Background: an optimization exercise with open tools, aiming at small area. Do not read the settings as production practice. At most, simulation tests tie the RTL to the original design; equivalence was not proved. The series may have gaps, and a smaller design here may also do less where the tests do not look. Only the layout flow was run in runs 7 to 10; the RTL was not checked for function there. Power and IR drop assume default switching activity.

==> design/flow/design.v <==
package pkg_UART;    
    typedef struct packed {
        logic [29 : 0]  zero;
        logic           new_rx;
        logic           send;
    } control_UART_r;
    typedef struct packed {
        logic [23 : 0]  zero;
        logic [7  : 0]  data;
    } data_UART_r;
endpackage
module UART_tx #(
    parameter int BAUD_CLK_TICKS = 1041   
) (
    input  logic       clk,
    input  logic       reset,
    input  logic       tx_start,
    output logic       tx_rdy,
    input  logic [7:0] tx_data_in,
    output logic       tx_data_out
);
    typedef enum logic [1:0] {IDLE, START, DATA, STOP} tx_states_t;
    tx_states_t tx_state;
    logic        baud_rate_clk;
    logic [10:0] baud_count;
    logic [2:0]  data_index;
    logic        data_index_reset;
    logic [7:0]  stored_data;
    logic        start_detected;
    logic        start_reset;
    logic        tx_end;
    logic        edge_signal;
    logic [7:0]  reg_data;
    logic        reg_start;
    logic        clean;
    always_ff @(posedge clk) begin
        if (reset) begin
            baud_rate_clk <= 1'b0;
            baud_count    <= 11'(BAUD_CLK_TICKS - 1);
        end else if (baud_count == 0) begin
            baud_rate_clk <= 1'b1;
            baud_count    <= 11'(BAUD_CLK_TICKS - 1);
        end else begin
            baud_rate_clk <= 1'b0;
            baud_count    <= baud_count - 11'd1;
        end
    end
    always_ff @(posedge clk) begin
        if (reset || clean) begin
            reg_data  <= '0;
            reg_start <= 1'b0;
        end else if (tx_start) begin
            reg_start <= 1'b1;
            reg_data  <= tx_data_in;
        end
    end
    always_ff @(posedge clk) begin
        if (reset || start_reset) begin
            start_detected <= 1'b0;
            clean          <= 1'b0;
        end else if (reg_start && !start_detected) begin
            start_detected <= 1'b1;
            stored_data    <= reg_data;
            clean          <= 1'b1;
        end else begin
            clean          <= 1'b0;
        end
    end
    always_ff @(posedge clk) begin
        if (reset || data_index_reset)
            data_index <= '0;
        else if (baud_rate_clk)
            data_index <= data_index + 3'd1;
    end
    always_ff @(posedge clk) begin
        if (reset) begin
            tx_state         <= IDLE;
            data_index_reset <= 1'b1;
            start_reset      <= 1'b1;
            tx_data_out      <= 1'b1;
            tx_end           <= 1'b0;
        end else if (baud_rate_clk) begin
            case (tx_state)
                IDLE: begin
                    tx_end           <= 1'b0;
                    data_index_reset <= 1'b1;
                    start_reset      <= 1'b0;
                    tx_data_out      <= 1'b1;
                    if (start_detected) tx_state <= START;
                end
                START: begin
                    tx_end           <= 1'b0;
                    data_index_reset <= 1'b0;
                    tx_data_out      <= 1'b0;
                    tx_state         <= DATA;
                end
                DATA: begin
                    tx_data_out <= stored_data[data_index];
                    if (data_index == 3'd7) begin
                        data_index_reset <= 1'b1;
                        tx_state         <= STOP;
                    end
                end
                default: begin  
                    tx_data_out <= 1'b1;
                    start_reset <= 1'b1;
                    tx_end      <= 1'b1;
                    tx_state    <= IDLE;
                end
            endcase
        end
    end
    always_ff @(posedge clk) begin
        if (reset) begin
            tx_rdy      <= 1'b0;
            edge_signal <= 1'b0;
        end else begin
            tx_rdy      <= tx_end & ~edge_signal;
            edge_signal <= tx_end;
        end
    end
endmodule
module UART_rx #(
    parameter int BAUD_X16_CLK_TICKS = 65   
) (
    input  logic       clk,
    input  logic       reset,
    input  logic       rx_data_in,
    output logic       rx_data_rdy,
    output logic [7:0] rx_data_out
);
    typedef enum logic [1:0] {IDLE, START, DATA, STOP} rx_states_t;
    rx_states_t rx_state;
    logic       baud_rate_x16_clk;
    logic [6:0] baud_x16_count;
    logic [7:0] rx_stored_data;
    logic       rx_end;
    logic       edge_signal;
    logic [3:0] bit_duration_count;
    logic [2:0] bit_count;
    always_ff @(posedge clk) begin
        if (reset) begin
            baud_rate_x16_clk <= 1'b0;
            baud_x16_count    <= 7'(BAUD_X16_CLK_TICKS - 1);
        end else if (baud_x16_count == 0) begin
            baud_rate_x16_clk <= 1'b1;
            baud_x16_count    <= 7'(BAUD_X16_CLK_TICKS - 1);
        end else begin
            baud_rate_x16_clk <= 1'b0;
            baud_x16_count    <= baud_x16_count - 7'd1;
        end
    end
    always_ff @(posedge clk) begin
        if (reset) begin
            rx_state           <= IDLE;
            rx_stored_data     <= '0;
            rx_data_out        <= '0;
            rx_end             <= 1'b0;
            bit_duration_count <= '0;
            bit_count          <= '0;
        end else if (baud_rate_x16_clk) begin
            case (rx_state)
                IDLE: begin
                    rx_end             <= 1'b0;
                    rx_stored_data     <= '0;
                    bit_duration_count <= '0;
                    bit_count          <= '0;
                    if (rx_data_in == 1'b0) rx_state <= START;
                end
                START: begin
                    rx_end <= 1'b0;
                    if (rx_data_in == 1'b0) begin
                        if (bit_duration_count == 4'd7) begin
                            rx_state           <= DATA;
                            bit_duration_count <= '0;
                        end else begin
                            bit_duration_count <= bit_duration_count + 4'd1;
                        end
                    end else begin
                        rx_state <= IDLE;
                    end
                end
                DATA: begin
                    if (bit_duration_count == 4'd15) begin
                        rx_stored_data[bit_count] <= rx_data_in;
                        bit_duration_count        <= '0;
                        if (bit_count == 3'd7)
                            rx_state <= STOP;
                        else
                            bit_count <= bit_count + 3'd1;
                    end else begin
                        bit_duration_count <= bit_duration_count + 4'd1;
                    end
                end
                default: begin  
                    if (bit_duration_count == 4'd15) begin
                        rx_data_out <= rx_stored_data;
                        rx_end      <= 1'b1;
                        rx_state    <= IDLE;
                    end else begin
                        bit_duration_count <= bit_duration_count + 4'd1;
                    end
                end
            endcase
        end
    end
    always_ff @(posedge clk) begin
        if (reset) begin
            rx_data_rdy <= 1'b0;
            edge_signal <= 1'b0;
        end else begin
            rx_data_rdy <= rx_end & ~edge_signal;
            edge_signal <= rx_end;
        end
    end
endmodule
module UART (
    input  logic       clk,
    input  logic       reset,
    input  logic       tx_start,
    output logic       tx_rdy,
    output logic       rx_data_rdy,
    input  logic [7:0] data_in,
    output logic [7:0] data_out,
    input  logic       rx,
    output logic       tx
);
    UART_tx transmitter (
        .clk         (clk),
        .reset       (reset),
        .tx_start    (tx_start),
        .tx_rdy      (tx_rdy),
        .tx_data_in  (data_in),
        .tx_data_out (tx)
    );
    UART_rx receiver (
        .clk         (clk),
        .reset       (reset),
        .rx_data_in  (rx),
        .rx_data_rdy (rx_data_rdy),
        .rx_data_out (data_out)
    );
endmodule
module module_control_register_uart
#(
    parameter DATA_WIDTH = 32
)(   
    input logic clk_i,
    input logic rst_i,
    input logic send_clear_i,
    input logic new_rx_clear_i,
    input logic wr_1_i,
    input logic wr_2_i,
    input logic wr_3_i,
    input logic [DATA_WIDTH - 1 : 0] data1_cr_i,
    output logic [DATA_WIDTH - 1 : 0] data_control_o
);
    pkg_UART::control_UART_r control;
    always_ff @ (posedge clk_i) begin
        if (!rst_i)
            control <= '0;
        else if (wr_1_i)
            control <= data1_cr_i;
        else if (wr_2_i && send_clear_i)
            control.send <= 0;
        else if (wr_3_i)
            control.new_rx <= new_rx_clear_i; 
        else control <= control;
    end 
    assign data_control_o = control; 
endmodule
module module_data_register_uart
(
    input logic clk_i,
    input logic rst_i,
    input logic addr_i,
    input logic wr_1_i,
    input logic wr_2_i,
    input pkg_UART::data_UART_r data1_i,
    input pkg_UART::data_UART_r data2_i,
    output pkg_UART::data_UART_r data1_o,
    output pkg_UART::data_UART_r data2_o
);
    typedef logic [31 : 0]  register;
    register      [1 : 0]   rf_r;
    always_ff@ (posedge clk_i) begin
        if (!rst_i) begin
            rf_r <= '0;
        end
        else begin
            if (wr_1_i)
                rf_r[0] <= data1_i.data;
            if (wr_2_i)
                rf_r[1] <= data2_i.data;
        end
    end
    assign data1_o.data = rf_r [0];
    assign data2_o.data = rf_r [addr_i];
    always_comb begin
        if (data1_i.zero == '0) 
            data1_o.zero = data1_i.zero;
        else  data1_o.zero = '0;
        if (data2_i.zero == '0) 
            data2_o.zero = data2_i.zero;
        else  data2_o.zero = '0;
    end      
endmodule
module module_dmux_1_2 (
  input logic  wr_i,
  input logic  reg_sel_i,
  output logic wr1_control_o,
  output logic wr1_data_o
);
  always_comb begin 
    case (reg_sel_i) 
      1'b0: begin
        wr1_control_o = wr_i;
        wr1_data_o   = 1'b0;
      end
      1'b1: begin
        wr1_control_o = 1'b0;
        wr1_data_o   = wr_i;
      end
    endcase
  end
endmodule
module module_fsm_rx(
    input logic  clk_i,
    input logic  reset_i,
    input logic  rx_data_rdy,
    output logic new_rx_clear,
    output logic we_control_rx_o
    );
    typedef enum logic [1 : 0] {
        STATE_0,
        STATE_1,
        STATE_2
    } states;
    states actual_state;
    states next_state;
    always_ff @(posedge clk_i) begin
        if (!reset_i) begin
            actual_state <= STATE_0;
        end
        else begin
            actual_state <= next_state;
		end
	end
	always_comb  begin
        case(actual_state)
            STATE_0: begin	
           	    if(rx_data_rdy) 
           	        next_state = STATE_1;
				else 
					next_state = STATE_0; 
            end
            STATE_1: next_state = STATE_2;    
            STATE_2: next_state = STATE_0;
            default: next_state = STATE_0;      
        endcase
    end
    always_comb begin
        new_rx_clear = 0;
        we_control_rx_o = 0;
        case(actual_state)
            STATE_0: begin
                new_rx_clear = 0; 
                we_control_rx_o = 0;
            end
            STATE_1: begin
                new_rx_clear = 1; 
                we_control_rx_o = 1;
            end
            STATE_2: begin
                new_rx_clear = 1;
                we_control_rx_o = 0;
            end
            default: begin
                new_rx_clear = 0;
                we_control_rx_o = 0;
            end
        endcase
    end
endmodule
module module_fsm_tx 
(
    input logic  clk_i,
    input logic  reset_i,
    input logic  tx_rdy,
    input logic  control_tx_i,
    output logic tx_start,
    output logic send_clear_o,
    output logic wr
);
    typedef enum logic [1:0] {
        STATE_0,
        STATE_1,
        STATE_2,
        STATE_3 
    } states;
    states actual_state; 
    states next_state;
    always_ff @ (posedge clk_i) begin
        if (!reset_i) begin
            actual_state <= STATE_0;
        end
        else begin
            actual_state <= next_state;
		end
	end
	always_comb  begin
        case(actual_state)
            STATE_0: begin	
           	    if(control_tx_i == 1)
           	        next_state = STATE_1;
				else 
					next_state = STATE_0; 
            end
            STATE_1: next_state = STATE_2; 
            STATE_2: begin
                if(tx_rdy == 1)
                    next_state = STATE_3;
                else 
					next_state = STATE_2; 
            end
            STATE_3: next_state = STATE_0;
            default: next_state = STATE_0;
        endcase
    end
    always_comb begin
        case(actual_state)
            STATE_1: begin
                tx_start     = 1;
                send_clear_o = 0;
                wr           = 0;
            end
            STATE_3: begin 
                tx_start     = 0;
                send_clear_o = 1;
                wr           = 1;
            end
            default: begin
                tx_start     = 0;
                send_clear_o = 0;
                wr           = 0;
            end
        endcase 
    end    
endmodule
module module_mux_2_1
    (
    input reg_sel_i,
    input pkg_UART::data_UART_r data_1_i,
    input pkg_UART::data_UART_r data_2_i,
    output pkg_UART::data_UART_r data_o
);
    always_comb begin
        case (reg_sel_i) 
            1'b0: data_o = data_1_i;
            1'b1: data_o = data_2_i;
            default: data_o = '0;
        endcase
    end
endmodule
module top_module_UART
    (
    input logic clk_10MHz,
    input logic rst,
    input logic wr_pi, 
    input logic reg_sel_pi,
    input logic addr_pi,
    input logic  [31 : 0] input_pi,
    output logic [31 : 0] output_po, 
    input  logic rx,
    output logic tx  
);
    logic wr_control;
    logic wr_data;
    logic wr_rx_clear;
    logic [31 : 0] data_out_control;
    logic [31 : 0] data_register;
    logic          tx_start;
    logic          tx_rdy;
    logic [31 : 0] data_in_UART;
    logic [31 : 0] data_out_UART;
    logic          rx_data_rdy; 
    logic new_rx_clear;
    logic send_clear;
    logic wr_fsm;
    module_dmux_1_2 DMUX (
        .wr_i           (wr_pi),
        .reg_sel_i      (reg_sel_pi),
        .wr1_control_o  (wr_control),
        .wr1_data_o     (wr_data)
    );
    module_mux_2_1 MUX (
        .reg_sel_i  (reg_sel_pi),
        .data_1_i   (data_out_control),
        .data_2_i   (data_register),
        .data_o     (output_po)
    );
    UART UART( 
        .clk            (clk_10MHz),
        .reset          (~rst),
        .tx_start       (tx_start),
        .tx_rdy         (tx_rdy),
        .data_out       (data_out_UART [7 : 0]),
        .data_in        (data_in_UART  [7 : 0]),
        .rx_data_rdy    (rx_data_rdy),
        .rx             (rx),
        .tx             (tx)
    );
    assign data_out_UART [31 : 8] = '0;
    module_fsm_rx RX (
        .clk_i           (clk_10MHz),
        .reset_i         (rst),
        .rx_data_rdy     (rx_data_rdy),
        .new_rx_clear    (new_rx_clear),
        .we_control_rx_o (wr_rx_clear)
    );
    module_fsm_tx TX (
        .clk_i          (clk_10MHz),
        .reset_i        (rst),
        .tx_rdy         (tx_rdy), 
        .control_tx_i   (data_out_control [0]),
        .tx_start       (tx_start),
        .send_clear_o   (send_clear),
        .wr             (wr_fsm)
    );
    module_control_register_uart CTRL_REG (
        .clk_i          (clk_10MHz),
        .rst_i          (rst),
        .send_clear_i   (send_clear),
        .new_rx_clear_i (new_rx_clear),
        .wr_1_i         (wr_control),
        .wr_2_i         (wr_fsm),
        .wr_3_i         (wr_rx_clear),
        .data1_cr_i     (input_pi),
        .data_control_o (data_out_control)
    );
    module_data_register_uart DATA_REG (
        .clk_i      (clk_10MHz),
        .rst_i      (rst),
        .addr_i     (addr_pi),
        .wr_1_i     (wr_data),
        .wr_2_i     (rx_data_rdy),
        .data1_i    (input_pi),
        .data2_i    (data_out_UART),
        .data1_o    (data_in_UART),
        .data2_o    (data_register)
    );
endmodule
==> design/flow/run.sh <==
#!/bin/bash
# synth_recipe.tcl (not shown) runs the flow's synth.tcl, then flattens the netlist and writes it again
# the make line also repeats each setting of config.mk as NAME=value (left out here)
make -C /OpenROAD-flow-scripts/flow DESIGN_CONFIG=/design/flow/config.mk WORK_HOME=/design/flow/orfs CLKGATE_MAP_FILE= SYNTH_SCRIPT=/design/flow/synth_recipe.tcl finish
==> design/flow/config.mk <==
export PLATFORM = sky130hd
export DESIGN_NAME = top_module_UART
export DESIGN_NICKNAME = top_module_UART
export VERILOG_FILES = /design/flow/design.v
export SDC_FILE = /design/flow/constraint.sdc
export NUM_CORES = 4
export LEC_CHECK = 0
export CAP_MARGIN = 20
export CORE_MARGIN = 2
export CORE_UTILIZATION = 40
export SLEW_MARGIN = 20
==> design/flow/constraint.sdc <==
create_clock -name core_clock -period 20.0 [get_ports {clk_10MHz}]
set_input_delay 4.0000 -clock core_clock [delete_from_list [all_inputs] [get_ports {clk_10MHz}]]
set_output_delay 4.0000 -clock core_clock [all_outputs]
set_load 0.01 [all_outputs]
Fig. 1: run 1, I/O nets highlighted
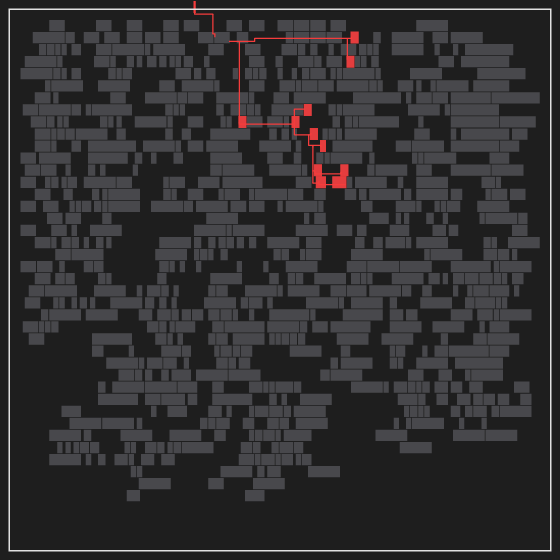
`wr_pi`: shown in red, direction input, end cells 11, buffers 1, wire 116 µm.
IO Port Bufs: 70
I/O pin cnt: 71

Fig. 2: run 1, sequential cells colored by netlist name
The bar under the picture is 20 µm long.
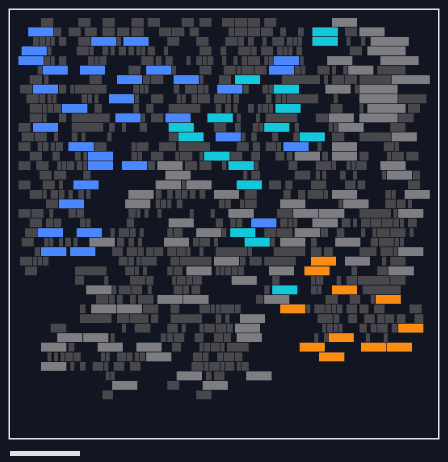
`DATA_REG.rf_r`: shown in cyan, placed flops 16. `UART.transmitter.baud_count`: shown in orange, placed flops 11, where south-east. `CTRL_REG.control`: shown in blue, placed flops 32.
Another 71 sequential cells are not colored.
sequential cell power: 0.284 mW
Seq area share: 0.384
Sequential cell area: 2680 µm²

==> results.toml, run 1 <==
[layout]
num-nonclk-inverters = 21
signal_buffers = 76
nFillCells = 1294
n_antenna_cell = 0
mostFrequentLayoutCells = "dfxtp_1 (122), nand2_1 (101), clkdlybuf4s50_1 (70)"
clk_share = 0.0859
clkbuf_count = 22
nets = 743
numSequentialCells = 130
design_area_um2 = 6980
area_growth_pct = 25.7
nonClkBufAreaFrac = 0.107
drive_gt1_frac = 0.0688
multi_input_area_um2 = 2650
n_multi_input_combinational_cell = 439
finish.utilization = 0.509

[run_status]
status = "timing/DRC/antenna clean"

[sta]
finalSetupTns_ns = 0
rsz0062_at_grt = "no"
relSlewSlack = 0.569
worst_pin_slew_ns = 0.646
fin_crit_sh = 0.483
maxClockFrequency_mhz = 104
whs_ns = 0.387
fin_skew_ns = 0.00674
fin_crit_ns = 9.66
final_hold_viol_count = 0
finalMaxSlewViolations = 0
final.setup.worst_slack_ns = 10.34

[power]
p_clk_frac = 0.474
p_leak_nw = 2.52
seqPwrFrac = 0.435
power_density_nw_per_um2 = 93.5
peakVddDrop_v = 0.0000615
swShare = 0.226
totalPowerFinal_mw = 0.653
p_int_mw = 0.505

[setup_path]
r2r-end = "UART.receiver.rx_data_out[4]$_SDFFE_PN0P_"
cp-start-kind = "primary input"
cp_max_fo = 51
ff2ff_path_depth = 5
critical_path_class = "in -> out"
crit_path_end_kind = "output pin"
arrival_ns = 5.66
r2r_setup_slack_ns = 18.10
startpoint = "reg_sel_pi"
critPathCapture = "output_po[5]"
r2r_start = "UART.receiver.bit_duration_count[0]$_SDFFE_PN0P_"

[synthesis]
synthCells = 626
synth_commonest_cells = "dfxtp_1 (122), nand2_1 (101), a21oi_1 (67)"
synthesis.area_um2 = 5550
synth_cell_type_count = 56
synth_compound_area_frac = 0.130
synth_top_family_by_area = "simple AND/OR/NAND/NOR gates"
yosysSeqAreaShare = 0.483
synth_fa_ha_area_frac = 0.0451
synthXorXnorAreaFrac = 0.0205
yosysWarnings = 8
yosys.area_share.simple = 0.212
yosys.area.top_type = "dfxtp_1"
synth_top_area_frac = 0.440
synth_edf_count = 8
synthFlopType = "dfxtp_1"
avgSynthCellArea_um2 = 8.87
synth.most_common_cell = "dfxtp_1"
ys_ff_latch = 130
syn-num-nets = 684
async_reset_ff_frac = 0

[grt]
grt_pass1_vias = 4170
grt_use_met2 = 0.275
grt_usage = 0.166
use_met1 = 0.207
grt_start_max_net_pins = 63
gr-total-overflow = 0
grt-busiest-layer = "met2"
grt_pass1_wl_mm = 19.5
antenna_found_initial = 0

[worst_hold_path]
worstHoldStart = "UART.receiver.edge_signal$_SDFF_PN0_"
hold-path-cell-count = 1

[place]
preCtsSetupSlack_ns = 10.35
gp_congestion = 0.819
dpl.hpwl_mm = 8.18
placedCellCount = 846
place_area_um2 = 6380

[job]
max-cap-violations = 0

[floorplanning]
rows = 43
die_width_um = 122
start_util = 0.405
die_area_um2 = 14800
die_h_um = 122
core_area_um2 = 13700
taps = 180

[routing]
drtIter0Drc = 322
firstDrtPassIters = 4
finalWirelength_mm = 11.7
via_per_inst = 5.04
vias = 4428
wl_per_cell_um = 13.4

[clock_tree]
clockBufferDepth = 2
ctsHoldBuffers = 0
clk_pin_slew_ns = 0.05
cts_setup_buffers = 0
cts_sinks = 130
insertion_delay_ns = 0.41
root_buffer = "clkbuf_16"
cts_resized = 0
cts_buffers = 17
Fig. 3: run 1, selected gate families
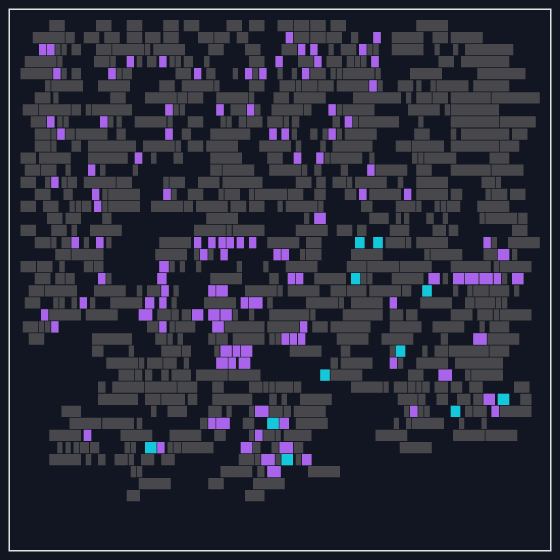
aoi and oai cells: shown in purple, cells 113, where all over the die. and/or cells: shown in cyan, cells 11.
post-route insts no fill: 878
fraction of area in multi-input gates: 0.379
most common cell after layout, fill and taps aside: dfxtp_1

run 1: critical path, cell delays in order:
cell,delay [ns]
clkdlybuf4s50_1,0.45
buf_4,0.41
nor2_1,0.09
a21oi_1,0.14
clkdlybuf4s50_1,0.55
run 1: sequential cells by signal (all words and copies together) (netlist names), 3 cells and up:
signal / flops
UART.transmitter.baud_count: 11
CTRL_REG.control: 32
UART.transmitter.stored_data: 8
UART.receiver.rx_data_out: 8
UART.receiver.bit_count: 3
UART.receiver.bit_duration_count: 4
UART.receiver.baud_x16_count: 7
DATA_REG.rf_r: 16
UART.transmitter.data_index: 3
UART.receiver.rx_stored_data: 8
UART.transmitter.reg_data: 8
run 1: metal layers:
layer  part of all wire  up-vias
met5                  0        -
li1                   -     2269
met4             0.0068        0
met3              0.032        4
met1               0.47     2080
met2               0.49       75
run 1: power groups by stage:
stage	clock, mW	sequential, mW	combinational, mW
finish	0.309	0.284	0.0597
global placement	0	0.288	0.0579
detailed placement	0	0.289	0.0600
floorplan	0	0.286	0.0409
global route	0.327	0.286	0.0673
CTS	0.316	0.284	0.0602
Fig. 4: run 1, routing congestion map
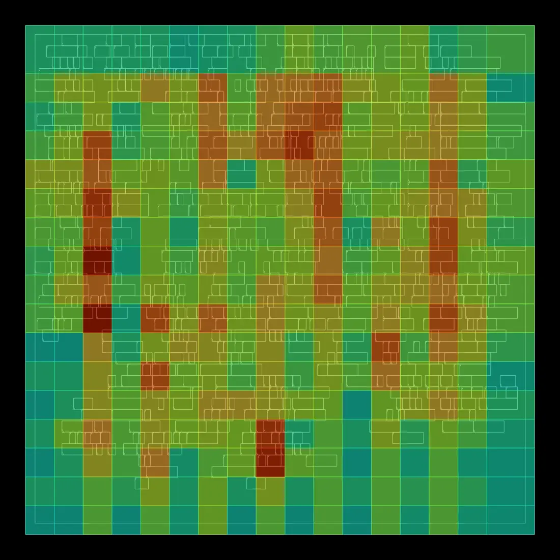

==> run 2: a larger rewrite; changed files in full <==
removed: design/flow/run.sh
==> design/flow/design.v <==
package pkg_UART;    
    typedef struct packed {
        logic [29 : 0]  zero;
        logic           new_rx;
        logic           send;
    } control_UART_r;
    typedef struct packed {
        logic [23 : 0]  zero;
        logic [7  : 0]  data;
    } data_UART_r;
endpackage
module top_module_UART (
    input  logic        clk_10MHz,
    input  logic        rst,
    input  logic        wr_pi,
    input  logic        reg_sel_pi,
    input  logic        addr_pi,
    input  logic [31:0] input_pi,
    output logic [31:0] output_po,
    input  logic        rx,
    output logic        tx
);
    localparam logic [4:0] T_START = 5'b10110, T_SB = 5'b10111,
                           T_B0 = 5'b11000, T_B7 = 5'b11111,
                           T_Q1 = 5'b00101, T_Q2 = 5'b00110, T_Q3 = 5'b00111,
                           N_W0 = 5'b01000, N_W1 = 5'b01001, N_W2 = 5'b01010, N_W3 = 5'b01011,
                           N_R0 = 5'b01100, N_R1 = 5'b01101, N_R2 = 5'b01110, N_R3 = 5'b01111;
    logic [4:0]  ts;
    logic [10:0] tcnt;
    logic        ttick;
    logic [7:0]  tbuf;
    logic [7:0]  pos;
    logic [6:0]  rcnt;
    logic        rtick;
    logic [7:0]  rsh;
    logic [31:0] ctrl;
    logic [7:0]  dr0, dr1;
    localparam int TXT = 1041;   
    localparam int RXT = 65;     
    assign ttick = (tcnt == 11'd0);
    assign rtick = (rcnt == 7'd0);
    always_ff @(posedge clk_10MHz) begin
        if (!rst)       tcnt <= 11'(TXT);
        else if (ttick) tcnt <= 11'(TXT - 1);
        else            tcnt <= tcnt - 11'd1;
    end
    always_ff @(posedge clk_10MHz) begin
        if (!rst)       rcnt <= 7'(RXT);
        else if (rtick) rcnt <= 7'(RXT - 1);
        else            rcnt <= rcnt - 7'd1;
    end
    always_ff @(posedge clk_10MHz) begin
        if (!rst) ts <= N_W0;
        else begin
            if (ts[4]) begin
                if (ttick) ts <= (ts == T_B7) ? T_Q1 : ts + 5'd1;
            end else if (!ts[3]) begin
                ts <= ts + 5'd1;                           
            end else begin
                if (ttick && ts == N_R3) ts <= T_START;
                else begin
                    ts[2] <= ts[2] | ttick;
                    case (ts[1:0])
                        2'd0:    ts[1:0] <= {1'b0, ctrl[0]};
                        2'd1:    ts[1:0] <= 2'd2;
                        default: ts[1:0] <= 2'd3;
                    endcase
                end
            end
        end
    end
    always_ff @(posedge clk_10MHz) begin
        if (ts == N_W1 || ts == N_R1) tbuf <= dr0;
    end
    always_comb begin
        if (ts[4:3] == 2'b11) tx = tbuf[ts[2:0]];
        else                  tx = (ts != T_SB);
    end
    always_ff @(posedge clk_10MHz) begin
        if (!rst) pos <= 8'd255;
        else if (pos == 8'd152 || pos == 8'd153) pos <= pos + 8'd1;
        else if (pos == 8'd154) pos <= 8'd255;
        else if (rtick) begin
            if (pos == 8'd255 || pos < 8'd8) pos <= rx ? 8'd255 : pos + 8'd1;
            else                            pos <= pos + 8'd1;
        end
    end
    always_ff @(posedge clk_10MHz) begin
        if (rtick && pos >= 8'd8 && pos <= 8'd135 && pos[3:0] == 4'd7)
            rsh <= {rx, rsh[7:1]};
    end
    always_ff @(posedge clk_10MHz) begin
        if (!rst) ctrl <= '0;
        else if (wr_pi && !reg_sel_pi) ctrl <= input_pi;
        else if (ts == T_Q3) ctrl[0] <= 1'b0;
        else if (pos == 8'd154) ctrl[1] <= 1'b1;
    end
    always_ff @(posedge clk_10MHz) begin
        if (!rst) dr0 <= '0;
        else if (wr_pi && reg_sel_pi) dr0 <= input_pi[7:0];
    end
    always_ff @(posedge clk_10MHz) begin
        if (!rst) dr1 <= '0;
        else if (pos == 8'd153) dr1 <= rsh;
    end
    assign output_po = reg_sel_pi ? {24'd0, addr_pi ? dr1 : dr0} : ctrl;
endmodule
==> design/flow/flow/run.sh <==
#!/bin/bash
# The standard ORFS layout, with buf_1 port buffers and no CTS dummy loads.
set -euo pipefail
export BUFFER_PORTS_ARGS="-buffer_cell sky130_fd_sc_hd__buf_1"
export CTS_ARGS="-sink_clustering_enable -repair_clock_nets -dont_use_dummy_load"
bash standard.sh > standard_make.log 2>&1
==> design/flow/standard.sh <==
#!/bin/bash
# synth_recipe.tcl (not shown) runs the flow's synth.tcl, then flattens the netlist and writes it again
# the make line also repeats each setting of config.mk as NAME=value (left out here)
make -C /OpenROAD-flow-scripts/flow DESIGN_CONFIG=/design/flow/config.mk WORK_HOME=/design/flow/orfs CLKGATE_MAP_FILE= SYNTH_SCRIPT=/design/flow/synth_recipe.tcl "${@:-finish}"
Fig. 5: run 2, routing congestion map
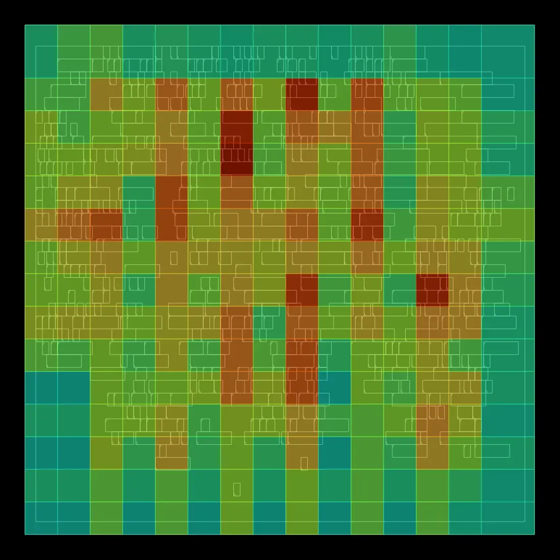
most used routing layer: met2
All-Layer GR Usage: 0.166
GR Layer Usage met1: 0.218
routing usage on met2: 0.254

Fig. 6: run 2, selected gate families
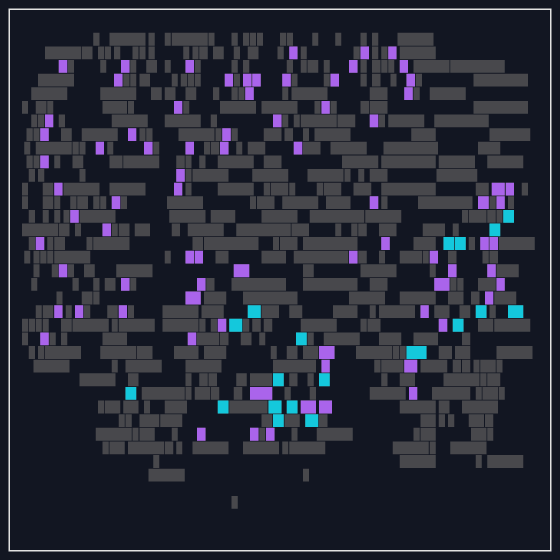
and/or cells: shown in cyan, cells 19. aoi and oai cells: shown in purple, cells 78.
fraction of area in multi-input gates: 0.439
post-route insts no fill: 674
most common cell after layout, fill and taps aside: nand2_1

==> run 2 against run 1 <==
Compared with the run above:
- critical path type unchanged
- maximum frequency grew 5.5%
- count of clock-buffer cells in the layout decreased by 13
- critical endpoint is now output_po[0]
- non-clock buffer count is 2 lower
- design area shrank 31%
- largest power group is now sequential cells
- flip-flop and latch count fell by 35
- routed wire length decreased by 21%
- setup slack gained 0.51 ns
- register-to-register slack got worse by 0.07 ns
- sequential share of layout area rose by 4.5 points
==> results.toml, run 2 <==
[power]
peakVddDrop_v = 0.0000391
swShare = 0.265
power_density_nw_per_um2 = 75.5
p_clk_frac = 0.271
p_leak_nw = 1.81
p_int_mw = 0.266
top_power_group = "sequential cells"
powerSeq_mw = 0.215

[synthesis]
synthFlopType = "dfxtp_1"
synthesis.area_um2 = 4310
avgSynthCellArea_um2 = 9.02
synth_commonest_cells = "nand2_1 (86), dfxtp_1 (79), a21oi_1 (57)"
yosysSeqAreaShare = 0.478
yosys.area.top_type = "dfxtp_1"
synth.most_common_cell = "nand2_1"
yosysWarnings = 1
synth_top_family_by_area = "simple AND/OR/NAND/NOR gates"
ys_ff_latch = 95
synth_compound_area_frac = 0.116
synthCells = 478
synth_top_area_frac = 0.367
synthXorXnorAreaFrac = 0.0284
synth_fa_ha_area_frac = 0.0406
yosys.area_share.simple = 0.254
synth_cell_type_count = 52
synth_edf_count = 16
async_reset_ff_frac = 0

[sta]
final_hold_viol_count = 0
maxClockFrequency_mhz = 109
finalMaxSlewViolations = 0
fin_crit_sh = 0.458
fin_skew_ns = 0.0150
worst_pin_slew_ns = 0.953
rsz0062_at_grt = "no"
relSlewSlack = 0.365
final.setup.worst_slack_ns = 10.85
finalSetupTns_ns = 0
whs_ns = 0.436
fin_crit_ns = 9.15

[setup_path]
cp-start-kind = "primary input"
crit_path_end_kind = "output pin"
critical_path_class = "in -> out"
worstPathRequired_ns = 16.00

[layout]
largest_register_ffs = 32
finish.utilization = 0.461
regMostFlops = "ctrl"
area_growth_pct = 11.4
drive_gt1_frac = 0.0595
design_area_um2 = 4800
n_antenna_cell = 0
nets = 592
reg.largest.list = "ctrl: 32 flops, tcnt: 11 flops"

[grt]
gr-total-overflow = 0
grt_pass1_vias = 3259
grt_start_max_net_pins = 52
grt_pass1_wl_mm = 15.3

[routing]
firstDrtPassIters = 4
wl_per_cell_um = 13.7
vias = 3474
finalWirelength_mm = 9.23
via_per_inst = 5.15
drtIter0Drc = 231

[clock_tree]
cts_buffers = 9
root_buffer = "clkbuf_8"
clockBufferDepth = 2
cts_setup_buffers = 0
ctsHoldBuffers = 0
clk_pin_slew_ns = 0.08
insertion_delay_ns = 0.36
cts_resized = 0
cts_sinks = 95

[place]
dpl.hpwl_mm = 6.46
portBuffers = 70
place_area_um2 = 4680
preCtsSetupSlack_ns = 10.82
gp_congestion = 0.787

[run_status]
status = "timing/DRC/antenna clean"

[job]
max-cap-violations = 0

[floorplanning]
die_area_um2 = 11600
rows = 37
core_area_um2 = 10400
die_h_um = 108
io_pins = 71
die_width_um = 108
start_util = 0.414
Fig. 7: run 2, I/O nets highlighted
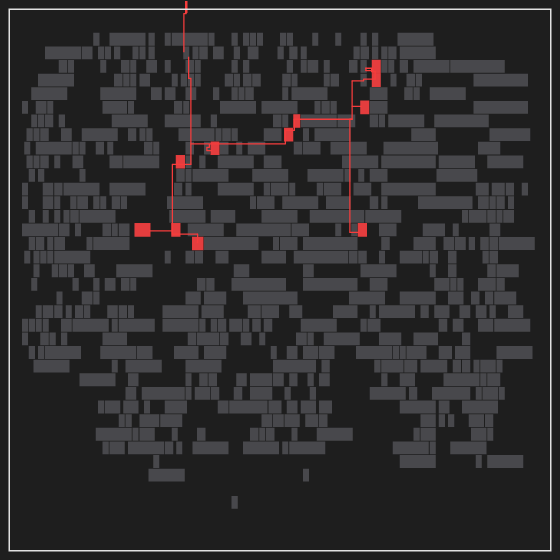
`wr_pi`: shown in red, direction input, end cells 11, buffers 1, wire 146 µm.

## run 2: metrics by stage
stage                     std cells  power (mW)
after floorplan                 478       0.255
after global placement          665       0.268
after detailed placement        665       0.269
after CTS                       674       0.368
after global routing            674       0.383
final                           674       0.363
## run 2: per-layer routing
metal | wire, µm | track usage | up-vias
li1 | - | - | 1756
met1 | 4270 | 0.218 | 1627
met3 | 473 | 0.0508 | 16
met2 | 4320 | 0.254 | 73
met5 | 12 | 0 | -
met4 | 159 | 0.0668 | 2
## run 2: area by class of cell
class                      count  area, µm²
inverter                      12       45.0
fill                        1048       5610
tap                          136        170
clock buffer                   9        124
sequential                    95       2060
multi-input combinational    348       2110
timing repair buffer          74        294
## run 2: final timing paths
path                             from                  end  slack [ns]  cells after the start
setup / recovery           reg_sel_pi         output_po[0]       10.85                      4
hold / removal       rsh[3]$_DFFE_PP_     rsh[2]$_DFFE_PP_        0.44                      0
setup reg to reg  pos[0]$_SDFFE_PN1P_  pos[1]$_SDFFE_PN1P_       18.03                      6
hold reg to reg      rsh[3]$_DFFE_PP_     rsh[2]$_DFFE_PP_        0.44                      0
## run 2: critical path, stage by stage
cell      delay, ns
clkbuf_2       0.71
nor2_1         0.07
a21oi_1        0.18
buf_1          0.19
Fig. 8: run 2, placed cells, one color a class
The bar under the picture is 20 µm long.
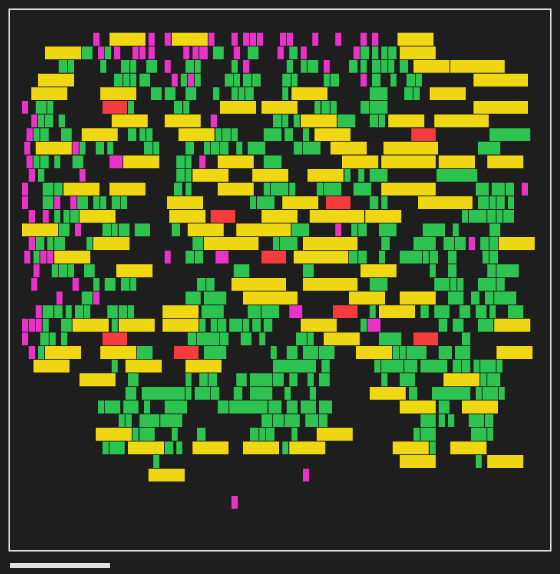

## Run 3: what changed since run 2
--- a/design/flow/flow/run.sh
+++ b/design/flow/flow/run.sh
@@ -5,2 +5,3 @@
 export CTS_ARGS="-sink_clustering_enable -repair_clock_nets -dont_use_dummy_load"
+export RECOVER_POWER=100
 bash standard.sh > standard_make.log 2>&1
Fig. 9: run 3, placed cells, one color a class
The bar under the picture is 20 µm long.
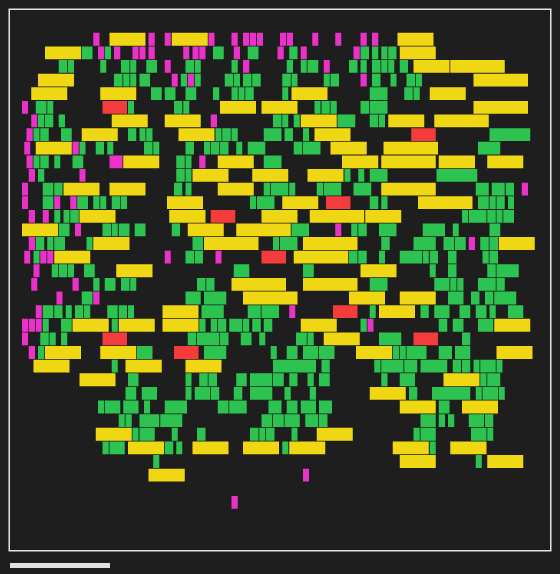
sequential cells: shown in yellow, cells 95. clock drivers: shown in red, cells 9. combinational and other logic: shown in green, cells 360. remaining buffers and delay cells: shown in magenta, cells 74.
post-layout util: 0.457
final instance area: 4760 µm²

Fig. 10: run 3, I/O nets highlighted
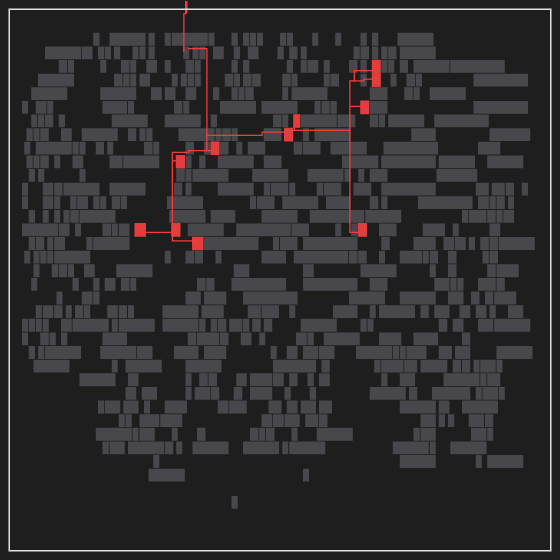
`wr_pi`: shown in red, direction input, end cells 11, buffers 1, wire 148 µm.

Fig. 11: run 3, sequential cells colored by netlist name
The bar under the picture is 20 µm long.
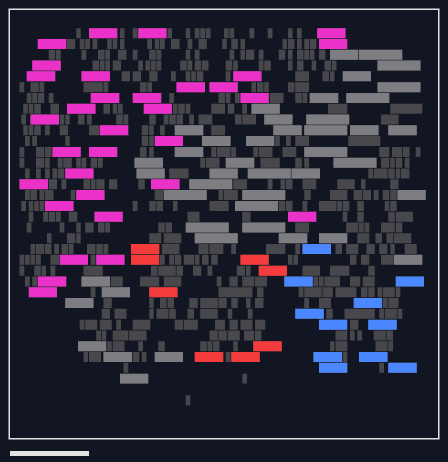
`tcnt`: shown in blue, placed flops 11, where south-east. `ctrl`: shown in magenta, placed flops 32. `pos`: shown in red, placed flops 8.
Another 44 sequential cells are not colored.
Seq area share: 0.433
Sequential cell area: 2060 µm²
sequential cell power: 0.215 mW

==> run 3 against run 2 <==
Compared with the run above:
- flip-flop and latch count did not move
- register-to-register slack got worse by 0.82 ns
- synthesized cell count did not move
- sequential power barely moved
- now fails the layout checks on capacitance limit, slew limit
- first-iteration DRC count rose by 16%
- power fell by 0.27%
- clock power barely moved
==> results.toml, run 3 <==
[setup_path]
r2r_setup_slack_ns = 17.21
cp_max_fo = 51
r2r_start = "rcnt[0]$_SDFF_PN1_"
arrival_ns = 5.90
ff2ff_path_depth = 6
cp-start-kind = "primary input"
crit_path_end_kind = "output pin"

[grt]
grt_pass1_wl_mm = 15.3
antenna_found_initial = 1
grt_usage = 0.166
grt_use_met2 = 0.254
grt_pass1_vias = 3259
grt_start_max_net_pins = 52
grtUsageMet3 = 0.0508
use_met1 = 0.218

[clock_tree]
clk_pin_slew_ns = 0.08
cts_buffers = 9
root_buffer = "clkbuf_8"
cts_setup_buffers = 0
insertion_delay_ns = 0.36

[floorplanning]
rows = 37
io_pins = 71
start_util = 0.414
die_area_um2 = 11600
core_area_um2 = 10400

[routing]
via_per_inst = 5.16
vias = 3477
top_layer_used = "met5"
drtIter0Drc = 268
wl_met1_mm = 4.28
finalWirelength_mm = 9.28
firstDrtPassIters = 4

[power]
comb_power_mw = 0.0485
power_density_nw_per_um2 = 75.9
swShare = 0.265
p_int_mw = 0.266
seqPwrFrac = 0.594
pg_clk_mw = 0.0984
totalPowerFinal_mw = 0.362
p_clk_frac = 0.272

[layout]
drive_gt1_frac = 0.0465
area_growth_pct = 10.4
largest_register_ffs = 32
final_common_cell = "nand2_1"
mostFrequentLayoutCells = "nand2_1 (86), dfxtp_1 (79), buf_1 (68)"
n_antenna_cell = 0
fin_cells = 674

[sta]
worst_pin_slew_ns = 2.22
finalMaxSlewViolations = 102
final_hold_viol_count = 0
fin_skew_ns = 0.0147
fin_crit_ns = 9.90
maxClockFrequency_mhz = 101
rsz0062_at_grt = "no"
fin_crit_sh = 0.495
relSlewSlack = -0.479

[synthesis]
synth_top_area_frac = 0.367
synthCells = 478
synthXorXnorAreaFrac = 0.0284
ys_ff_latch = 95
synth_fa_ha_area_frac = 0.0406
avgSynthCellArea_um2 = 9.02
synth_edf_count = 16
yosysSeqAreaShare = 0.478
yosys.area.top_type = "dfxtp_1"
synthesis.area_um2 = 4310
yosys.area_share.simple = 0.254
synth.most_common_cell = "nand2_1"
synth_cell_type_count = 52
syn-num-nets = 530
synthFlopType = "dfxtp_1"
synth_commonest_cells = "nand2_1 (86), dfxtp_1 (79), a21oi_1 (57)"
yosysWarnings = 1
async_reset_ff_frac = 0
synth_compound_area_frac = 0.116

[place]
place_area_um2 = 4680
portBuffers = 70
placedCellCount = 665
preCtsSetupSlack_ns = 10.82
gp_congestion = 0.787

[worst_hold_path]
hold-path-cell-count = 0
holdPathEnd = "rsh[2]$_DFFE_PP_"

[run_status]
status = "finished with violations"
so.violations = "capacitance limit, slew limit"

[job]
max-cap-violations = 2
[run 3: cell counts after synthesis]
Identical to the previous run, type by type.
[run 3: logic make-up after synthesis]
kind of cell    after synthesis
fa+ha+maj                    14
simple gates                216
mux                          19
flops                        95
xor+xnor                     14
compound gates               85
buf+inv                      35
[run 3: worst max path at each step]
stage / slack (ns) / from / cells past startpoint / end
global route: 9.81 / reg_sel_pi / 4 / output_po[1]
global placement: 10.82 / reg_sel_pi / 4 / output_po[0]
floorplan: 11.19 / reg_sel_pi / 4 / output_po[6]
finish: 10.10 / reg_sel_pi / 4 / output_po[0]
detailed placement: 10.82 / reg_sel_pi / 4 / output_po[0]
CTS: 10.82 / reg_sel_pi / 4 / output_po[0]
[run 3: final cells by class]
| type | instances | area, µm² | share of cell area |
|---|---|---|---|
| flip-flops and latches | 95 | 2060 | 0.433 |
| repair buffers | 74 | 282 | 0.0591 |
| multi-input cells | 348 | 2080 | 0.437 |
| clock buffers | 9 | 124 | 0.0260 |
| well taps | 136 | 170 | 0.0357 |
| inverters | 12 | 45.0 | 0.00946 |
[run 3: worst max-delay path, stage by stage]
cell and delay, ns:
clkbuf_1 1.42, nor2_1 0.06, a21oi_1 0.22, buf_1 0.19
## Run 4: what changed since run 3
==> design/flow/flow/run.sh (replaced) <==
#!/bin/bash
# The standard ORFS layout, with buf_1 port buffers and no CTS dummy loads.
set -euo pipefail
export BUFFER_PORTS_ARGS="-buffer_cell sky130_fd_sc_hd__buf_1"
export CTS_ARGS="-sink_clustering_enable -repair_clock_nets -dont_use_dummy_load -buf_list sky130_fd_sc_hd__clkbuf_8 -root_buf sky130_fd_sc_hd__clkbuf_8 -sink_clustering_size 32 -sink_clustering_max_diameter 200"
bash standard.sh > standard_make.log 2>&1
Fig. 12: run 4, sequential cells colored by netlist name
The bar under the picture is 20 µm long.
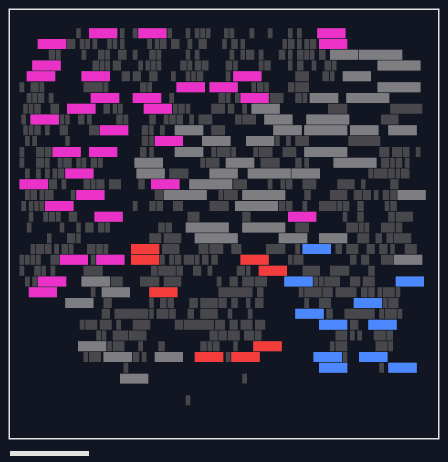
`pos`: shown in red, placed flops 8. `ctrl`: shown in magenta, placed flops 32. `tcnt`: shown in blue, placed flops 11, where south-east.
Another 44 sequential cells are not colored.
post-layout util: 0.461
Seq area share: 0.429

==> run 4 against run 3 <==
Compared with the run above:
- register-to-register slack better by 0.82 ns
- die area unchanged
- clock skew about the same
- first-iteration DRC count down 14%
- area after synthesis unchanged
- critical endpoint unchanged
- highest routed layer unchanged
- design area up 0.87%
- maximum frequency up 8.2%
- sequential power about the same
- count of clock-buffer cells in the layout unchanged
- utilization up 0.40 points
- synthesized cell count unchanged
- sequential share of layout area down 0.37 points
- the run now finishes clean
==> results.toml, run 4 <==
[setup_path]
worstPathRequired_ns = 16.00
critical-path-top-delay-family = "buffers and inverters"
crit_chain = "clkbuf_2 > nor2_1 > a21oi_1 > buf_1"
cp-start-kind = "primary input"
cpPeakStageDelay_ns = 0.71
r2r_setup_slack_ns = 18.03
startpoint = "reg_sel_pi"
slowest_stage = "clkbuf_2"
crit_buf_inv = 2
r2r-end = "pos[1]$_SDFFE_PN1P_"
r2r_start = "pos[0]$_SDFFE_PN1P_"
ff2ff_path_depth = 6
arrival_ns = 5.15

[floorplanning]
rows = 37
taps = 136
io_pins = 71
die_h_um = 108
die_width_um = 108
start_util = 0.414

[place]
placedCellCount = 665
portBuffers = 70
dpl.hpwl_mm = 6.46
place_area_um2 = 4680
gp_congestion = 0.787

[worst_hold_path]
holdPathEnd = "rsh[2]$_DFFE_PP_"
hold-path-cell-count = 0
worstHoldStart = "rsh[3]$_DFFE_PP_"

[clock_tree]
cts_sinks = 95
root_buffer = "clkbuf_8"
ctsHoldBuffers = 0
cts_resized = 0
clockBufferDepth = 2
cts_setup_buffers = 0
insertion_delay_ns = 0.36
clk_pin_slew_ns = 0.08

[power]
p_leak_nw = 1.81
p_int_mw = 0.266
p_clk_frac = 0.271
totalPowerFinal_mw = 0.363
seqPwrFrac = 0.594
swShare = 0.265
peakVddDrop_v = 0.0000391

[synthesis]
async_reset_ff_frac = 0
synth_commonest_cells = "nand2_1 (86), dfxtp_1 (79), a21oi_1 (57)"
synth_edf_count = 16
yosysSeqAreaShare = 0.478
avgSynthCellArea_um2 = 9.02
yosys.area.top_type = "dfxtp_1"
synth_top_area_frac = 0.367
ys_ff_latch = 95
synth.most_common_cell = "nand2_1"
syn-num-nets = 530
synth_cell_type_count = 52
yosysWarnings = 1
synthFlopType = "dfxtp_1"
synthCells = 478

[layout]
n_antenna_cell = 0
largest_register_ffs = 32
regMostFlops = "ctrl"
numSequentialCells = 95
fin_cells = 674
area_growth_pct = 11.4
nets = 592
signal_buffers = 74
regArea_um2 = 2060
reg.largest.list = "ctrl: 32 flops, tcnt: 11 flops"
clkbuf_count = 9
n_multi_input_combinational_cell = 348
nonClkBufAreaFrac = 0.0612

[job]
max-cap-violations = 0

[routing]
firstDrtPassIters = 4
wl_per_cell_um = 13.7
vias = 3474
drtIter0Drc = 231
finalWirelength_mm = 9.23

[grt]
grt-busiest-layer = "met2"
use_met1 = 0.218
grt_start_max_net_pins = 52
gr-total-overflow = 0
grt_pass1_vias = 3259
grt_usage = 0.166
antenna_found_initial = 1
grt_use_met2 = 0.254

[sta]
final_hold_viol_count = 0
final.setup.worst_slack_ns = 10.85
finalMaxSlewViolations = 0
maxClockFrequency_mhz = 109
fin_crit_ns = 9.15
relSlewSlack = 0.365
fin_skew_ns = 0.0150
worst_pin_slew_ns = 0.953

[run_status]
status = "timing/DRC/antenna clean"
## run 4: worst max-delay path by stage
stage | to | slack, ns | depth (start not counted)
after global placement | output_po[0] | 10.82 | 4
after global routing | output_po[0] | 10.68 | 4
after detailed placement | output_po[0] | 10.82 | 4
after floorplan | output_po[6] | 11.19 | 4
final | output_po[0] | 10.85 | 4
after CTS | output_po[0] | 10.82 | 4
## run 4: cells by family (layout without fill, tap and decap cells)
kind of cell	after synthesis	in the layout	share of synthesized area
buffers and inverters	35	95	0.0334
flip-flops	95	95	0.478
AO/OA/AOI/OAI	85	85	0.116
adder cells (fa/ha/maj)	14	14	0.0406
AND/OR/NAND/NOR	216	216	0.254
multiplexers	19	19	0.0499
XOR/XNOR	14	14	0.0284
## run 4: power by group through the flow
stage	Combinational (mW)	Clock, mW	Sequential (mW)
6_report	0.0492	0.0982	0.215
5_1_grt	0.0559	0.110	0.217
3_5_place_dp	0.0493	0	0.220
4_1_cts	0.0496	0.103	0.215
3_3_place_gp	0.0482	0	0.219
2_1_floorplan	0.0375	0	0.217
## run 4: metal layers
metal	vias to the layer above	share of wire
li1	1756	-
met2	73	0.47
met3	16	0.051
met5	-	0.0013
met4	2	0.017
met1	1627	0.46
## Run 5: what changed since run 4
==> design/flow/run.sh (new file) <==
#!/bin/bash
# synth_recipe.tcl (not shown) runs the flow's synth.tcl, then flattens the netlist and writes it again
# the make line also repeats each setting of config.mk as NAME=value (left out here)
make -C /OpenROAD-flow-scripts/flow DESIGN_CONFIG=/design/flow/config.mk WORK_HOME=/design/flow/orfs CLKGATE_MAP_FILE= SYNTH_SCRIPT=/design/flow/synth_recipe.tcl finish
removed: design/flow/flow/run.sh
removed: design/flow/standard.sh
Fig. 13: run 5, routing congestion map
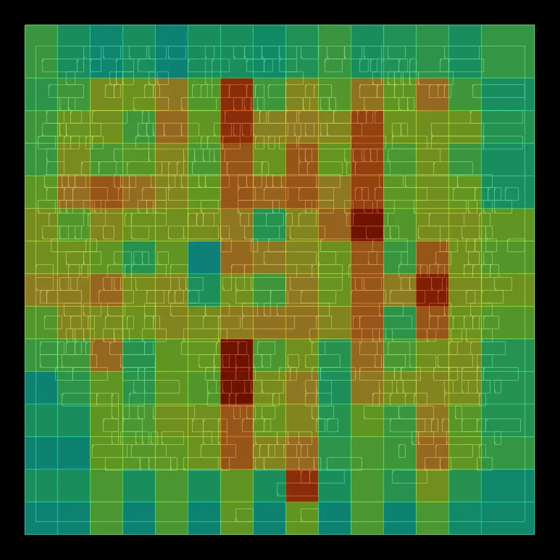
post-DR wirelength/cell: 14.5 µm
GR Util met3: 0.0605

Fig. 14: run 5, sequential cells colored by netlist name
The bar under the picture is 20 µm long.
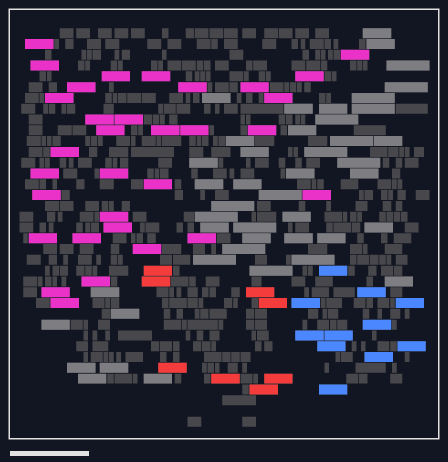
`pos`: shown in red, placed flops 8, where south. `ctrl`: shown in magenta, placed flops 32. `tcnt`: shown in blue, placed flops 11, where south-east.
Another 44 sequential cells are not colored.
post-layout util: 0.512
Seq area share: 0.387

Fig. 15: run 5, placed cells, one color a class
The bar under the picture is 20 µm long.
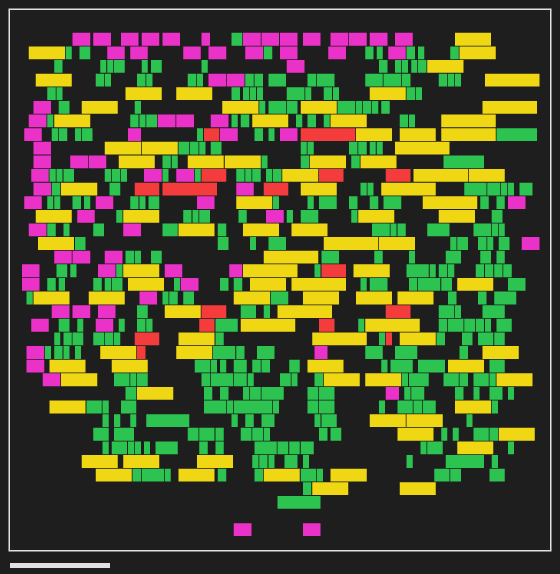
clock drivers and dummy loads: shown in red, cells 16. remaining buffers and delay cells: shown in magenta, cells 74. sequential cells: shown in yellow, cells 95. combinational and other logic: shown in green, cells 360.
final instance area: 5330 µm²
Row Count: 37
Core Box Area: 10400 µm²

==> run 5 against run 4 <==
Compared with the run above:
- still clean
- clock power up 42%
- flip-flop and latch count unchanged
- first-iteration DRC count grew 10%
- synthesized cell count is the same
- area after synthesis unchanged
- setup slack worse by 0.54 ns
- critical endpoint unchanged
- worst hold slack improved by 0.017 ns
- via count shrank 0.46%
- cell count rose by 1.0%
- global-route usage grew 1.1 points
==> results.toml, run 5 <==
[run_status]
status = "timing/DRC/antenna clean"

[synthesis]
yosysSeqAreaShare = 0.478
synth_compound_area_frac = 0.116
synthesis.area_um2 = 4310
synth_top_area_frac = 0.367
synth_fa_ha_area_frac = 0.0406
synthCells = 478
synthMuxAreaShare = 0.0499
yosys.area_share.simple = 0.254
yosys.area.top_type = "dfxtp_1"
avgSynthCellArea_um2 = 9.02

[grt]
grt_start_max_net_pins = 52
gr-total-overflow = 0
grt_use_met2 = 0.278
grt_pass1_vias = 3373
grt-busiest-layer = "met2"
use_met1 = 0.235
grt_usage = 0.177
grt_pass1_wl_mm = 16.5

[routing]
wl_met1_mm = 4.66
met3_length_um = 499
finalWirelength_mm = 9.85
wl_met2_mm = 4.48
firstDrtPassIters = 4

[setup_path]
cp-start-kind = "primary input"
startpoint = "addr_pi"
cp_common_cell = "clkdlybuf4s50_1"
crit_chain = "clkdlybuf4s50_1 > mux2i_1 > a21oi_1 > clkdlybuf4s50_1"
cpPeakStageDelay_ns = 0.77
crit_path_end_kind = "output pin"
arrival_ns = 5.70
crit_buf_inv = 2
slowest_stage = "clkdlybuf4s50_1"
critical_path_class = "in -> out"
critical-path-top-delay-family = "buffers and inverters"

[place]
gp_congestion = 0.799
dpl.hpwl_mm = 6.89

[sta]
maxClockFrequency_mhz = 103
fin_crit_ns = 9.70
relSlewSlack = 0.396
fin_crit_sh = 0.485
finalSetupTns_ns = 0
worst_pin_slew_ns = 0.906
rsz0062_at_grt = "no"

[floorplanning]
start_util = 0.414
die_h_um = 108
die_area_um2 = 11600

[layout]
drive_gt1_frac = 0.0697
mostFrequentLayoutCells = "nand2_1 (86), dfxtp_1 (79), clkdlybuf4s50_1 (69)"
largest_register_ffs = 32
area_growth_pct = 23.6
reg.largest.list = "ctrl: 32 flops, tcnt: 11 flops"
nets = 592

[power]
pg_clk_mw = 0.139
swShare = 0.259
p_leak_nw = 2.04
totalPowerFinal_mw = 0.412
top_power_group = "sequential cells"
p_int_mw = 0.305
p_clk_frac = 0.338
peakVddDrop_v = 0.0000403
powerSeq_mw = 0.215

[worst_hold_path]
worstHoldStart = "ctrl[11]$_SDFFE_PN0P_"

[clock_tree]
cts_buffers = 9
cts_resized = 0
clockBufferDepth = 2
insertion_delay_ns = 0.35
ctsHoldBuffers = 0
root_buffer = "clkbuf_8"
## run 5: cell count changes in the layout (fill, tap and decap cells not counted), sizes merged
cell / previous run / this run
inv: 12 / 14
buf: 73 / 5
clkinv: 0 / 2
bufinv: 0 / 2
clkdlybuf4s50: 0 / 69
## run 5: final timing paths
kind / cells after the start / slack, ns / to
setup reg to reg: 6 / 18.02 / rsh[7]$_DFFE_PP_
hold / removal: 2 / 0.45 / ctrl[11]$_SDFFE_PN0P_
setup / recovery: 4 / 10.30 / output_po[0]
hold reg to reg: 2 / 0.45 / ctrl[11]$_SDFFE_PN0P_
## run 5: final cells by class
type | instances | area, µm²
tap | 136 | 170
inverter | 12 | 45.0
clock inverter | 6 | 91.3
clock buffer | 10 | 128
sequential | 95 | 2060
multi-input combinational | 348 | 2110
timing repair buffer | 74 | 726
fill | 979 | 5080
## run 5: per-stage QoR
stage,setup slack (ns),util,instances,hold slack (ns)
floorplan,11.19,-,478,0.426
global placement,10.32,0.491,665,0.434
detailed placement,10.31,0.491,665,0.437
CTS,10.29,0.512,681,0.455
global route,10.19,0.512,681,0.469
finish,10.30,0.512,681,0.454
Fig. 16: run 5, I/O nets highlighted
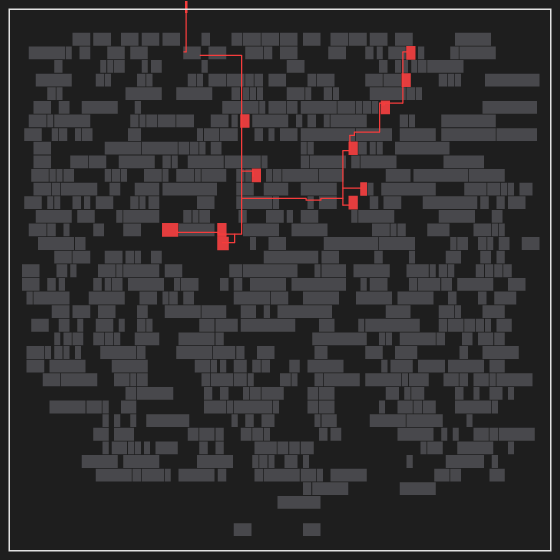

--- run 6 (changed files replaced; the others as in run 5) ---
removed: design/flow/run.sh
==> design/flow/design.v <==
package pkg_UART;    
    typedef struct packed {
        logic [29 : 0]  zero;
        logic           new_rx;
        logic           send;
    } control_UART_r;
    typedef struct packed {
        logic [23 : 0]  zero;
        logic [7  : 0]  data;
    } data_UART_r;
endpackage
module top_module_UART (
    input  logic        clk_10MHz,
    input  logic        rst,
    input  logic        wr_pi,
    input  logic        reg_sel_pi,
    input  logic        addr_pi,
    input  logic [31:0] input_pi,
    output logic [31:0] output_po,
    input  logic        rx,
    output logic        tx
);
    localparam int TXT = 1041;   
    localparam int RXT = 65;     
    localparam logic [10:0] T_TERM = 11'b00000000101;   
    localparam logic [6:0]  R_TERM = 7'b0001110;        
    localparam logic [10:0] T_POL  = 11'b01010101010;
    localparam logic [6:0]  R_POL  = 7'b0101010;
    logic [10:0] tq;     
    logic [6:0]  rq;
    logic [10:0] ts_l;
    logic [6:0]  rs_l;
    logic        ttick, rtick;
    assign ts_l  = tq ^ T_POL;
    assign rs_l  = rq ^ R_POL;
    assign ttick = (ts_l == T_TERM);
    assign rtick = (rs_l == R_TERM);
    logic tload, rload;
    assign tload = ~rst | ttick;
    assign rload = ~rst | rtick;
    always_ff @(posedge clk_10MHz) begin
        for (int i = 1; i < 10; i++) tq[i] <= (tload | ts_l[i-1]) ^ T_POL[i];
        tq[10] <= rst & (ttick | ts_l[9]);
        tq[0]  <= (tload | (ts_l[10] ^ ts_l[8])) ^ T_POL[0];
    end
    always_ff @(posedge clk_10MHz) begin
        for (int i = 1; i < 6; i++) rq[i] <= (rload | rs_l[i-1]) ^ R_POL[i];
        rq[6] <= rst & (rtick | rs_l[5]);
        rq[0] <= (rload | (rs_l[6] ^ rs_l[5])) ^ R_POL[0];
    end
    logic [4:0] ts;
    logic [7:0] tbuf;
    logic       sclr;
    assign sclr = (ts[4:3] == 2'b00) & ~ts_l[1];
    always_ff @(posedge clk_10MHz) begin
        if (!rst) ts <= 5'b01000;
        else if (ts[4]) begin
            if (ttick) ts <= ts + 5'd1;
        end else if (!ts[3]) begin
            if (sclr) ts <= 5'b01000;
        end else if (ttick && ts[2:0] == 3'b110) begin
            ts <= 5'b10110;
        end else begin
            ts[2] <= ts[2] | ttick;
            ts[1] <= ts[1] | ts[0];
            ts[0] <= ~ts[1] & (ts[0] | ctrl0);
        end
    end
    always_ff @(posedge clk_10MHz) begin
        if (ts[4:3] == 2'b01 && ts[1:0] == 2'b01) tbuf <= dr0;
    end
    always_comb begin
        if (ts[4:3] == 2'b11) tx = tbuf[ts[2:0]];
        else                  tx = (ts != 5'b10111);
    end
    localparam logic [2:0] R_IDLE = 3'd0, R_START = 3'd1, R_DATA = 3'd2,
                           R_STOP = 3'd3, R_DONE = 3'd4;
    logic [2:0] rst_s;
    logic [3:0] dur;
    logic [7:0] rsh;
    logic       bend, ld1, rxset;
    assign bend  = rtick & (dur == 4'd15);
    assign ld1   = (rst_s == R_DONE) & rs_l[1] & ~rs_l[0];
    assign rxset = (rst_s == R_DONE) & ~rs_l[1];
    always_ff @(posedge clk_10MHz) begin
        if (!rst) rst_s <= R_IDLE;
        else case (rst_s)
            R_IDLE:  if (rtick && !rx) rst_s <= R_START;
            R_START: if (rtick && rx) rst_s <= R_IDLE;
                     else if (bend) rst_s <= R_DATA;
            R_DATA:  if (bend && rsh[0]) rst_s <= R_STOP;
            R_STOP:  if (bend) rst_s <= R_DONE;
            default: if (~rs_l[1]) rst_s <= R_IDLE;
        endcase
    end
    always_ff @(posedge clk_10MHz) begin
        if (rst_s == R_IDLE) dur <= 4'd8;
        else if (rtick)      dur <= dur + 4'd1;
    end
    always_ff @(posedge clk_10MHz) begin
        if (rst_s == R_START && bend)     rsh <= 8'h80;
        else if (rst_s == R_DATA && bend) rsh <= {rx, rsh[7:1]};
    end
    logic [31:0] ctrl;
    logic [7:0]  dr0, dr1;
    logic        ctrl0;
    assign ctrl0 = ctrl[0];
    always_ff @(posedge clk_10MHz) begin
        if (!rst) ctrl <= '0;
        else if (wr_pi && !reg_sel_pi) ctrl <= input_pi;
        else if (sclr) ctrl[0] <= 1'b0;
        else if (rxset) ctrl[1] <= 1'b1;
    end
    always_ff @(posedge clk_10MHz) begin
        if (!rst) dr0 <= '0;
        else if (wr_pi && reg_sel_pi) dr0 <= input_pi[7:0];
    end
    always_ff @(posedge clk_10MHz) begin
        if (!rst) dr1 <= '0;
        else if (ld1) dr1 <= rsh;
    end
    assign output_po = reg_sel_pi ? {24'd0, addr_pi ? dr1 : dr0} : ctrl;
endmodule
==> design/flow/flow/run.sh <==
#!/bin/bash
# The standard ORFS layout with three changes: the technology mapping of the
# combinational logic uses an area-oriented ABC script (flow/area.abc; the
# rest of the synthesis, flip-flop mapping included, is synth_recipe.tcl
# unchanged), the port buffers are buf_1, and CTS inserts no dummy loads.
set -euo pipefail
HERE=$(pwd)
{
  head -n 1 synth_recipe.tcl
  echo "proc abc {args} {"
  echo "  set i [lsearch -exact \$args -script]"
  echo "  if { \$i >= 0 } { lset args [expr { \$i + 1 }] $HERE/flow/area.abc }"
  echo "  yosys abc {*}\$args"
  echo "}"
  tail -n +2 synth_recipe.tcl
} > flow_synth.tcl
export BUFFER_PORTS_ARGS="-buffer_cell sky130_fd_sc_hd__buf_1"
export CTS_ARGS="-sink_clustering_enable -repair_clock_nets -dont_use_dummy_load"
bash standard.sh SYNTH_SCRIPT=$HERE/flow_synth.tcl finish > standard_make.log 2>&1
==> design/flow/flow/area.abc <==
strash
dch -f
amap
strash
dch -f
amap
strash
dch -f
amap
strash
dch -f
amap
==> design/flow/standard.sh <==
#!/bin/bash
# synth_recipe.tcl (not shown) runs the flow's synth.tcl, then flattens the netlist and writes it again
# the make line also repeats each setting of config.mk as NAME=value (left out here)
make -C /OpenROAD-flow-scripts/flow DESIGN_CONFIG=/design/flow/config.mk WORK_HOME=/design/flow/orfs CLKGATE_MAP_FILE= SYNTH_SCRIPT=/design/flow/synth_recipe.tcl "${@:-finish}"
Fig. 17: run 6, I/O nets highlighted
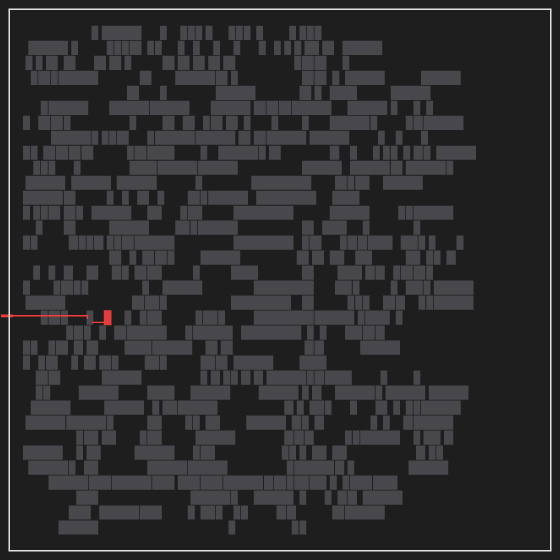
`wr_pi`: shown in red, direction input, end cells 1, buffers 1, wire 16.4 µm.

Fig. 18: run 6, selected gate families
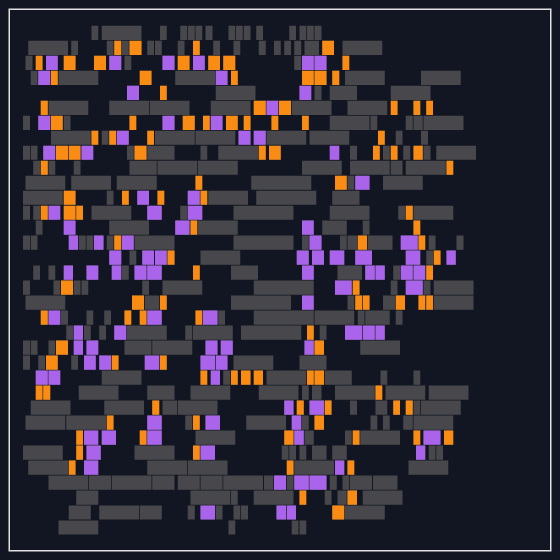
nor cells: shown in orange, cells 115, where all over the die. aoi and oai cells: shown in purple, cells 98.
post-route insts no fill: 577
most common cell after layout, fill and taps aside: dfxtp_1
fraction of area in multi-input gates: 0.356

Fig. 19: run 6, sequential cells colored by netlist name
The bar under the picture is 20 µm long.
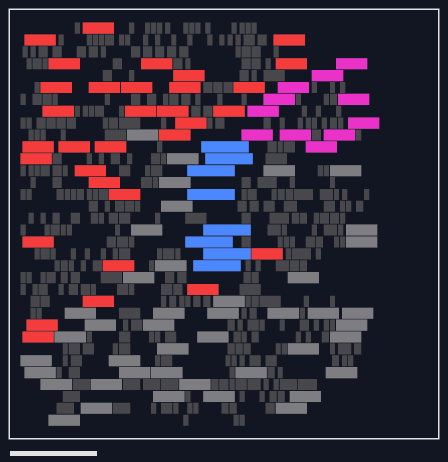
`tbuf`: shown in blue, placed flops 8, where center. `tq`: shown in magenta, placed flops 11, where north-east. `ctrl`: shown in red, placed flops 32.
Seq area share: 0.481
post-layout util: 0.472
sequential cell power: 0.202 mW

==> run 6 against run 5 <==
Compared with the run above:
- global-route usage is 0.75 points lower
- utilization is 3.9 points lower
- clock power down 31%
- non-clock buffer count is 1 lower
- highest routed layer is now met4
==> results.toml, run 6 <==
[layout]
signal_buffers = 73
nFillCells = 884
n_antenna_cell = 0
nonClkBufAreaFrac = 0.0699
multi_input_area_um2 = 1450
nets = 514
mostFrequentLayoutCells = "dfxtp_1 (86), nor2_1 (77), buf_1 (70)"
clk_share = 0.0304

[clock_tree]
cts_resized = 0
root_buffer = "clkbuf_8"
insertion_delay_ns = 0.35
clk_pin_slew_ns = 0.09
cts_buffers = 9
cts_setup_buffers = 0
cts_sinks = 94
clockBufferDepth = 2

[sta]
worst_pin_slew_ns = 0.914
maxClockFrequency_mhz = 108
fin_crit_sh = 0.464
rsz0062_at_grt = "no"
fin_skew_ns = 0.0221
finalMaxSlewViolations = 0

[setup_path]
worstPathRequired_ns = 16.00
ff2ff_path_depth = 12
arrival_ns = 5.29
crit_chain = "buf_1 > buf_4 > clkinv_1 > o21ai_0 > buf_1"
crit_path_end_kind = "output pin"
startpoint = "reg_sel_pi"
crit_buf_inv = 4
cp_max_fo = 27
cp_common_cell = "buf_1"
critical-path-top-delay-family = "buffers and inverters"
slowest_stage = "clkinv_1"
critical_path_class = "in -> out"

[floorplanning]
core_area_um2 = 8640
rows = 34
die_h_um = 98.0
start_util = 0.409
taps = 108
io_pins = 71
die_width_um = 98.0

[place]
portBuffers = 70
preCtsSetupSlack_ns = 10.70
gp_congestion = 0.795
dpl.hpwl_mm = 5.55

[grt]
grt_usage = 0.170
gr-total-overflow = 0

[synthesis]
yosys.area.top_type = "dfxtp_1"
yosysWarnings = 1
yosysSeqAreaShare = 0.555
ys_ff_latch = 94
synth_cell_type_count = 27
synth.most_common_cell = "dfxtp_1"
synth_top_area_frac = 0.487

[run_status]
status = "timing/DRC/antenna clean"

[power]
peakVddDrop_v = 0.0000408
run 6: routing by layer:
metal | up-vias | global-route usage | part of all wire | routed length [µm]
li1 | 1565 | - | - | -
met1 | 1363 | 0.245 | 0.50 | 3930
met2 | 76 | 0.246 | 0.42 | 3330
met3 | 15 | 0.0351 | 0.052 | 409
met4 | 0 | 0.0759 | 0.022 | 170
met5 | - | 0 | 0 | 0
run 6: power by group:
part | switching [mW] | leakage [nW] | internal [mW]
clock network | 0.0552 | 0.0647 | 0.0404
registers | 0.00422 | 0.777 | 0.197
logic | 0.0230 | 0.552 | 0.0144
run 6: how the worst min path moves through the flow:
stage / from / to / cells after the start
global placement: rq[3]$_DFF_P_ / rq[4]$_DFF_P_ / 1
finish: rq[3]$_DFF_P_ / rq[4]$_DFF_P_ / 1
global route: tq[7]$_DFF_P_ / tq[8]$_DFF_P_ / 1
detailed placement: rq[3]$_DFF_P_ / rq[4]$_DFF_P_ / 1
floorplan: tq[3]$_DFF_P_ / tq[4]$_DFF_P_ / 1
CTS: rq[3]$_DFF_P_ / rq[4]$_DFF_P_ / 1
run 6: cell families after synthesis:
family,share of synthesized area
simple gates,0.184
flops,0.555
fa+ha+maj,0.0177
compound gates,0.209
buf+inv,0.0340
Fig. 20: run 6, routing congestion map
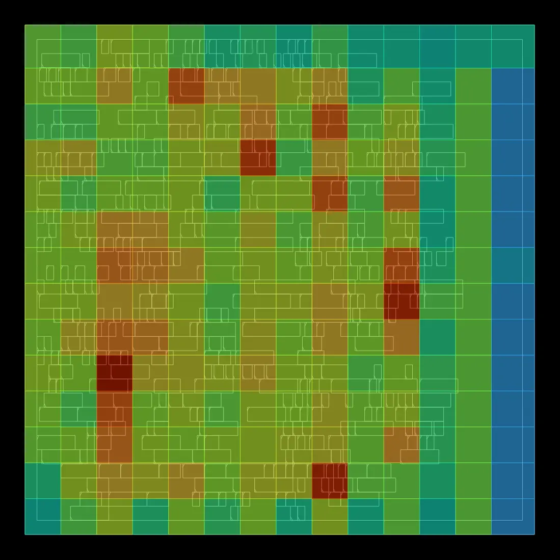

## Run 7: what changed since run 6
--- a/design/flow/design.v
+++ b/design/flow/design.v
@@ -103,21 +103,31 @@
     end
-    logic [31:0] ctrl;
-    logic [7:0]  dr0, dr1;
+    logic [31:0] nctrl;
+    logic [7:0]  ndr0, ndr1, dr0;
     logic        ctrl0;
-    assign ctrl0 = ctrl[0];
+    logic        gc, hc, g0, h0, g1, h1;
+    assign ctrl0 = ~nctrl[0];
+    assign dr0   = ~ndr0;
+    assign gc = rst & wr_pi & ~reg_sel_pi;
+    assign hc = rst & ~(wr_pi & ~reg_sel_pi);
+    assign g0 = rst & wr_pi & reg_sel_pi;
+    assign h0 = rst & ~(wr_pi & reg_sel_pi);
+    assign g1 = rst & ld1;
+    assign h1 = rst & ~ld1;
     always_ff @(posedge clk_10MHz) begin
-        if (!rst) ctrl <= '0;
-        else if (wr_pi && !reg_sel_pi) ctrl <= input_pi;
-        else if (sclr) ctrl[0] <= 1'b0;
-        else if (rxset) ctrl[1] <= 1'b1;
+        nctrl[31:2] <= ~((gc ? input_pi[31:2] : 30'd0) | (hc ? ~nctrl[31:2] : 30'd0));
+        ndr0 <= ~((g0 ? input_pi[7:0] : 8'd0) | (h0 ? ~ndr0 : 8'd0));
+        ndr1 <= ~((g1 ? rsh : 8'd0) | (h1 ? ~ndr1 : 8'd0));
     end
     always_ff @(posedge clk_10MHz) begin
-        if (!rst) dr0 <= '0;
-        else if (wr_pi && reg_sel_pi) dr0 <= input_pi[7:0];
+        if (!rst) nctrl[1:0] <= 2'b11;
+        else if (wr_pi && !reg_sel_pi) nctrl[1:0] <= ~input_pi[1:0];
+        else if (sclr) nctrl[0] <= 1'b1;
+        else if (rxset) nctrl[1] <= 1'b0;
     end
-    always_ff @(posedge clk_10MHz) begin
-        if (!rst) dr1 <= '0;
-        else if (ld1) dr1 <= rsh;
-    end
-    assign output_po = reg_sel_pi ? {24'd0, addr_pi ? dr1 : dr0} : ctrl;
+    logic sc, s0, s1;
+    assign sc = ~reg_sel_pi;
+    assign s0 = reg_sel_pi & ~addr_pi;
+    assign s1 = reg_sel_pi & addr_pi;
+    assign output_po[31:8] = ~(nctrl[31:8] | {24{reg_sel_pi}});
+    assign output_po[7:0]  = ~(({8{sc}} & nctrl[7:0]) | ({8{s0}} & ndr0) | ({8{s1}} & ndr1));
 endmodule
==> design/flow/flow/area.abc (replaced) <==
strash
dch -f
amap -F 1000 -A 1000
strash
dch -f
amap -F 1000 -A 1000
strash
dch -f
amap -F 1000 -A 1000
strash
dch -f
amap -F 1000 -A 1000
Fig. 21: run 7, routing congestion map
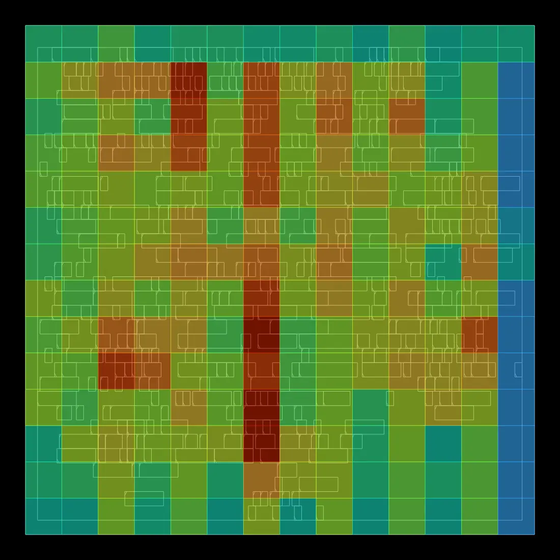
GR Util met3: 0.0325
routing usage on met2: 0.293
GR Layer Usage met1: 0.217

Fig. 22: run 7, I/O nets highlighted
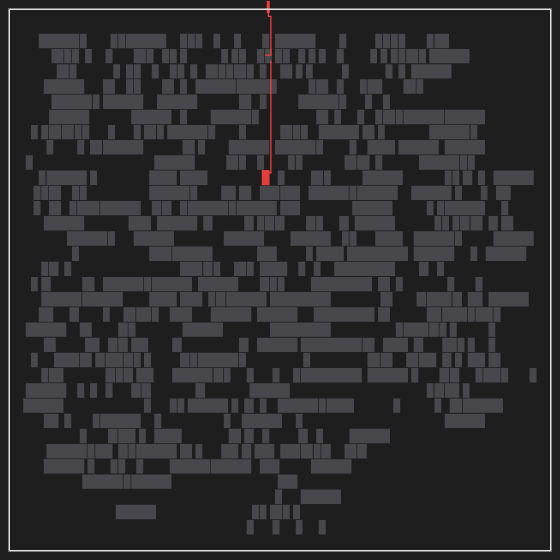
`wr_pi`: shown in red, direction input, end cells 1, buffers 1, wire 30.5 µm.

Fig. 23: run 7, selected gate families
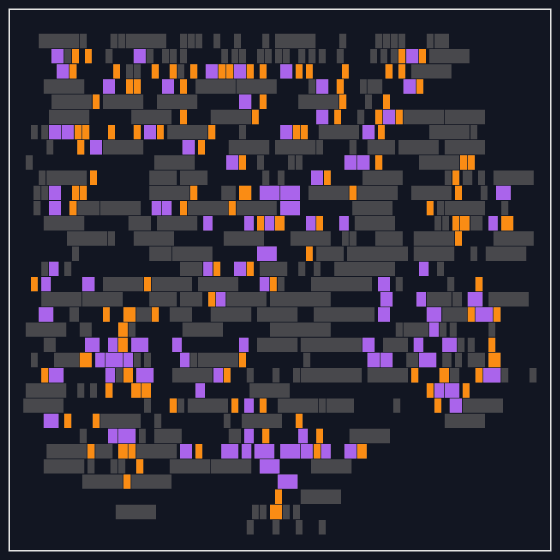
nor cells: shown in orange, cells 116, where all over the die. aoi and oai cells: shown in purple, cells 97, where all over the die.
most common cell after layout, fill and taps aside: nor2_1
post-route insts no fill: 567
fraction of area in multi-input gates: 0.338

==> run 7 against run 6 <==
Compared with the run above:
- worst hold slack worse by 0.016 ns
- die area shrank 2.7%
- first-iteration DRC count rose to 2.8 times the previous value
- critical path type unchanged
- global-route usage is 0.49 points higher
- area after synthesis down 2.8%
- largest cell class unchanged
- maximum frequency down 4.2%
- routed wire length grew 3.2%
- sequential share of layout area grew 1.1 points
- setup slack worse by 0.41 ns
- flip-flop and latch count did not move
==> results.toml, run 7 <==
[layout]
design_area_um2 = 3990
largest_register_ffs = 32
clk_share = 0.0311
reg.largest.list = "nctrl: 32 flops, tq: 11 flops"
nets = 507
regArea_um2 = 1960
nonClkBufAreaFrac = 0.0734
largestClassByArea = "registers"
n_multi_input_combinational_cell = 250
signal_buffers = 74
area_growth_pct = 16.1
multi_input_area_um2 = 1350
n_antenna_cell = 0
num-nonclk-inverters = 35
mostFrequentLayoutCells = "nor2_1 (100), dfxtp_1 (86), buf_1 (70)"
drive_gt1_frac = 0.0325
numSequentialCells = 94
regMostFlops = "nctrl"
nFillCells = 829

[sta]
whs_ns = 0.370
finalSetupTns_ns = 0
fin_crit_ns = 9.70
fin_crit_sh = 0.485
finalMaxSlewViolations = 0
worst_pin_slew_ns = 0.968
maxClockFrequency_mhz = 103
fin_skew_ns = 0.0295
relSlewSlack = 0.350
final.setup.worst_slack_ns = 10.30
rsz0062_at_grt = "no"

[grt]
grt_usage = 0.175
grt_pass1_vias = 2880
grt_start_max_net_pins = 38
grt_pass1_wl_mm = 13.5
antenna_found_initial = 0
gr-total-overflow = 0

[power]
power_density_nw_per_um2 = 85.0
totalPowerFinal_mw = 0.339
p_clk_frac = 0.284
swShare = 0.258
seqPwrFrac = 0.601
peakVddDrop_v = 0.0000370
p_leak_nw = 1.37
power_switching_mw = 0.0874
power_frac_comb = 0.115
p_int_mw = 0.251

[setup_path]
cp-start-kind = "primary input"
crit_path_end_kind = "output pin"
slowest_stage = "nor2b_1"
critical_path_class = "in -> out"
cp_common_cell = "buf_1"
cpPeakStageDelay_ns = 0.56
worstPathRequired_ns = 16.00
r2r-end = "rsh[3]$_SDFFE_PP0P_"
crit_chain = "buf_1 > buf_4 > clkinv_1 > nor2b_1 > a222oi_1 > buf_1"

[run_status]
status = "timing/DRC/antenna clean"

[synthesis]
avgSynthCellArea_um2 = 9.06
synth_top_family_by_area = "compound AO/OA/AOI/OAI gates"
synth.most_common_cell = "nor2_1"
async_reset_ff_frac = 0
synth_top_area_frac = 0.501
synth_edf_count = 8
yosysWarnings = 1
yosys.area_share.simple = 0.168
synthXorXnorAreaFrac = 0
synthCells = 379
synth_fa_ha_area_frac = 0.0182
syn-num-nets = 422
synth_commonest_cells = "nor2_1 (101), dfxtp_1 (86), clkinv_1 (35)"
ys_ff_latch = 94

[routing]
firstDrtPassIters = 4
wl_met1_mm = 3.61
via_per_inst = 5.29
top_layer_used = "met4"
wl_met2_mm = 4.10
met3_length_um = 238
drtIter0Drc = 238

[floorplanning]
rows = 33
io_pins = 71
taps = 105
start_util = 0.416
die_width_um = 96.7
die_h_um = 96.7

[place]
place_area_um2 = 3860
dpl.hpwl_mm = 5.83
gp_congestion = 0.808
preCtsSetupSlack_ns = 10.33
portBuffers = 70
placedCellCount = 558

[clock_tree]
insertion_delay_ns = 0.35
clk_pin_slew_ns = 0.10
clockBufferDepth = 2
cts_setup_buffers = 0
cts_sinks = 94
cts_buffers = 9
cts_resized = 0

[worst_hold_path]
hold-path-cell-count = 1
worstHoldStart = "tq[3]$_DFF_P_"
holdPathEnd = "tq[4]$_DFF_P_"

[job]
max-cap-violations = 0
## run 7: worst max-delay path by stage
stage / end / start / slack (ns)
2_1_floorplan: output_po[0] / reg_sel_pi / 11.24
3_3_place_gp: output_po[4] / reg_sel_pi / 10.35
3_5_place_dp: output_po[4] / reg_sel_pi / 10.33
4_1_cts: output_po[4] / reg_sel_pi / 10.31
5_1_grt: output_po[4] / reg_sel_pi / 10.08
6_report: output_po[4] / reg_sel_pi / 10.30
## run 7: power by group through the flow
stage | combinational, mW | sequential, mW | clock, mW
after floorplan | 0.0250 | 0.206 | 0
after global placement | 0.0379 | 0.208 | 0
after detailed placement | 0.0391 | 0.208 | 0
after CTS | 0.0392 | 0.204 | 0.0994
after global routing | 0.0437 | 0.205 | 0.107
final | 0.0390 | 0.204 | 0.0962
## run 7: critical path, delay by kind of cell
family	cells	cell delay (ns)
buffers and inverters	4	0.85
AND/OR/NAND/NOR	1	0.56
AO/OA/AOI/OAI	1	0.27
## run 7: cell families after synthesis
family,count (synthesis)
AND/OR/NAND/NOR,141
adder cells (fa/ha/maj),5
buffers and inverters,35
flip-flops,94
AO/OA/AOI/OAI,104
## Run 8: what changed since run 7
--- a/design/flow/flow/run.sh
+++ b/design/flow/flow/run.sh
@@ -17,3 +17,3 @@
 export BUFFER_PORTS_ARGS="-buffer_cell sky130_fd_sc_hd__buf_1"
-export CTS_ARGS="-sink_clustering_enable -repair_clock_nets -dont_use_dummy_load"
+export CTS_ARGS="-sink_clustering_enable -repair_clock_nets -dont_use_dummy_load -sink_clustering_size 50 -sink_clustering_max_diameter 300 -sink_buffer_max_cap_derate 1.0 -buf_list sky130_fd_sc_hd__clkbuf_8 -root_buf sky130_fd_sc_hd__clkbuf_8"
 bash standard.sh SYNTH_SCRIPT=$HERE/flow_synth.tcl finish > standard_make.log 2>&1
Fig. 24: run 8, sequential cells colored by netlist name
The bar under the picture is 20 µm long.
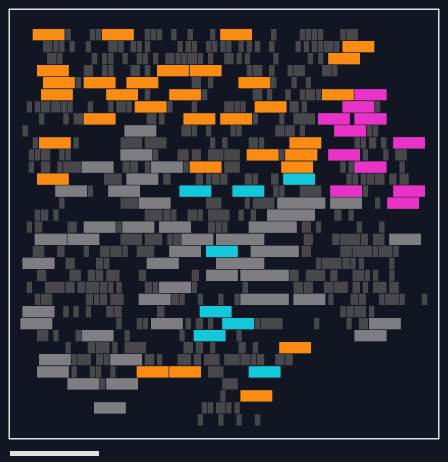
`tq`: shown in magenta, placed flops 11. `nctrl`: shown in orange, placed flops 32. `ndr0`: shown in cyan, placed flops 8.
Another 43 sequential cells are not colored.
sequential cell power: 0.204 mW
Seq area share: 0.492
Sequential cell area: 1960 µm²
post-layout util: 0.483

Fig. 25: run 8, placed cells, one color a class
The bar under the picture is 20 µm long.
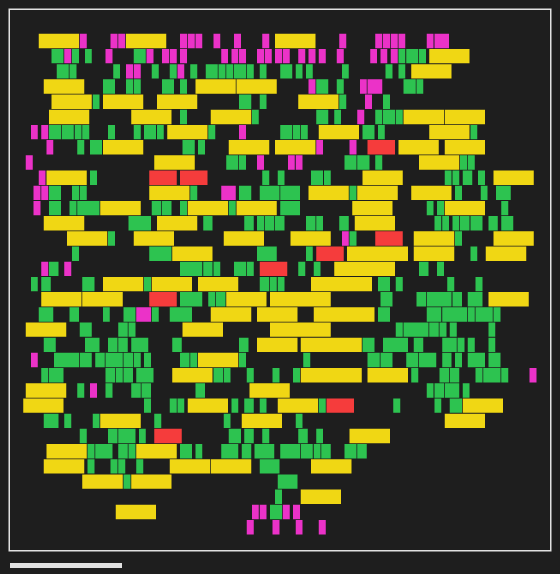
sequential cells: shown in yellow, cells 94. remaining buffers and delay cells: shown in magenta, cells 74. combinational and other logic: shown in green, cells 285. clock drivers: shown in red, cells 9.
final instance area: 3990 µm²
Row Count: 33
Core Box Area: 8260 µm²

==> run 8 against run 7 <==
Compared with the run above:
- clock skew stayed put
- sequential power is essentially flat
- global-route usage unchanged
- first-iteration DRC count did not move
- combinational power hardly changed
- critical path type unchanged
- largest cell class unchanged
- highest routed layer unchanged
==> results.toml, run 8 <==
[routing]
wl_met1_mm = 3.61
vias = 3002
wl_per_cell_um = 14.3
top_layer_used = "met4"
via_per_inst = 5.29
finalWirelength_mm = 8.09
met3_length_um = 238
drtIter0Drc = 238
wl_met2_mm = 4.10
firstDrtPassIters = 4

[grt]
use_met1 = 0.217
grt_pass1_wl_mm = 13.5
grt_use_met2 = 0.293
gr-total-overflow = 0
grt-busiest-layer = "met2"
grt_start_max_net_pins = 38

[floorplanning]
die_area_um2 = 9340
start_util = 0.416
die_h_um = 96.7
io_pins = 71
die_width_um = 96.7

[sta]
whs_ns = 0.370
finalSetupTns_ns = 0
final.setup.worst_slack_ns = 10.30
finalMaxSlewViolations = 0
fin_crit_ns = 9.70
final_hold_viol_count = 0
fin_crit_sh = 0.485
maxClockFrequency_mhz = 103

[setup_path]
crit_buf_inv = 4
r2r-end = "rsh[3]$_SDFFE_PP0P_"
critPathCapture = "output_po[4]"
r2r_setup_slack_ns = 17.59
slowest_stage = "nor2b_1"
cp_max_fo = 26
startpoint = "reg_sel_pi"
worstPathRequired_ns = 16.00
arrival_ns = 5.70
critical_path_class = "in -> out"
critical_path_depth = 6
crit_chain = "buf_1 > buf_4 > clkinv_1 > nor2b_1 > a222oi_1 > buf_1"
critical-path-top-delay-family = "buffers and inverters"
r2r_start = "rq[5]$_DFF_P_"
cp-start-kind = "primary input"

[clock_tree]
cts_buffers = 9
clk_pin_slew_ns = 0.10
cts_resized = 0
insertion_delay_ns = 0.35
cts_setup_buffers = 0
cts_sinks = 94
root_buffer = "clkbuf_8"
clockBufferDepth = 2
ctsHoldBuffers = 0

[synthesis]
synthCells = 379
synthesis.area_um2 = 3430
synth_edf_count = 8
synth.most_common_cell = "nor2_1"
yosys.area.top_type = "dfxtp_1"
yosysWarnings = 1
synthFlopType = "dfxtp_1"
synth_cell_type_count = 28
synth_top_area_frac = 0.501
async_reset_ff_frac = 0

[power]
power_frac_comb = 0.115
power_density_nw_per_um2 = 85.0
p_clk_frac = 0.284
p_int_mw = 0.251
seqPwrFrac = 0.601
swShare = 0.258
pg_clk_mw = 0.0962
comb_power_mw = 0.0390

[place]
gp_congestion = 0.808
dpl.hpwl_mm = 5.83
portBuffers = 70
place_area_um2 = 3860
preCtsSetupSlack_ns = 10.33

[layout]
largest_register_ffs = 32
fin_cells = 567
drive_gt1_frac = 0.0325
area_growth_pct = 16.1
final_common_cell = "nor2_1"
mostFrequentLayoutCells = "nor2_1 (100), dfxtp_1 (86), buf_1 (70)"
nFillCells = 829
n_antenna_cell = 0

[run_status]
status = "timing/DRC/antenna clean"

[job]
max-cap-violations = 0
[run 8: worst min path at each step]
stage / start / to / cells after the start
after floorplan: rq[3]$_DFF_P_ / rq[4]$_DFF_P_ / 1
after global placement: rq[3]$_DFF_P_ / rq[4]$_DFF_P_ / 1
after detailed placement: rq[3]$_DFF_P_ / rq[4]$_DFF_P_ / 1
after CTS: tq[3]$_DFF_P_ / tq[4]$_DFF_P_ / 1
after global routing: tq[3]$_DFF_P_ / tq[4]$_DFF_P_ / 1
final: tq[3]$_DFF_P_ / tq[4]$_DFF_P_ / 1
[run 8: cells by family after synthesis]
logic type	Yosys count	synth area share
simple gates	141	0.168
buf+inv	35	0.0383
fa+ha+maj	5	0.0182
flops	94	0.571
compound gates	104	0.205
[run 8: final cells by class]
| class | instances | area, µm² | share of cell area |
|---|---|---|---|
| clock buffers | 9 | 124 | 0.0311 |
| well taps | 105 | 131 | 0.0329 |
| multi-input cells | 250 | 1350 | 0.338 |
| inverters | 35 | 131 | 0.0329 |
| flip-flops and latches | 94 | 1960 | 0.492 |
| repair buffers | 74 | 293 | 0.0734 |
## Run 9: what changed since run 8
==> design/flow/flow/run.sh (replaced) <==
#!/bin/bash
# The standard ORFS layout with three changes: the technology mapping of the
# combinational logic uses an area-oriented ABC script (flow/area.abc; the
# rest of the synthesis, flip-flop mapping included, is synth_recipe.tcl
# unchanged, except that adders are not mapped to adder cells first), the
# port buffers are buf_1, and CTS inserts no dummy loads.
set -euo pipefail
HERE=$(pwd)
{
  head -n 1 synth_recipe.tcl
  echo "proc abc {args} {"
  echo "  set i [lsearch -exact \$args -script]"
  echo "  if { \$i >= 0 } { lset args [expr { \$i + 1 }] $HERE/flow/area.abc }"
  echo "  yosys abc {*}\$args"
  echo "}"
  tail -n +2 synth_recipe.tcl
} > flow_synth.tcl
export BUFFER_PORTS_ARGS="-buffer_cell sky130_fd_sc_hd__buf_1"
export CTS_ARGS="-sink_clustering_enable -repair_clock_nets -dont_use_dummy_load -sink_clustering_size 50 -sink_clustering_max_diameter 500 -buf_list sky130_fd_sc_hd__clkbuf_16 -root_buf sky130_fd_sc_hd__clkbuf_16"
bash standard.sh SYNTH_SCRIPT=$HERE/flow_synth.tcl ADDER_MAP_FILE= finish > standard_make.log 2>&1
Fig. 26: run 9, placed cells, one color a class
The bar under the picture is 20 µm long.
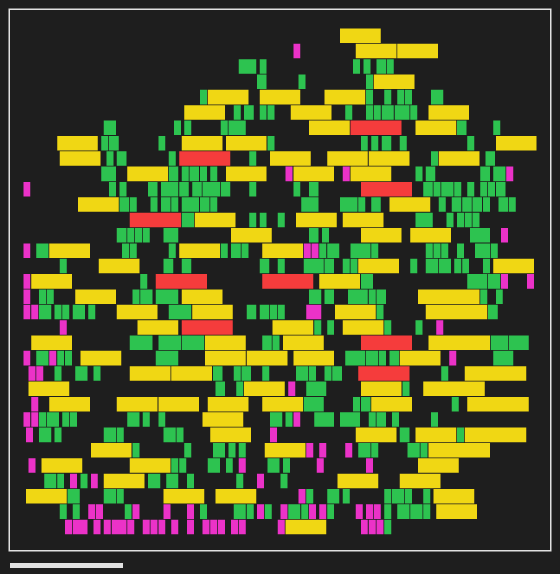
clock drivers: shown in red, cells 9. remaining buffers and delay cells: shown in magenta, cells 73. sequential cells: shown in yellow, cells 94. combinational and other logic: shown in green, cells 283.
Core Box Area: 8180 µm²
final instance area: 4010 µm²

Fig. 27: run 9, sequential cells colored by netlist name
The bar under the picture is 20 µm long.
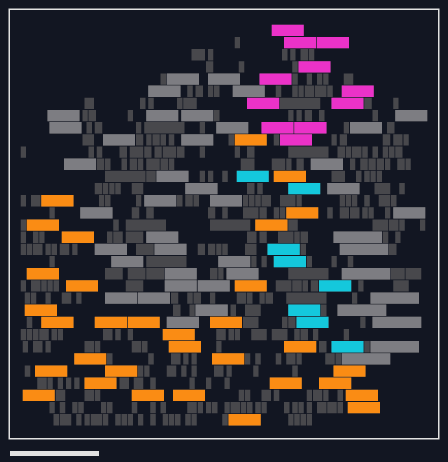
`nctrl`: shown in orange, placed flops 32. `ndr0`: shown in cyan, placed flops 8. `tq`: shown in magenta, placed flops 11.
Another 43 sequential cells are not colored.
post-layout util: 0.491
Seq area share: 0.489
sequential cell power: 0.210 mW

==> run 9 against run 8 <==
Compared with the run above:
- maximum frequency grew 0.94%
- die area down 2.0%
- critical path depth did not move
- routed wire length shrank 6.0%
- global-route usage fell by 0.15 points
- critical path type unchanged
- critical endpoint is now output_po[0]
- largest cell class unchanged
==> results.toml, run 9 <==
[synthesis]
synth.most_common_cell = "nor2_1"
syn-num-nets = 415
synth_cell_type_count = 25
synthFlopType = "dfxtp_1"
synthesis.area_um2 = 3360
synth_edf_count = 8
synthCells = 377
yosys.area.top_type = "dfxtp_1"
yosysSeqAreaShare = 0.584
ys_ff_latch = 94

[run_status]
status = "timing/DRC/antenna clean"

[routing]
wl_per_cell_um = 13.5
wl_met1_mm = 3.53
drtIter0Drc = 181
firstDrtPassIters = 5
vias = 2911
finalWirelength_mm = 7.61
met3_length_um = 357

[sta]
finalMaxSlewViolations = 0
maxClockFrequency_mhz = 104
rsz0062_at_grt = "no"
finalSetupTns_ns = 0
fin_skew_ns = 0.0150
fin_crit_ns = 9.61

[grt]
gr-total-overflow = 0
antenna_found_initial = 0
grt_pass1_wl_mm = 12.3
grtUsageMet3 = 0.0372

[floorplanning]
die_width_um = 95.7
io_pins = 71
start_util = 0.411

[layout]
reg.largest.list = "nctrl: 32 flops, tq: 11 flops"
drive_gt1_frac = 0.0305
largest_register_ffs = 32

[clock_tree]
cts_sinks = 94
root_buffer = "clkbuf_16"
cts_setup_buffers = 0
cts_resized = 0

[power]
p_leak_nw = 1.41
peakVddDrop_v = 0.0000443
power_density_nw_per_um2 = 101

[setup_path]
cp-start-kind = "primary input"
critical_path_class = "in -> out"
slowest_stage = "nor2b_1"
startpoint = "reg_sel_pi"
arrival_ns = 5.61
cpPeakStageDelay_ns = 0.52
cp_common_cell = "buf_1"
worstPathRequired_ns = 16.00
Fig. 28: run 9, routing congestion map
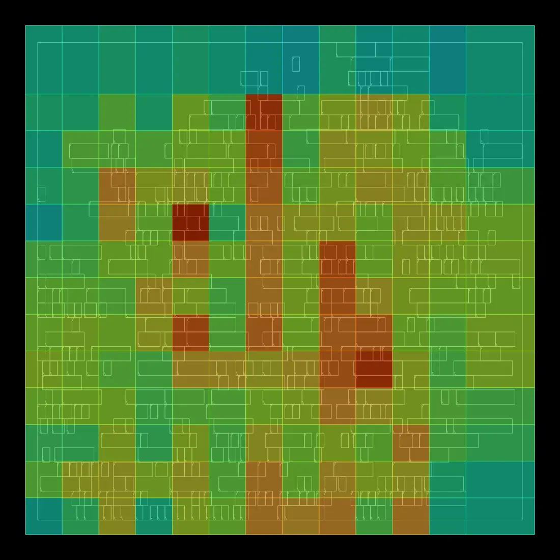
All-Layer GR Usage: 0.173
GR Layer Usage met1: 0.229
routing usage on met2: 0.281

## run 9: changes by cell type after synthesis, sizes merged, moves of 3 or more
cell	previous run	this run
a222oi	8	11
ha	5	0
nand2	15	26
o21ai	10	13
o22ai	8	4
## run 9: through the flow
step | hold slack (ns) | area [µm²] | std cells
after floorplan | 0.353 | 3360 | 377
after global placement | 0.359 | 3780 | 555
after detailed placement | 0.369 | 3780 | 555
after CTS | 0.376 | 4010 | 564
after global routing | 0.389 | 4010 | 564
final | 0.375 | 4010 | 564
## run 9: power by group
group	switching [mW]	internal, mW	leakage [nW]
Sequential	0.00842	0.202	0.779
Clock	0.0601	0.0791	0.111
Combinational	0.0350	0.0195	0.519
## run 9: area by class of cell
| type | count | area, µm² |
|---|---|---|
| tap | 105 | 131 |
| timing repair buffer | 73 | 285 |
| sequential | 94 | 1960 |
| multi-input combinational | 246 | 1270 |
| inverter | 37 | 139 |
| clock buffer | 9 | 225 |
| fill | 812 | 4160 |
## run 9: worst paths after layout
path | to | depth (start not counted)
setup / recovery | output_po[0] | 6
hold / removal | rq[4]$_DFF_P_ | 1
setup reg to reg | rsh[2]$_SDFFE_PP0P_ | 11
hold reg to reg | rq[4]$_DFF_P_ | 1
## Run 10: what changed since run 9
--- a/design/flow/flow/run.sh
+++ b/design/flow/flow/run.sh
@@ -18,3 +18,3 @@
 export BUFFER_PORTS_ARGS="-buffer_cell sky130_fd_sc_hd__buf_1"
-export CTS_ARGS="-sink_clustering_enable -repair_clock_nets -dont_use_dummy_load -sink_clustering_size 50 -sink_clustering_max_diameter 500 -buf_list sky130_fd_sc_hd__clkbuf_16 -root_buf sky130_fd_sc_hd__clkbuf_16"
+export CTS_ARGS="-repair_clock_nets -dont_use_dummy_load -buf_list sky130_fd_sc_hd__clkbuf_16 -root_buf sky130_fd_sc_hd__clkbuf_16"
 bash standard.sh SYNTH_SCRIPT=$HERE/flow_synth.tcl ADDER_MAP_FILE= finish > standard_make.log 2>&1
Fig. 29: run 10, I/O nets highlighted
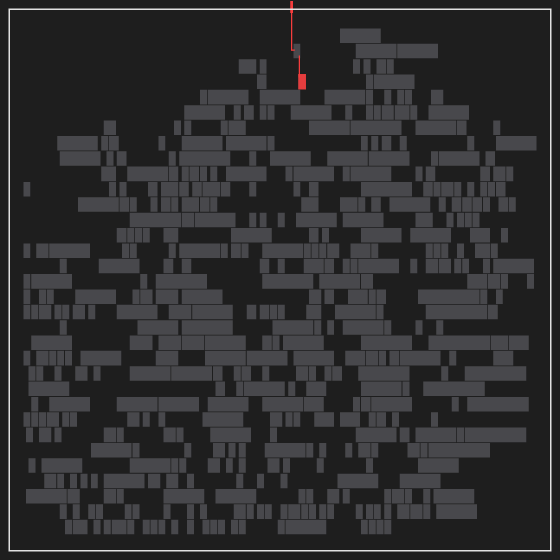
`wr_pi`: shown in red, direction input, end cells 1, buffers 1, wire 11.1 µm.

==> run 10 against run 9 <==
Compared with the run above:
- non-clock buffer count did not move
- worst hold slack did not move
- clock skew is the same
- routed wire length stayed put
- count of clock-buffer cells in the layout did not move
- first-iteration DRC count unchanged
- die area is the same
- register-to-register slack barely moved
- cell count is the same
- flip-flop and latch count is the same
- design area unchanged
- synthesized cell count unchanged
- critical path type unchanged
==> results.toml, run 10 <==
[run_status]
status = "timing/DRC/antenna clean"

[setup_path]
cp_max_fo = 26
crit_chain = "buf_1 > buf_4 > clkinv_1 > nor2b_1 > a222oi_1 > buf_1"
critical_path_class = "in -> out"
slowest_stage = "nor2b_1"
arrival_ns = 5.61
cp_common_cell = "buf_1"
crit_path_end_kind = "output pin"
r2r_setup_slack_ns = 17.29
cp-start-kind = "primary input"
cpPeakStageDelay_ns = 0.52

[synthesis]
avgSynthCellArea_um2 = 8.92
synthFlopType = "dfxtp_1"
synthCells = 377
synth_cell_type_count = 25
synth_fa_ha_area_frac = 0
synthesis.area_um2 = 3360
async_reset_ff_frac = 0
synth_top_family_by_area = "compound AO/OA/AOI/OAI gates"
yosysWarnings = 1
yosys.area_share.simple = 0.172
synth_edf_count = 8
syn-num-nets = 415
yosysSeqAreaShare = 0.584
ys_ff_latch = 94
synth.most_common_cell = "nor2_1"
yosys.area.top_type = "dfxtp_1"

[sta]
fin_crit_sh = 0.480
maxClockFrequency_mhz = 104
finalSetupTns_ns = 0
fin_crit_ns = 9.61
final_hold_viol_count = 0
relSlewSlack = 0.309
finalMaxSlewViolations = 0
final.setup.worst_slack_ns = 10.39
whs_ns = 0.375
fin_skew_ns = 0.0150
worst_pin_slew_ns = 1.03

[floorplanning]
start_util = 0.411
die_area_um2 = 9150
rows = 33
core_area_um2 = 8180
die_h_um = 95.7

[routing]
finalWirelength_mm = 7.61
firstDrtPassIters = 5
drtIter0Drc = 181
via_per_inst = 5.16
wl_per_cell_um = 13.5

[power]
power_frac_comb = 0.135
peakVddDrop_v = 0.0000443
power_density_nw_per_um2 = 101
p_int_mw = 0.300
comb_power_mw = 0.0544
powerSeq_mw = 0.210
totalPowerFinal_mw = 0.404
power_switching_mw = 0.103
seqPwrFrac = 0.521
p_clk_frac = 0.345
top_power_group = "sequential cells"
p_leak_nw = 1.41

[layout]
n_antenna_cell = 0
finish.utilization = 0.491
reg.largest.list = "nctrl: 32 flops, tq: 11 flops"
nFillCells = 812
regMostFlops = "nctrl"
area_growth_pct = 19.3
nets = 499

[grt]
grt_start_max_net_pins = 39
grt_pass1_vias = 2572
gr-total-overflow = 0
grt_usage = 0.173

[clock_tree]
insertion_delay_ns = 0.33
cts_resized = 0
clockBufferDepth = 2
root_buffer = "clkbuf_16"
cts_sinks = 94
ctsHoldBuffers = 0
cts_setup_buffers = 0
cts_buffers = 9

[place]
portBuffers = 70
dpl.hpwl_mm = 5.33
placedCellCount = 555

[job]
max-cap-violations = 0
Fig. 30: run 10, selected gate families
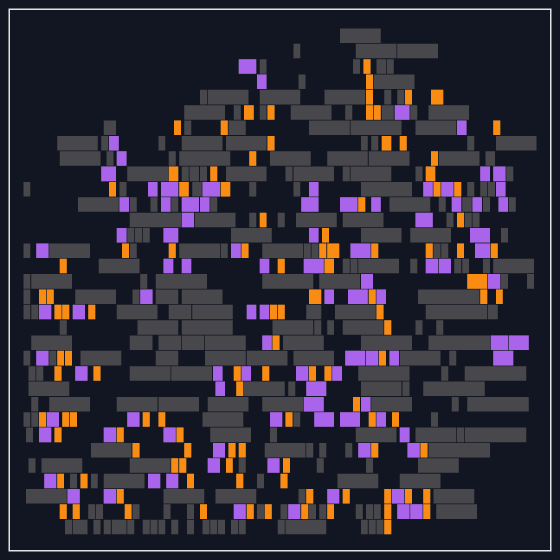
aoi and oai cells: shown in purple, cells 95. nor cells: shown in orange, cells 110, where all over the die.
fraction of area in multi-input gates: 0.316
post-route insts no fill: 564

## run 10: cell counts after synthesis
No cell type changed its count.
## run 10: worst max-delay path: cells and delay by family
kind,cells,cell delay (ns)
compound gates,1,0.24
buf+inv,4,0.83
simple gates,1,0.52
## run 10: logic make-up after synthesis
group                  Yosys count
AND/OR/NAND/NOR                145
AO/OA/AOI/OAI                  101
flip-flops                      94
buffers and inverters           37
## run 10: final cells by class
type / instances / area [µm²] / share of cell area
multi-input combinational: 246 / 1270 / 0.316
clock buffer: 9 / 225 / 0.0561
tap: 105 / 131 / 0.0328
sequential: 94 / 1960 / 0.489
inverter: 37 / 139 / 0.0346
timing repair buffer: 73 / 285 / 0.0711
## run 10: final timing paths
check	end	cells past startpoint	start
worst max-delay path	output_po[0]	6	reg_sel_pi
worst min register to register	rq[4]$_DFF_P_	1	rq[3]$_DFF_P_
worst min-delay path	rq[4]$_DFF_P_	1	rq[3]$_DFF_P_
worst max register to register	rsh[2]$_SDFFE_PP0P_	11	rq[5]$_DFF_P_
## run 10: per-layer routing
metal,vias to the layer above,GRT usage,part of all wire
met5,-,0,0
met1,1316,0.229,0.46
met3,7,0.0372,0.047
met2,80,0.281,0.48
li1,1508,-,-
met4,0,0.0583,0.0097
## Run 11: what changed since run 10
--- a/design/flow/design.v
+++ b/design/flow/design.v
@@ -75,5 +75,4 @@
     end
-    localparam logic [2:0] R_IDLE = 3'd0, R_START = 3'd1, R_DATA = 3'd2,
-                           R_STOP = 3'd3, R_DONE = 3'd4;
-    logic [2:0] rst_s;
+    localparam logic [1:0] R_IDLE = 2'd0, R_START = 2'd1, R_DATA = 2'd2, R_STOP = 2'd3;
+    logic [1:0] rst_s;
     logic [3:0] dur;
@@ -82,4 +81,4 @@
     assign bend  = rtick & (dur == 4'd15);
-    assign ld1   = (rst_s == R_DONE) & rs_l[1] & ~rs_l[0];
-    assign rxset = (rst_s == R_DONE) & ~rs_l[1];
+    assign ld1   = (rst_s == R_IDLE) & (dur == 4'd1);
+    assign rxset = (rst_s == R_IDLE) & (dur == 4'd2);
     always_ff @(posedge clk_10MHz) begin
@@ -91,4 +90,3 @@
             R_DATA:  if (bend && rsh[0]) rst_s <= R_STOP;
-            R_STOP:  if (bend) rst_s <= R_DONE;
-            default: if (~rs_l[1]) rst_s <= R_IDLE;
+            default: if (bend) rst_s <= R_IDLE;
         endcase
@@ -96,4 +94,4 @@
     always_ff @(posedge clk_10MHz) begin
-        if (rst_s == R_IDLE) dur <= 4'd8;
-        else if (rtick)      dur <= dur + 4'd1;
+        if (!rst || (rst_s == R_START && rtick && rx)) dur <= 4'd8;
+        else if (rst_s == R_IDLE ? dur != 4'd8 : rtick) dur <= dur + 4'd1;
     end
--- a/design/flow/flow/run.sh
+++ b/design/flow/flow/run.sh
@@ -18,3 +18,3 @@
 export BUFFER_PORTS_ARGS="-buffer_cell sky130_fd_sc_hd__buf_1"
-export CTS_ARGS="-repair_clock_nets -dont_use_dummy_load -buf_list sky130_fd_sc_hd__clkbuf_16 -root_buf sky130_fd_sc_hd__clkbuf_16"
+export CTS_ARGS="-sink_clustering_enable -repair_clock_nets -dont_use_dummy_load"
 bash standard.sh SYNTH_SCRIPT=$HERE/flow_synth.tcl ADDER_MAP_FILE= finish > standard_make.log 2>&1
--- a/design/flow/config.mk
+++ b/design/flow/config.mk
@@ -9,3 +9,4 @@
 export CORE_MARGIN = 2
-export CORE_UTILIZATION = 40
+export CORE_UTILIZATION = 70
+export PLACE_DENSITY = 0.75
 export SLEW_MARGIN = 20
Fig. 31: run 11, sequential cells colored by netlist name
The bar under the picture is 20 µm long.
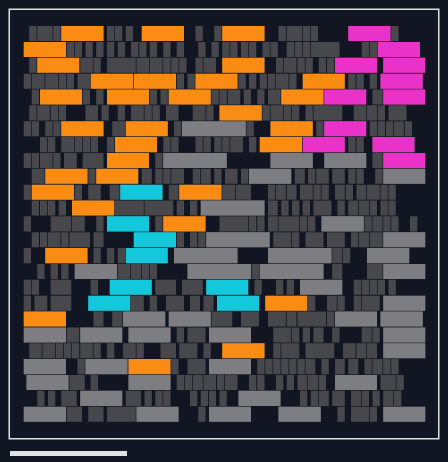
`nctrl`: shown in orange, placed flops 32. `tq`: shown in magenta, placed flops 11, where north-east. `ndr0`: shown in cyan, placed flops 8.
Sequential cell area: 1940 µm²
post-layout util: 0.821
sequential cell power: 0.206 mW

Fig. 32: run 11, I/O nets highlighted
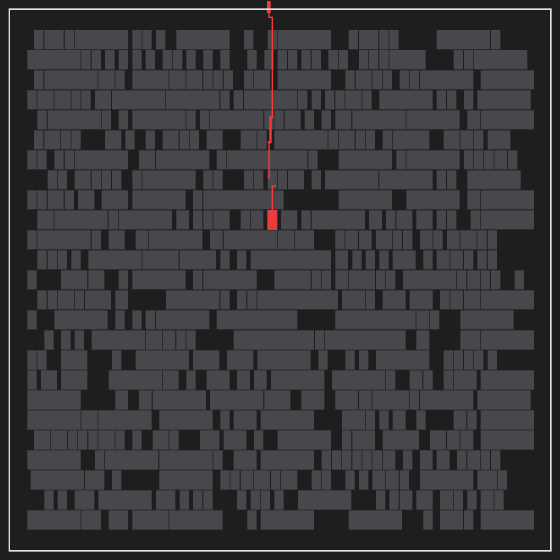
`wr_pi`: shown in red, direction input, end cells 1, buffers 1, wire 29.6 µm.

==> run 11 against run 10 <==
Compared with the run above:
- register-to-register slack worse by 0.48 ns
- still clean
- maximum frequency is 0.65% lower
- critical path depth stayed put
- largest power group unchanged
- synthesized cell count is 2.4% higher
- utilization is 33 points higher
==> results.toml, run 11 <==
[power]
totalPowerFinal_mw = 0.344
p_leak_nw = 1.36
power_density_nw_per_um2 = 89.2
peakVddDrop_v = 0.0000694

[setup_path]
crit_chain = "buf_1 > buf_4 > clkinv_1 > nor2b_1 > a222oi_1 > buf_1"
cpPeakStageDelay_ns = 0.57
cp_max_fo = 26
r2r_setup_slack_ns = 16.81
cp-start-kind = "primary input"
ff2ff_path_depth = 11
cp_common_cell = "buf_1"
r2r_start = "rq[5]$_DFF_P_"
critical_path_depth = 6
crit_path_end_kind = "output pin"
worstPathRequired_ns = 16.00
critPathCapture = "output_po[1]"
critical_path_class = "in -> out"
r2r-end = "rsh[7]$_SDFFE_PP1P_"
slowest_stage = "nor2b_1"
critical-path-top-delay-family = "buffers and inverters"
crit_buf_inv = 4

[layout]
multi_input_area_share = 0.332
largest_register_ffs = 32
final_common_cell = "nor2_1"
mostFrequentLayoutCells = "nor2_1 (111), dfxtp_1 (85), buf_1 (70)"
reg.largest.list = "nctrl: 32 flops, tq: 11 flops"
seq_area_frac = 0.504
nFillCells = 321
area_growth_pct = 14.2
n_antenna_cell = 0
fin_cells = 522
nonClkBufAreaFrac = 0.0741
nets = 508
clkbuf_count = 9
signal_buffers = 73
largestClassByArea = "registers"
n_multi_input_combinational_cell = 252
regMostFlops = "nctrl"
num-nonclk-inverters = 41

[place]
place_area_um2 = 3730
dpl.hpwl_mm = 5.27
placedCellCount = 513
portBuffers = 70
gp_congestion = 0.859
preCtsSetupSlack_ns = 10.36

[synthesis]
synthCells = 386
synthMuxAreaShare = 0
synthesis.area_um2 = 3370
synth_edf_count = 8
syn-num-nets = 424
synth_top_area_frac = 0.505
synth_commonest_cells = "nor2_1 (112), dfxtp_1 (85), clkinv_1 (41)"
synth_fa_ha_area_frac = 0
synth_compound_area_frac = 0.188
synth.most_common_cell = "nor2_1"
async_reset_ff_frac = 0
yosys.area.top_type = "dfxtp_1"
synth_cell_type_count = 24
synthFlopType = "dfxtp_1"
ys_ff_latch = 93

[grt]
grt_usage = 0.293
antenna_found_initial = 0
grt_pass1_wl_mm = 12.2
grt_start_max_net_pins = 45
grt_pass1_vias = 2752

[floorplanning]
die_h_um = 73.4
start_util = 0.719
die_area_um2 = 5390
io_pins = 71
taps = 54
die_width_um = 73.4
core_area_um2 = 4690

[sta]
fin_crit_sh = 0.483
relSlewSlack = 0.276
maxClockFrequency_mhz = 103
final.setup.worst_slack_ns = 10.33
finalMaxSlewViolations = 0
fin_crit_ns = 9.67
final_hold_viol_count = 0
finalSetupTns_ns = 0
rsz0062_at_grt = "no"
whs_ns = 0.384

[clock_tree]
clk_pin_slew_ns = 0.08
cts_sinks = 93
insertion_delay_ns = 0.35
cts_resized = 0
ctsHoldBuffers = 0
clockBufferDepth = 2
cts_buffers = 9
root_buffer = "clkbuf_8"
cts_setup_buffers = 0

[routing]
wl_met1_mm = 3.19
drtIter0Drc = 242
wl_met2_mm = 3.65
vias = 3103
wl_per_cell_um = 14.3
firstDrtPassIters = 5
via_per_inst = 5.94
met3_length_um = 474
finalWirelength_mm = 7.48

[job]
max-cap-violations = 0

[run_status]
status = "timing/DRC/antenna clean"

[worst_hold_path]
min_path_type = "reg -> reg"
Fig. 33: run 11, placed cells, one color a class
The bar under the picture is 20 µm long.
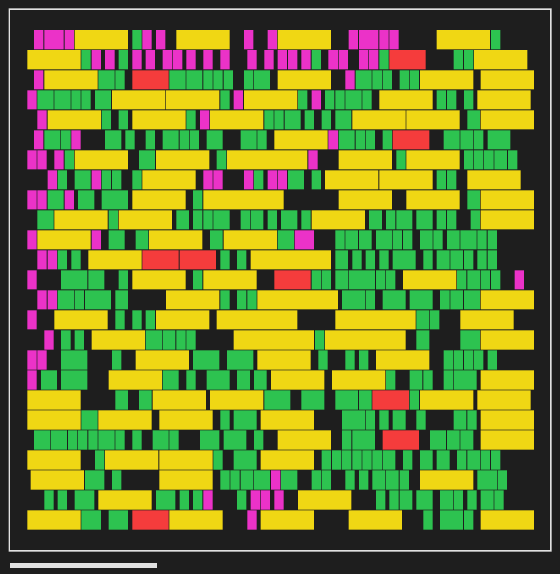
remaining buffers and delay cells: shown in magenta, cells 73. clock drivers: shown in red, cells 9. sequential cells: shown in yellow, cells 93. combinational and other logic: shown in green, cells 293.
final instance area: 3850 µm²
Row Count: 25

==> run 11: changes by cell type after synthesis, sizes merged, moves of 4 or more <==
cell / previous run / this run
nor2: 100 / 112
a21oi: 22 / 14
nand2: 26 / 19
o221a: 6 / 0
a22oi: 1 / 6
o21ai: 13 / 8
clkinv: 37 / 41
nand3: 6 / 10
==> run 11: how the worst min path moves through the flow <==
stage / start / end / slack (ns)
after floorplan: rq[1]$_DFF_P_ / rq[2]$_DFF_P_ / 0.35
after global placement: rq[3]$_DFF_P_ / rq[4]$_DFF_P_ / 0.36
after detailed placement: rq[3]$_DFF_P_ / rq[4]$_DFF_P_ / 0.37
after CTS: rq[3]$_DFF_P_ / rq[4]$_DFF_P_ / 0.39
after global routing: tq[5]$_DFF_P_ / tq[6]$_DFF_P_ / 0.40
final: rq[3]$_DFF_P_ / rq[4]$_DFF_P_ / 0.38
==> run 11: metal layers <==
metal	global-route usage	vias up
li1	-	1541
met1	0.385	1420
met2	0.472	128
met3	0.0480	14
met4	0.137	0
met5	0	-
==> run 11: power breakdown <==
group	total (mW)	switching, mW	internal [mW]
sequential	0.206	0.00755	0.198
combinational	0.0426	0.0276	0.0149
clock	0.0955	0.0551	0.0404
Fig. 34: run 11, routing congestion map
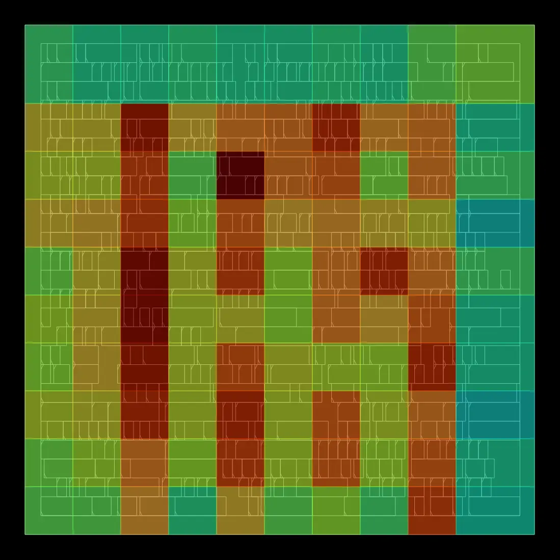

## Run 12: what changed since run 11
--- a/design/flow/config.mk
+++ b/design/flow/config.mk
@@ -9,4 +9,3 @@
 export CORE_MARGIN = 2
-export CORE_UTILIZATION = 70
-export PLACE_DENSITY = 0.75
+export CORE_UTILIZATION = 40
 export SLEW_MARGIN = 20
Fig. 35: run 12, routing congestion map
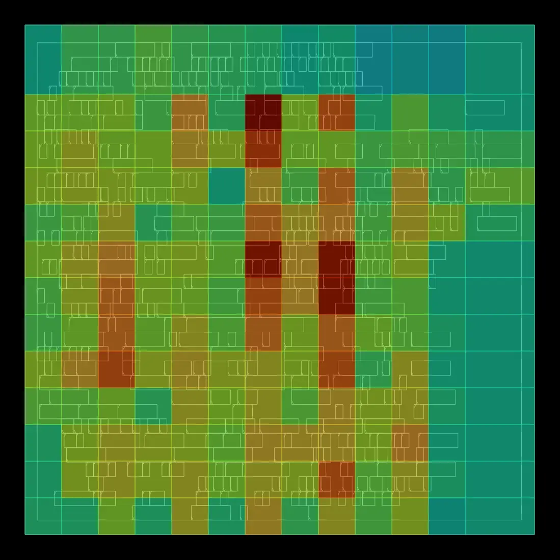
post-layout util: 0.479
GR Layer Usage met1: 0.234

Fig. 36: run 12, selected gate families
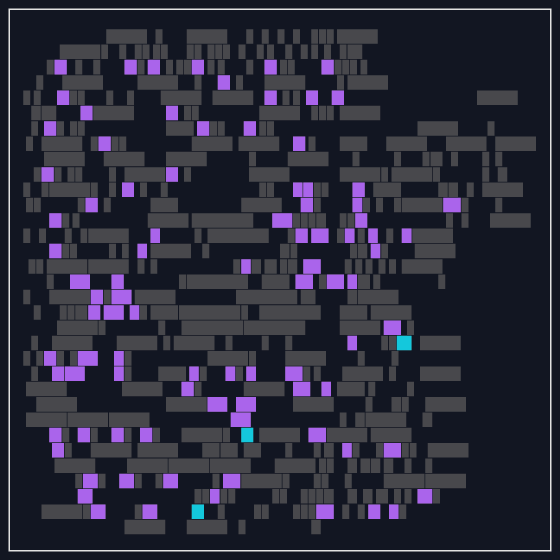
and/or cells: shown in cyan, cells 3. aoi and oai cells: shown in purple, cells 90.
post-route insts no fill: 573
fraction of area in multi-input gates: 0.327

Fig. 37: run 12, placed cells, one color a class
The bar under the picture is 20 µm long.
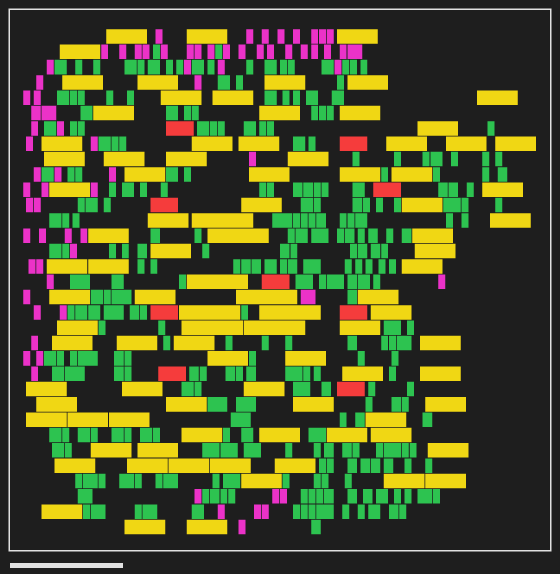
sequential cells: shown in yellow, cells 93. remaining buffers and delay cells: shown in magenta, cells 73. combinational and other logic: shown in green, cells 293. clock drivers: shown in red, cells 9.
final instance area: 3920 µm²
Row Count: 33
Seq area share: 0.496

==> run 12 against run 11 <==
Compared with the run above:
- combinational power hardly changed
- register-to-register slack improved by 0.05 ns
- via count is 3.9% lower
- utilization down 34 points
- global-route usage down 12 points
- clock power down 0.7%
==> results.toml, run 12 <==
[setup_path]
worstPathRequired_ns = 16.00
slowest_stage = "nor2b_1"
cp_common_cell = "buf_1"
crit_path_end_kind = "output pin"
r2r_start = "rq[5]$_DFF_P_"
crit_buf_inv = 4
critical_path_class = "in -> out"
arrival_ns = 5.67
crit_chain = "buf_1 > buf_4 > clkinv_1 > nor2b_1 > a222oi_1 > buf_1"
r2r_setup_slack_ns = 16.86
critical-path-top-delay-family = "buffers and inverters"
startpoint = "reg_sel_pi"
cp_max_fo = 26

[layout]
signal_buffers = 73
numSequentialCells = 93
multi_input_area_um2 = 1280
regArea_um2 = 1940
nets = 508
regMostFlops = "nctrl"
nonClkBufAreaFrac = 0.0732
n_multi_input_combinational_cell = 252
clkbuf_count = 9
reg.largest.list = "nctrl: 32 flops, tq: 11 flops"
num-nonclk-inverters = 41
n_antenna_cell = 0
largest_register_ffs = 32
final_common_cell = "nor2_1"
largestClassByArea = "registers"
clk_share = 0.0316
mostFrequentLayoutCells = "nor2_1 (111), dfxtp_1 (85), buf_1 (69)"
nFillCells = 851

[place]
preCtsSetupSlack_ns = 10.33
dpl.hpwl_mm = 5.32
place_area_um2 = 3790
placedCellCount = 564
portBuffers = 70

[sta]
worst_pin_slew_ns = 1.06
whs_ns = 0.380
final.setup.worst_slack_ns = 10.33
relSlewSlack = 0.291
finalSetupTns_ns = 0
final_hold_viol_count = 0
maxClockFrequency_mhz = 103
fin_crit_ns = 9.67

[floorplanning]
start_util = 0.412
io_pins = 71
core_area_um2 = 8180
taps = 105
die_width_um = 95.8
die_h_um = 95.8
die_area_um2 = 9180

[clock_tree]
cts_sinks = 93
ctsHoldBuffers = 0
root_buffer = "clkbuf_8"
cts_setup_buffers = 0
cts_resized = 0
clockBufferDepth = 2

[job]
max-cap-violations = 0

[synthesis]
ys_ff_latch = 93
synthFlopType = "dfxtp_1"
syn-num-nets = 424
yosysSeqAreaShare = 0.576
synth_commonest_cells = "nor2_1 (112), dfxtp_1 (85), clkinv_1 (41)"
avgSynthCellArea_um2 = 8.74
yosysWarnings = 1
async_reset_ff_frac = 0
synth_top_area_frac = 0.505
synth_edf_count = 8
synth.most_common_cell = "nor2_1"
synthCells = 386
synth_cell_type_count = 24
yosys.area.top_type = "dfxtp_1"

[grt]
antenna_found_initial = 0
grt_pass1_vias = 2591
gr-total-overflow = 0
grt_start_max_net_pins = 45
grt_use_met2 = 0.253
grt_usage = 0.168
grt_pass1_wl_mm = 12.0
grt-busiest-layer = "met2"

[routing]
firstDrtPassIters = 5
wl_per_cell_um = 13.3
finalWirelength_mm = 7.64
drtIter0Drc = 176
vias = 2981
via_per_inst = 5.20

[power]
totalPowerFinal_mw = 0.343
power_density_nw_per_um2 = 87.6

[worst_hold_path]
min_path_type = "reg -> reg"

[run_status]
status = "timing/DRC/antenna clean"
[run 12: path summary, 6_finish.rpt]
path                         endpoint  cells past startpoint
hold / removal          tq[8]$_DFF_P_                      1
hold reg to reg         tq[8]$_DFF_P_                      1
setup / recovery         output_po[0]                      6
setup reg to reg  rsh[7]$_SDFFE_PP1P_                     11
[run 12: logic make-up after synthesis]
family / count (synthesis) / share of synthesized area
AND/OR/NAND/NOR: 159 / 0.190
AO/OA/AOI/OAI: 93 / 0.188
buffers and inverters: 41 / 0.0456
flip-flops: 93 / 0.576
[run 12: power by group]
part           leakage, nW  internal [mW]  total [mW]  switching, mW
Combinational        0.528         0.0149      0.0427         0.0277
Clock               0.0647         0.0404      0.0948         0.0544
Sequential           0.771          0.198       0.206        0.00743
Total                 1.36          0.254       0.343         0.0896
[run 12: worst register-to-register path: cells and delay by family (launching register included)]
| kind | cells | cell delay (ns) |
|---|---|---|
| simple gates | 7 | 2.00 |
| compound gates | 1 | 0.05 |
| flops | 1 | 0.38 |
| buf+inv | 3 | 0.64 |
[run 12: routing by layer]
metal  routed length, µm  vias to the layer above
li1                    -                     1537
met3                 453                        7
met1                3690                     1351
met2                3410                       86
met5                   0                        -
met4                  84                        0

## Gallery

Selected gate families.
image #1
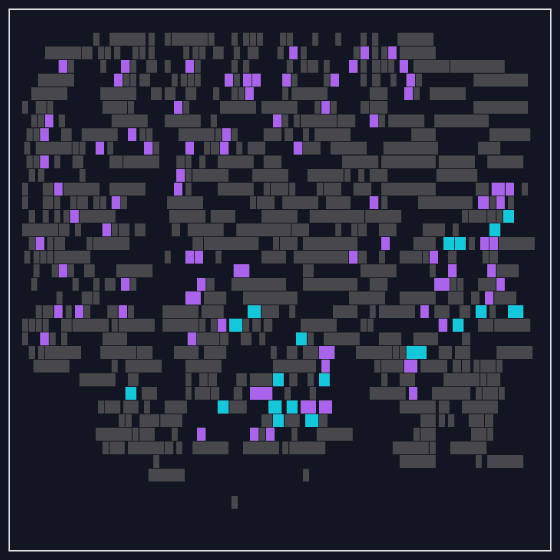
image #2
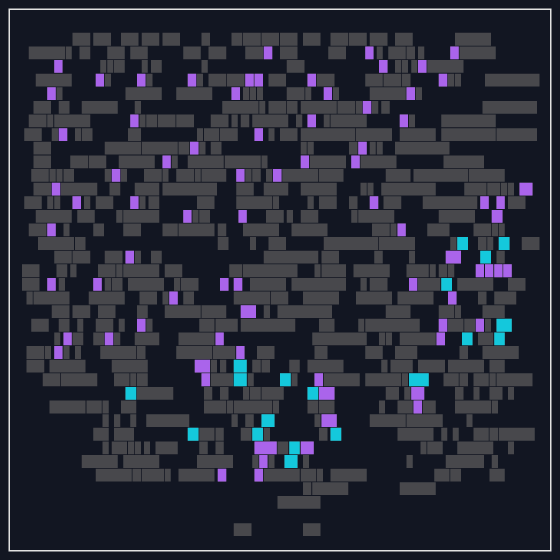
image #3
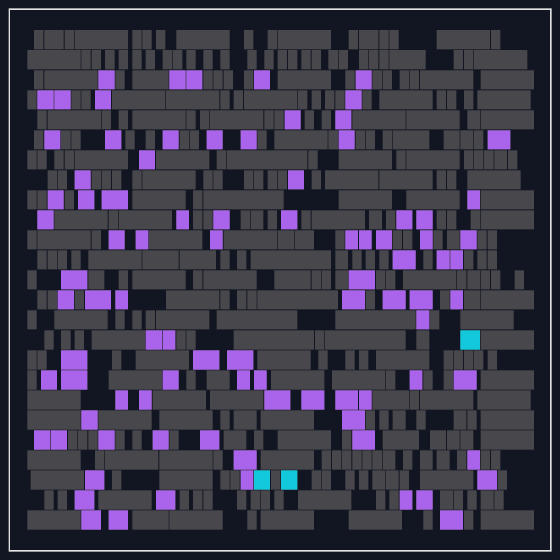
| from | picture |
|---|---|
| run 11 | image #3 |
| run 5 | image #2 |
| run 3 | image #1 |
Of these, fewest cells: image #3

## static timing again, ports no longer ideal
No port has a modelled driver above. Below, the same layouts with a new extraction and two added sets of constraints. Step 1: set_driving_cell puts a clkbuf_16 on clk_10MHz and a buf_2 on each other input, an assumption about the parent block. Step 2, shift: input delay + t, output delay - t, t = (earliest + latest rising clock arrival at the registers) / 2. This alone moves slack from input paths to output paths. a / b / c = no drivers / after step 1 / after step 2; a / b = the first two.
run | t, ns | setup WS [ns] | slew at the worst register clock pin (ns) | worst slew at a driven data input, ns
run 1 | 0.449 | 10.340 / 10.316 / 10.316 | 0.06 / 0.06 | 0.05
run 2 | 0.381 | 10.845 / 10.822 / 10.822 | 0.09 / 0.09 | 0.07
run 3 | 0.385 | 10.098 / 10.058 / 10.058 | 0.09 / 0.09 | 0.07
run 4 | 0.381 | 10.845 / 10.822 / 10.822 | 0.09 / 0.09 | 0.07
run 5 | 0.376 | 10.304 / 10.279 / 10.279 | 0.10 / 0.10 | 0.06
run 6 | 0.370 | 10.714 / 10.692 / 10.692 | 0.09 / 0.09 | 0.04
run 7 | 0.372 | 10.303 / 10.272 / 10.272 | 0.10 / 0.10 | 0.05
run 8 | 0.372 | 10.303 / 10.272 / 10.272 | 0.10 / 0.10 | 0.05
run 9 | 0.354 | 10.394 / 10.370 / 10.370 | 0.07 / 0.07 | 0.05
run 10 | 0.354 | 10.394 / 10.370 / 10.370 | 0.07 / 0.07 | 0.05
run 11 | 0.372 | 10.331 / 10.308 / 10.308 | 0.08 / 0.08 | 0.04
run 12 | 0.373 | 10.327 / 10.303 / 10.303 | 0.10 / 0.10 | 0.04
For run 3, which loses most, drivers alone change the setup slack by -0.040 ns; drivers and shift together by -0.040 ns.
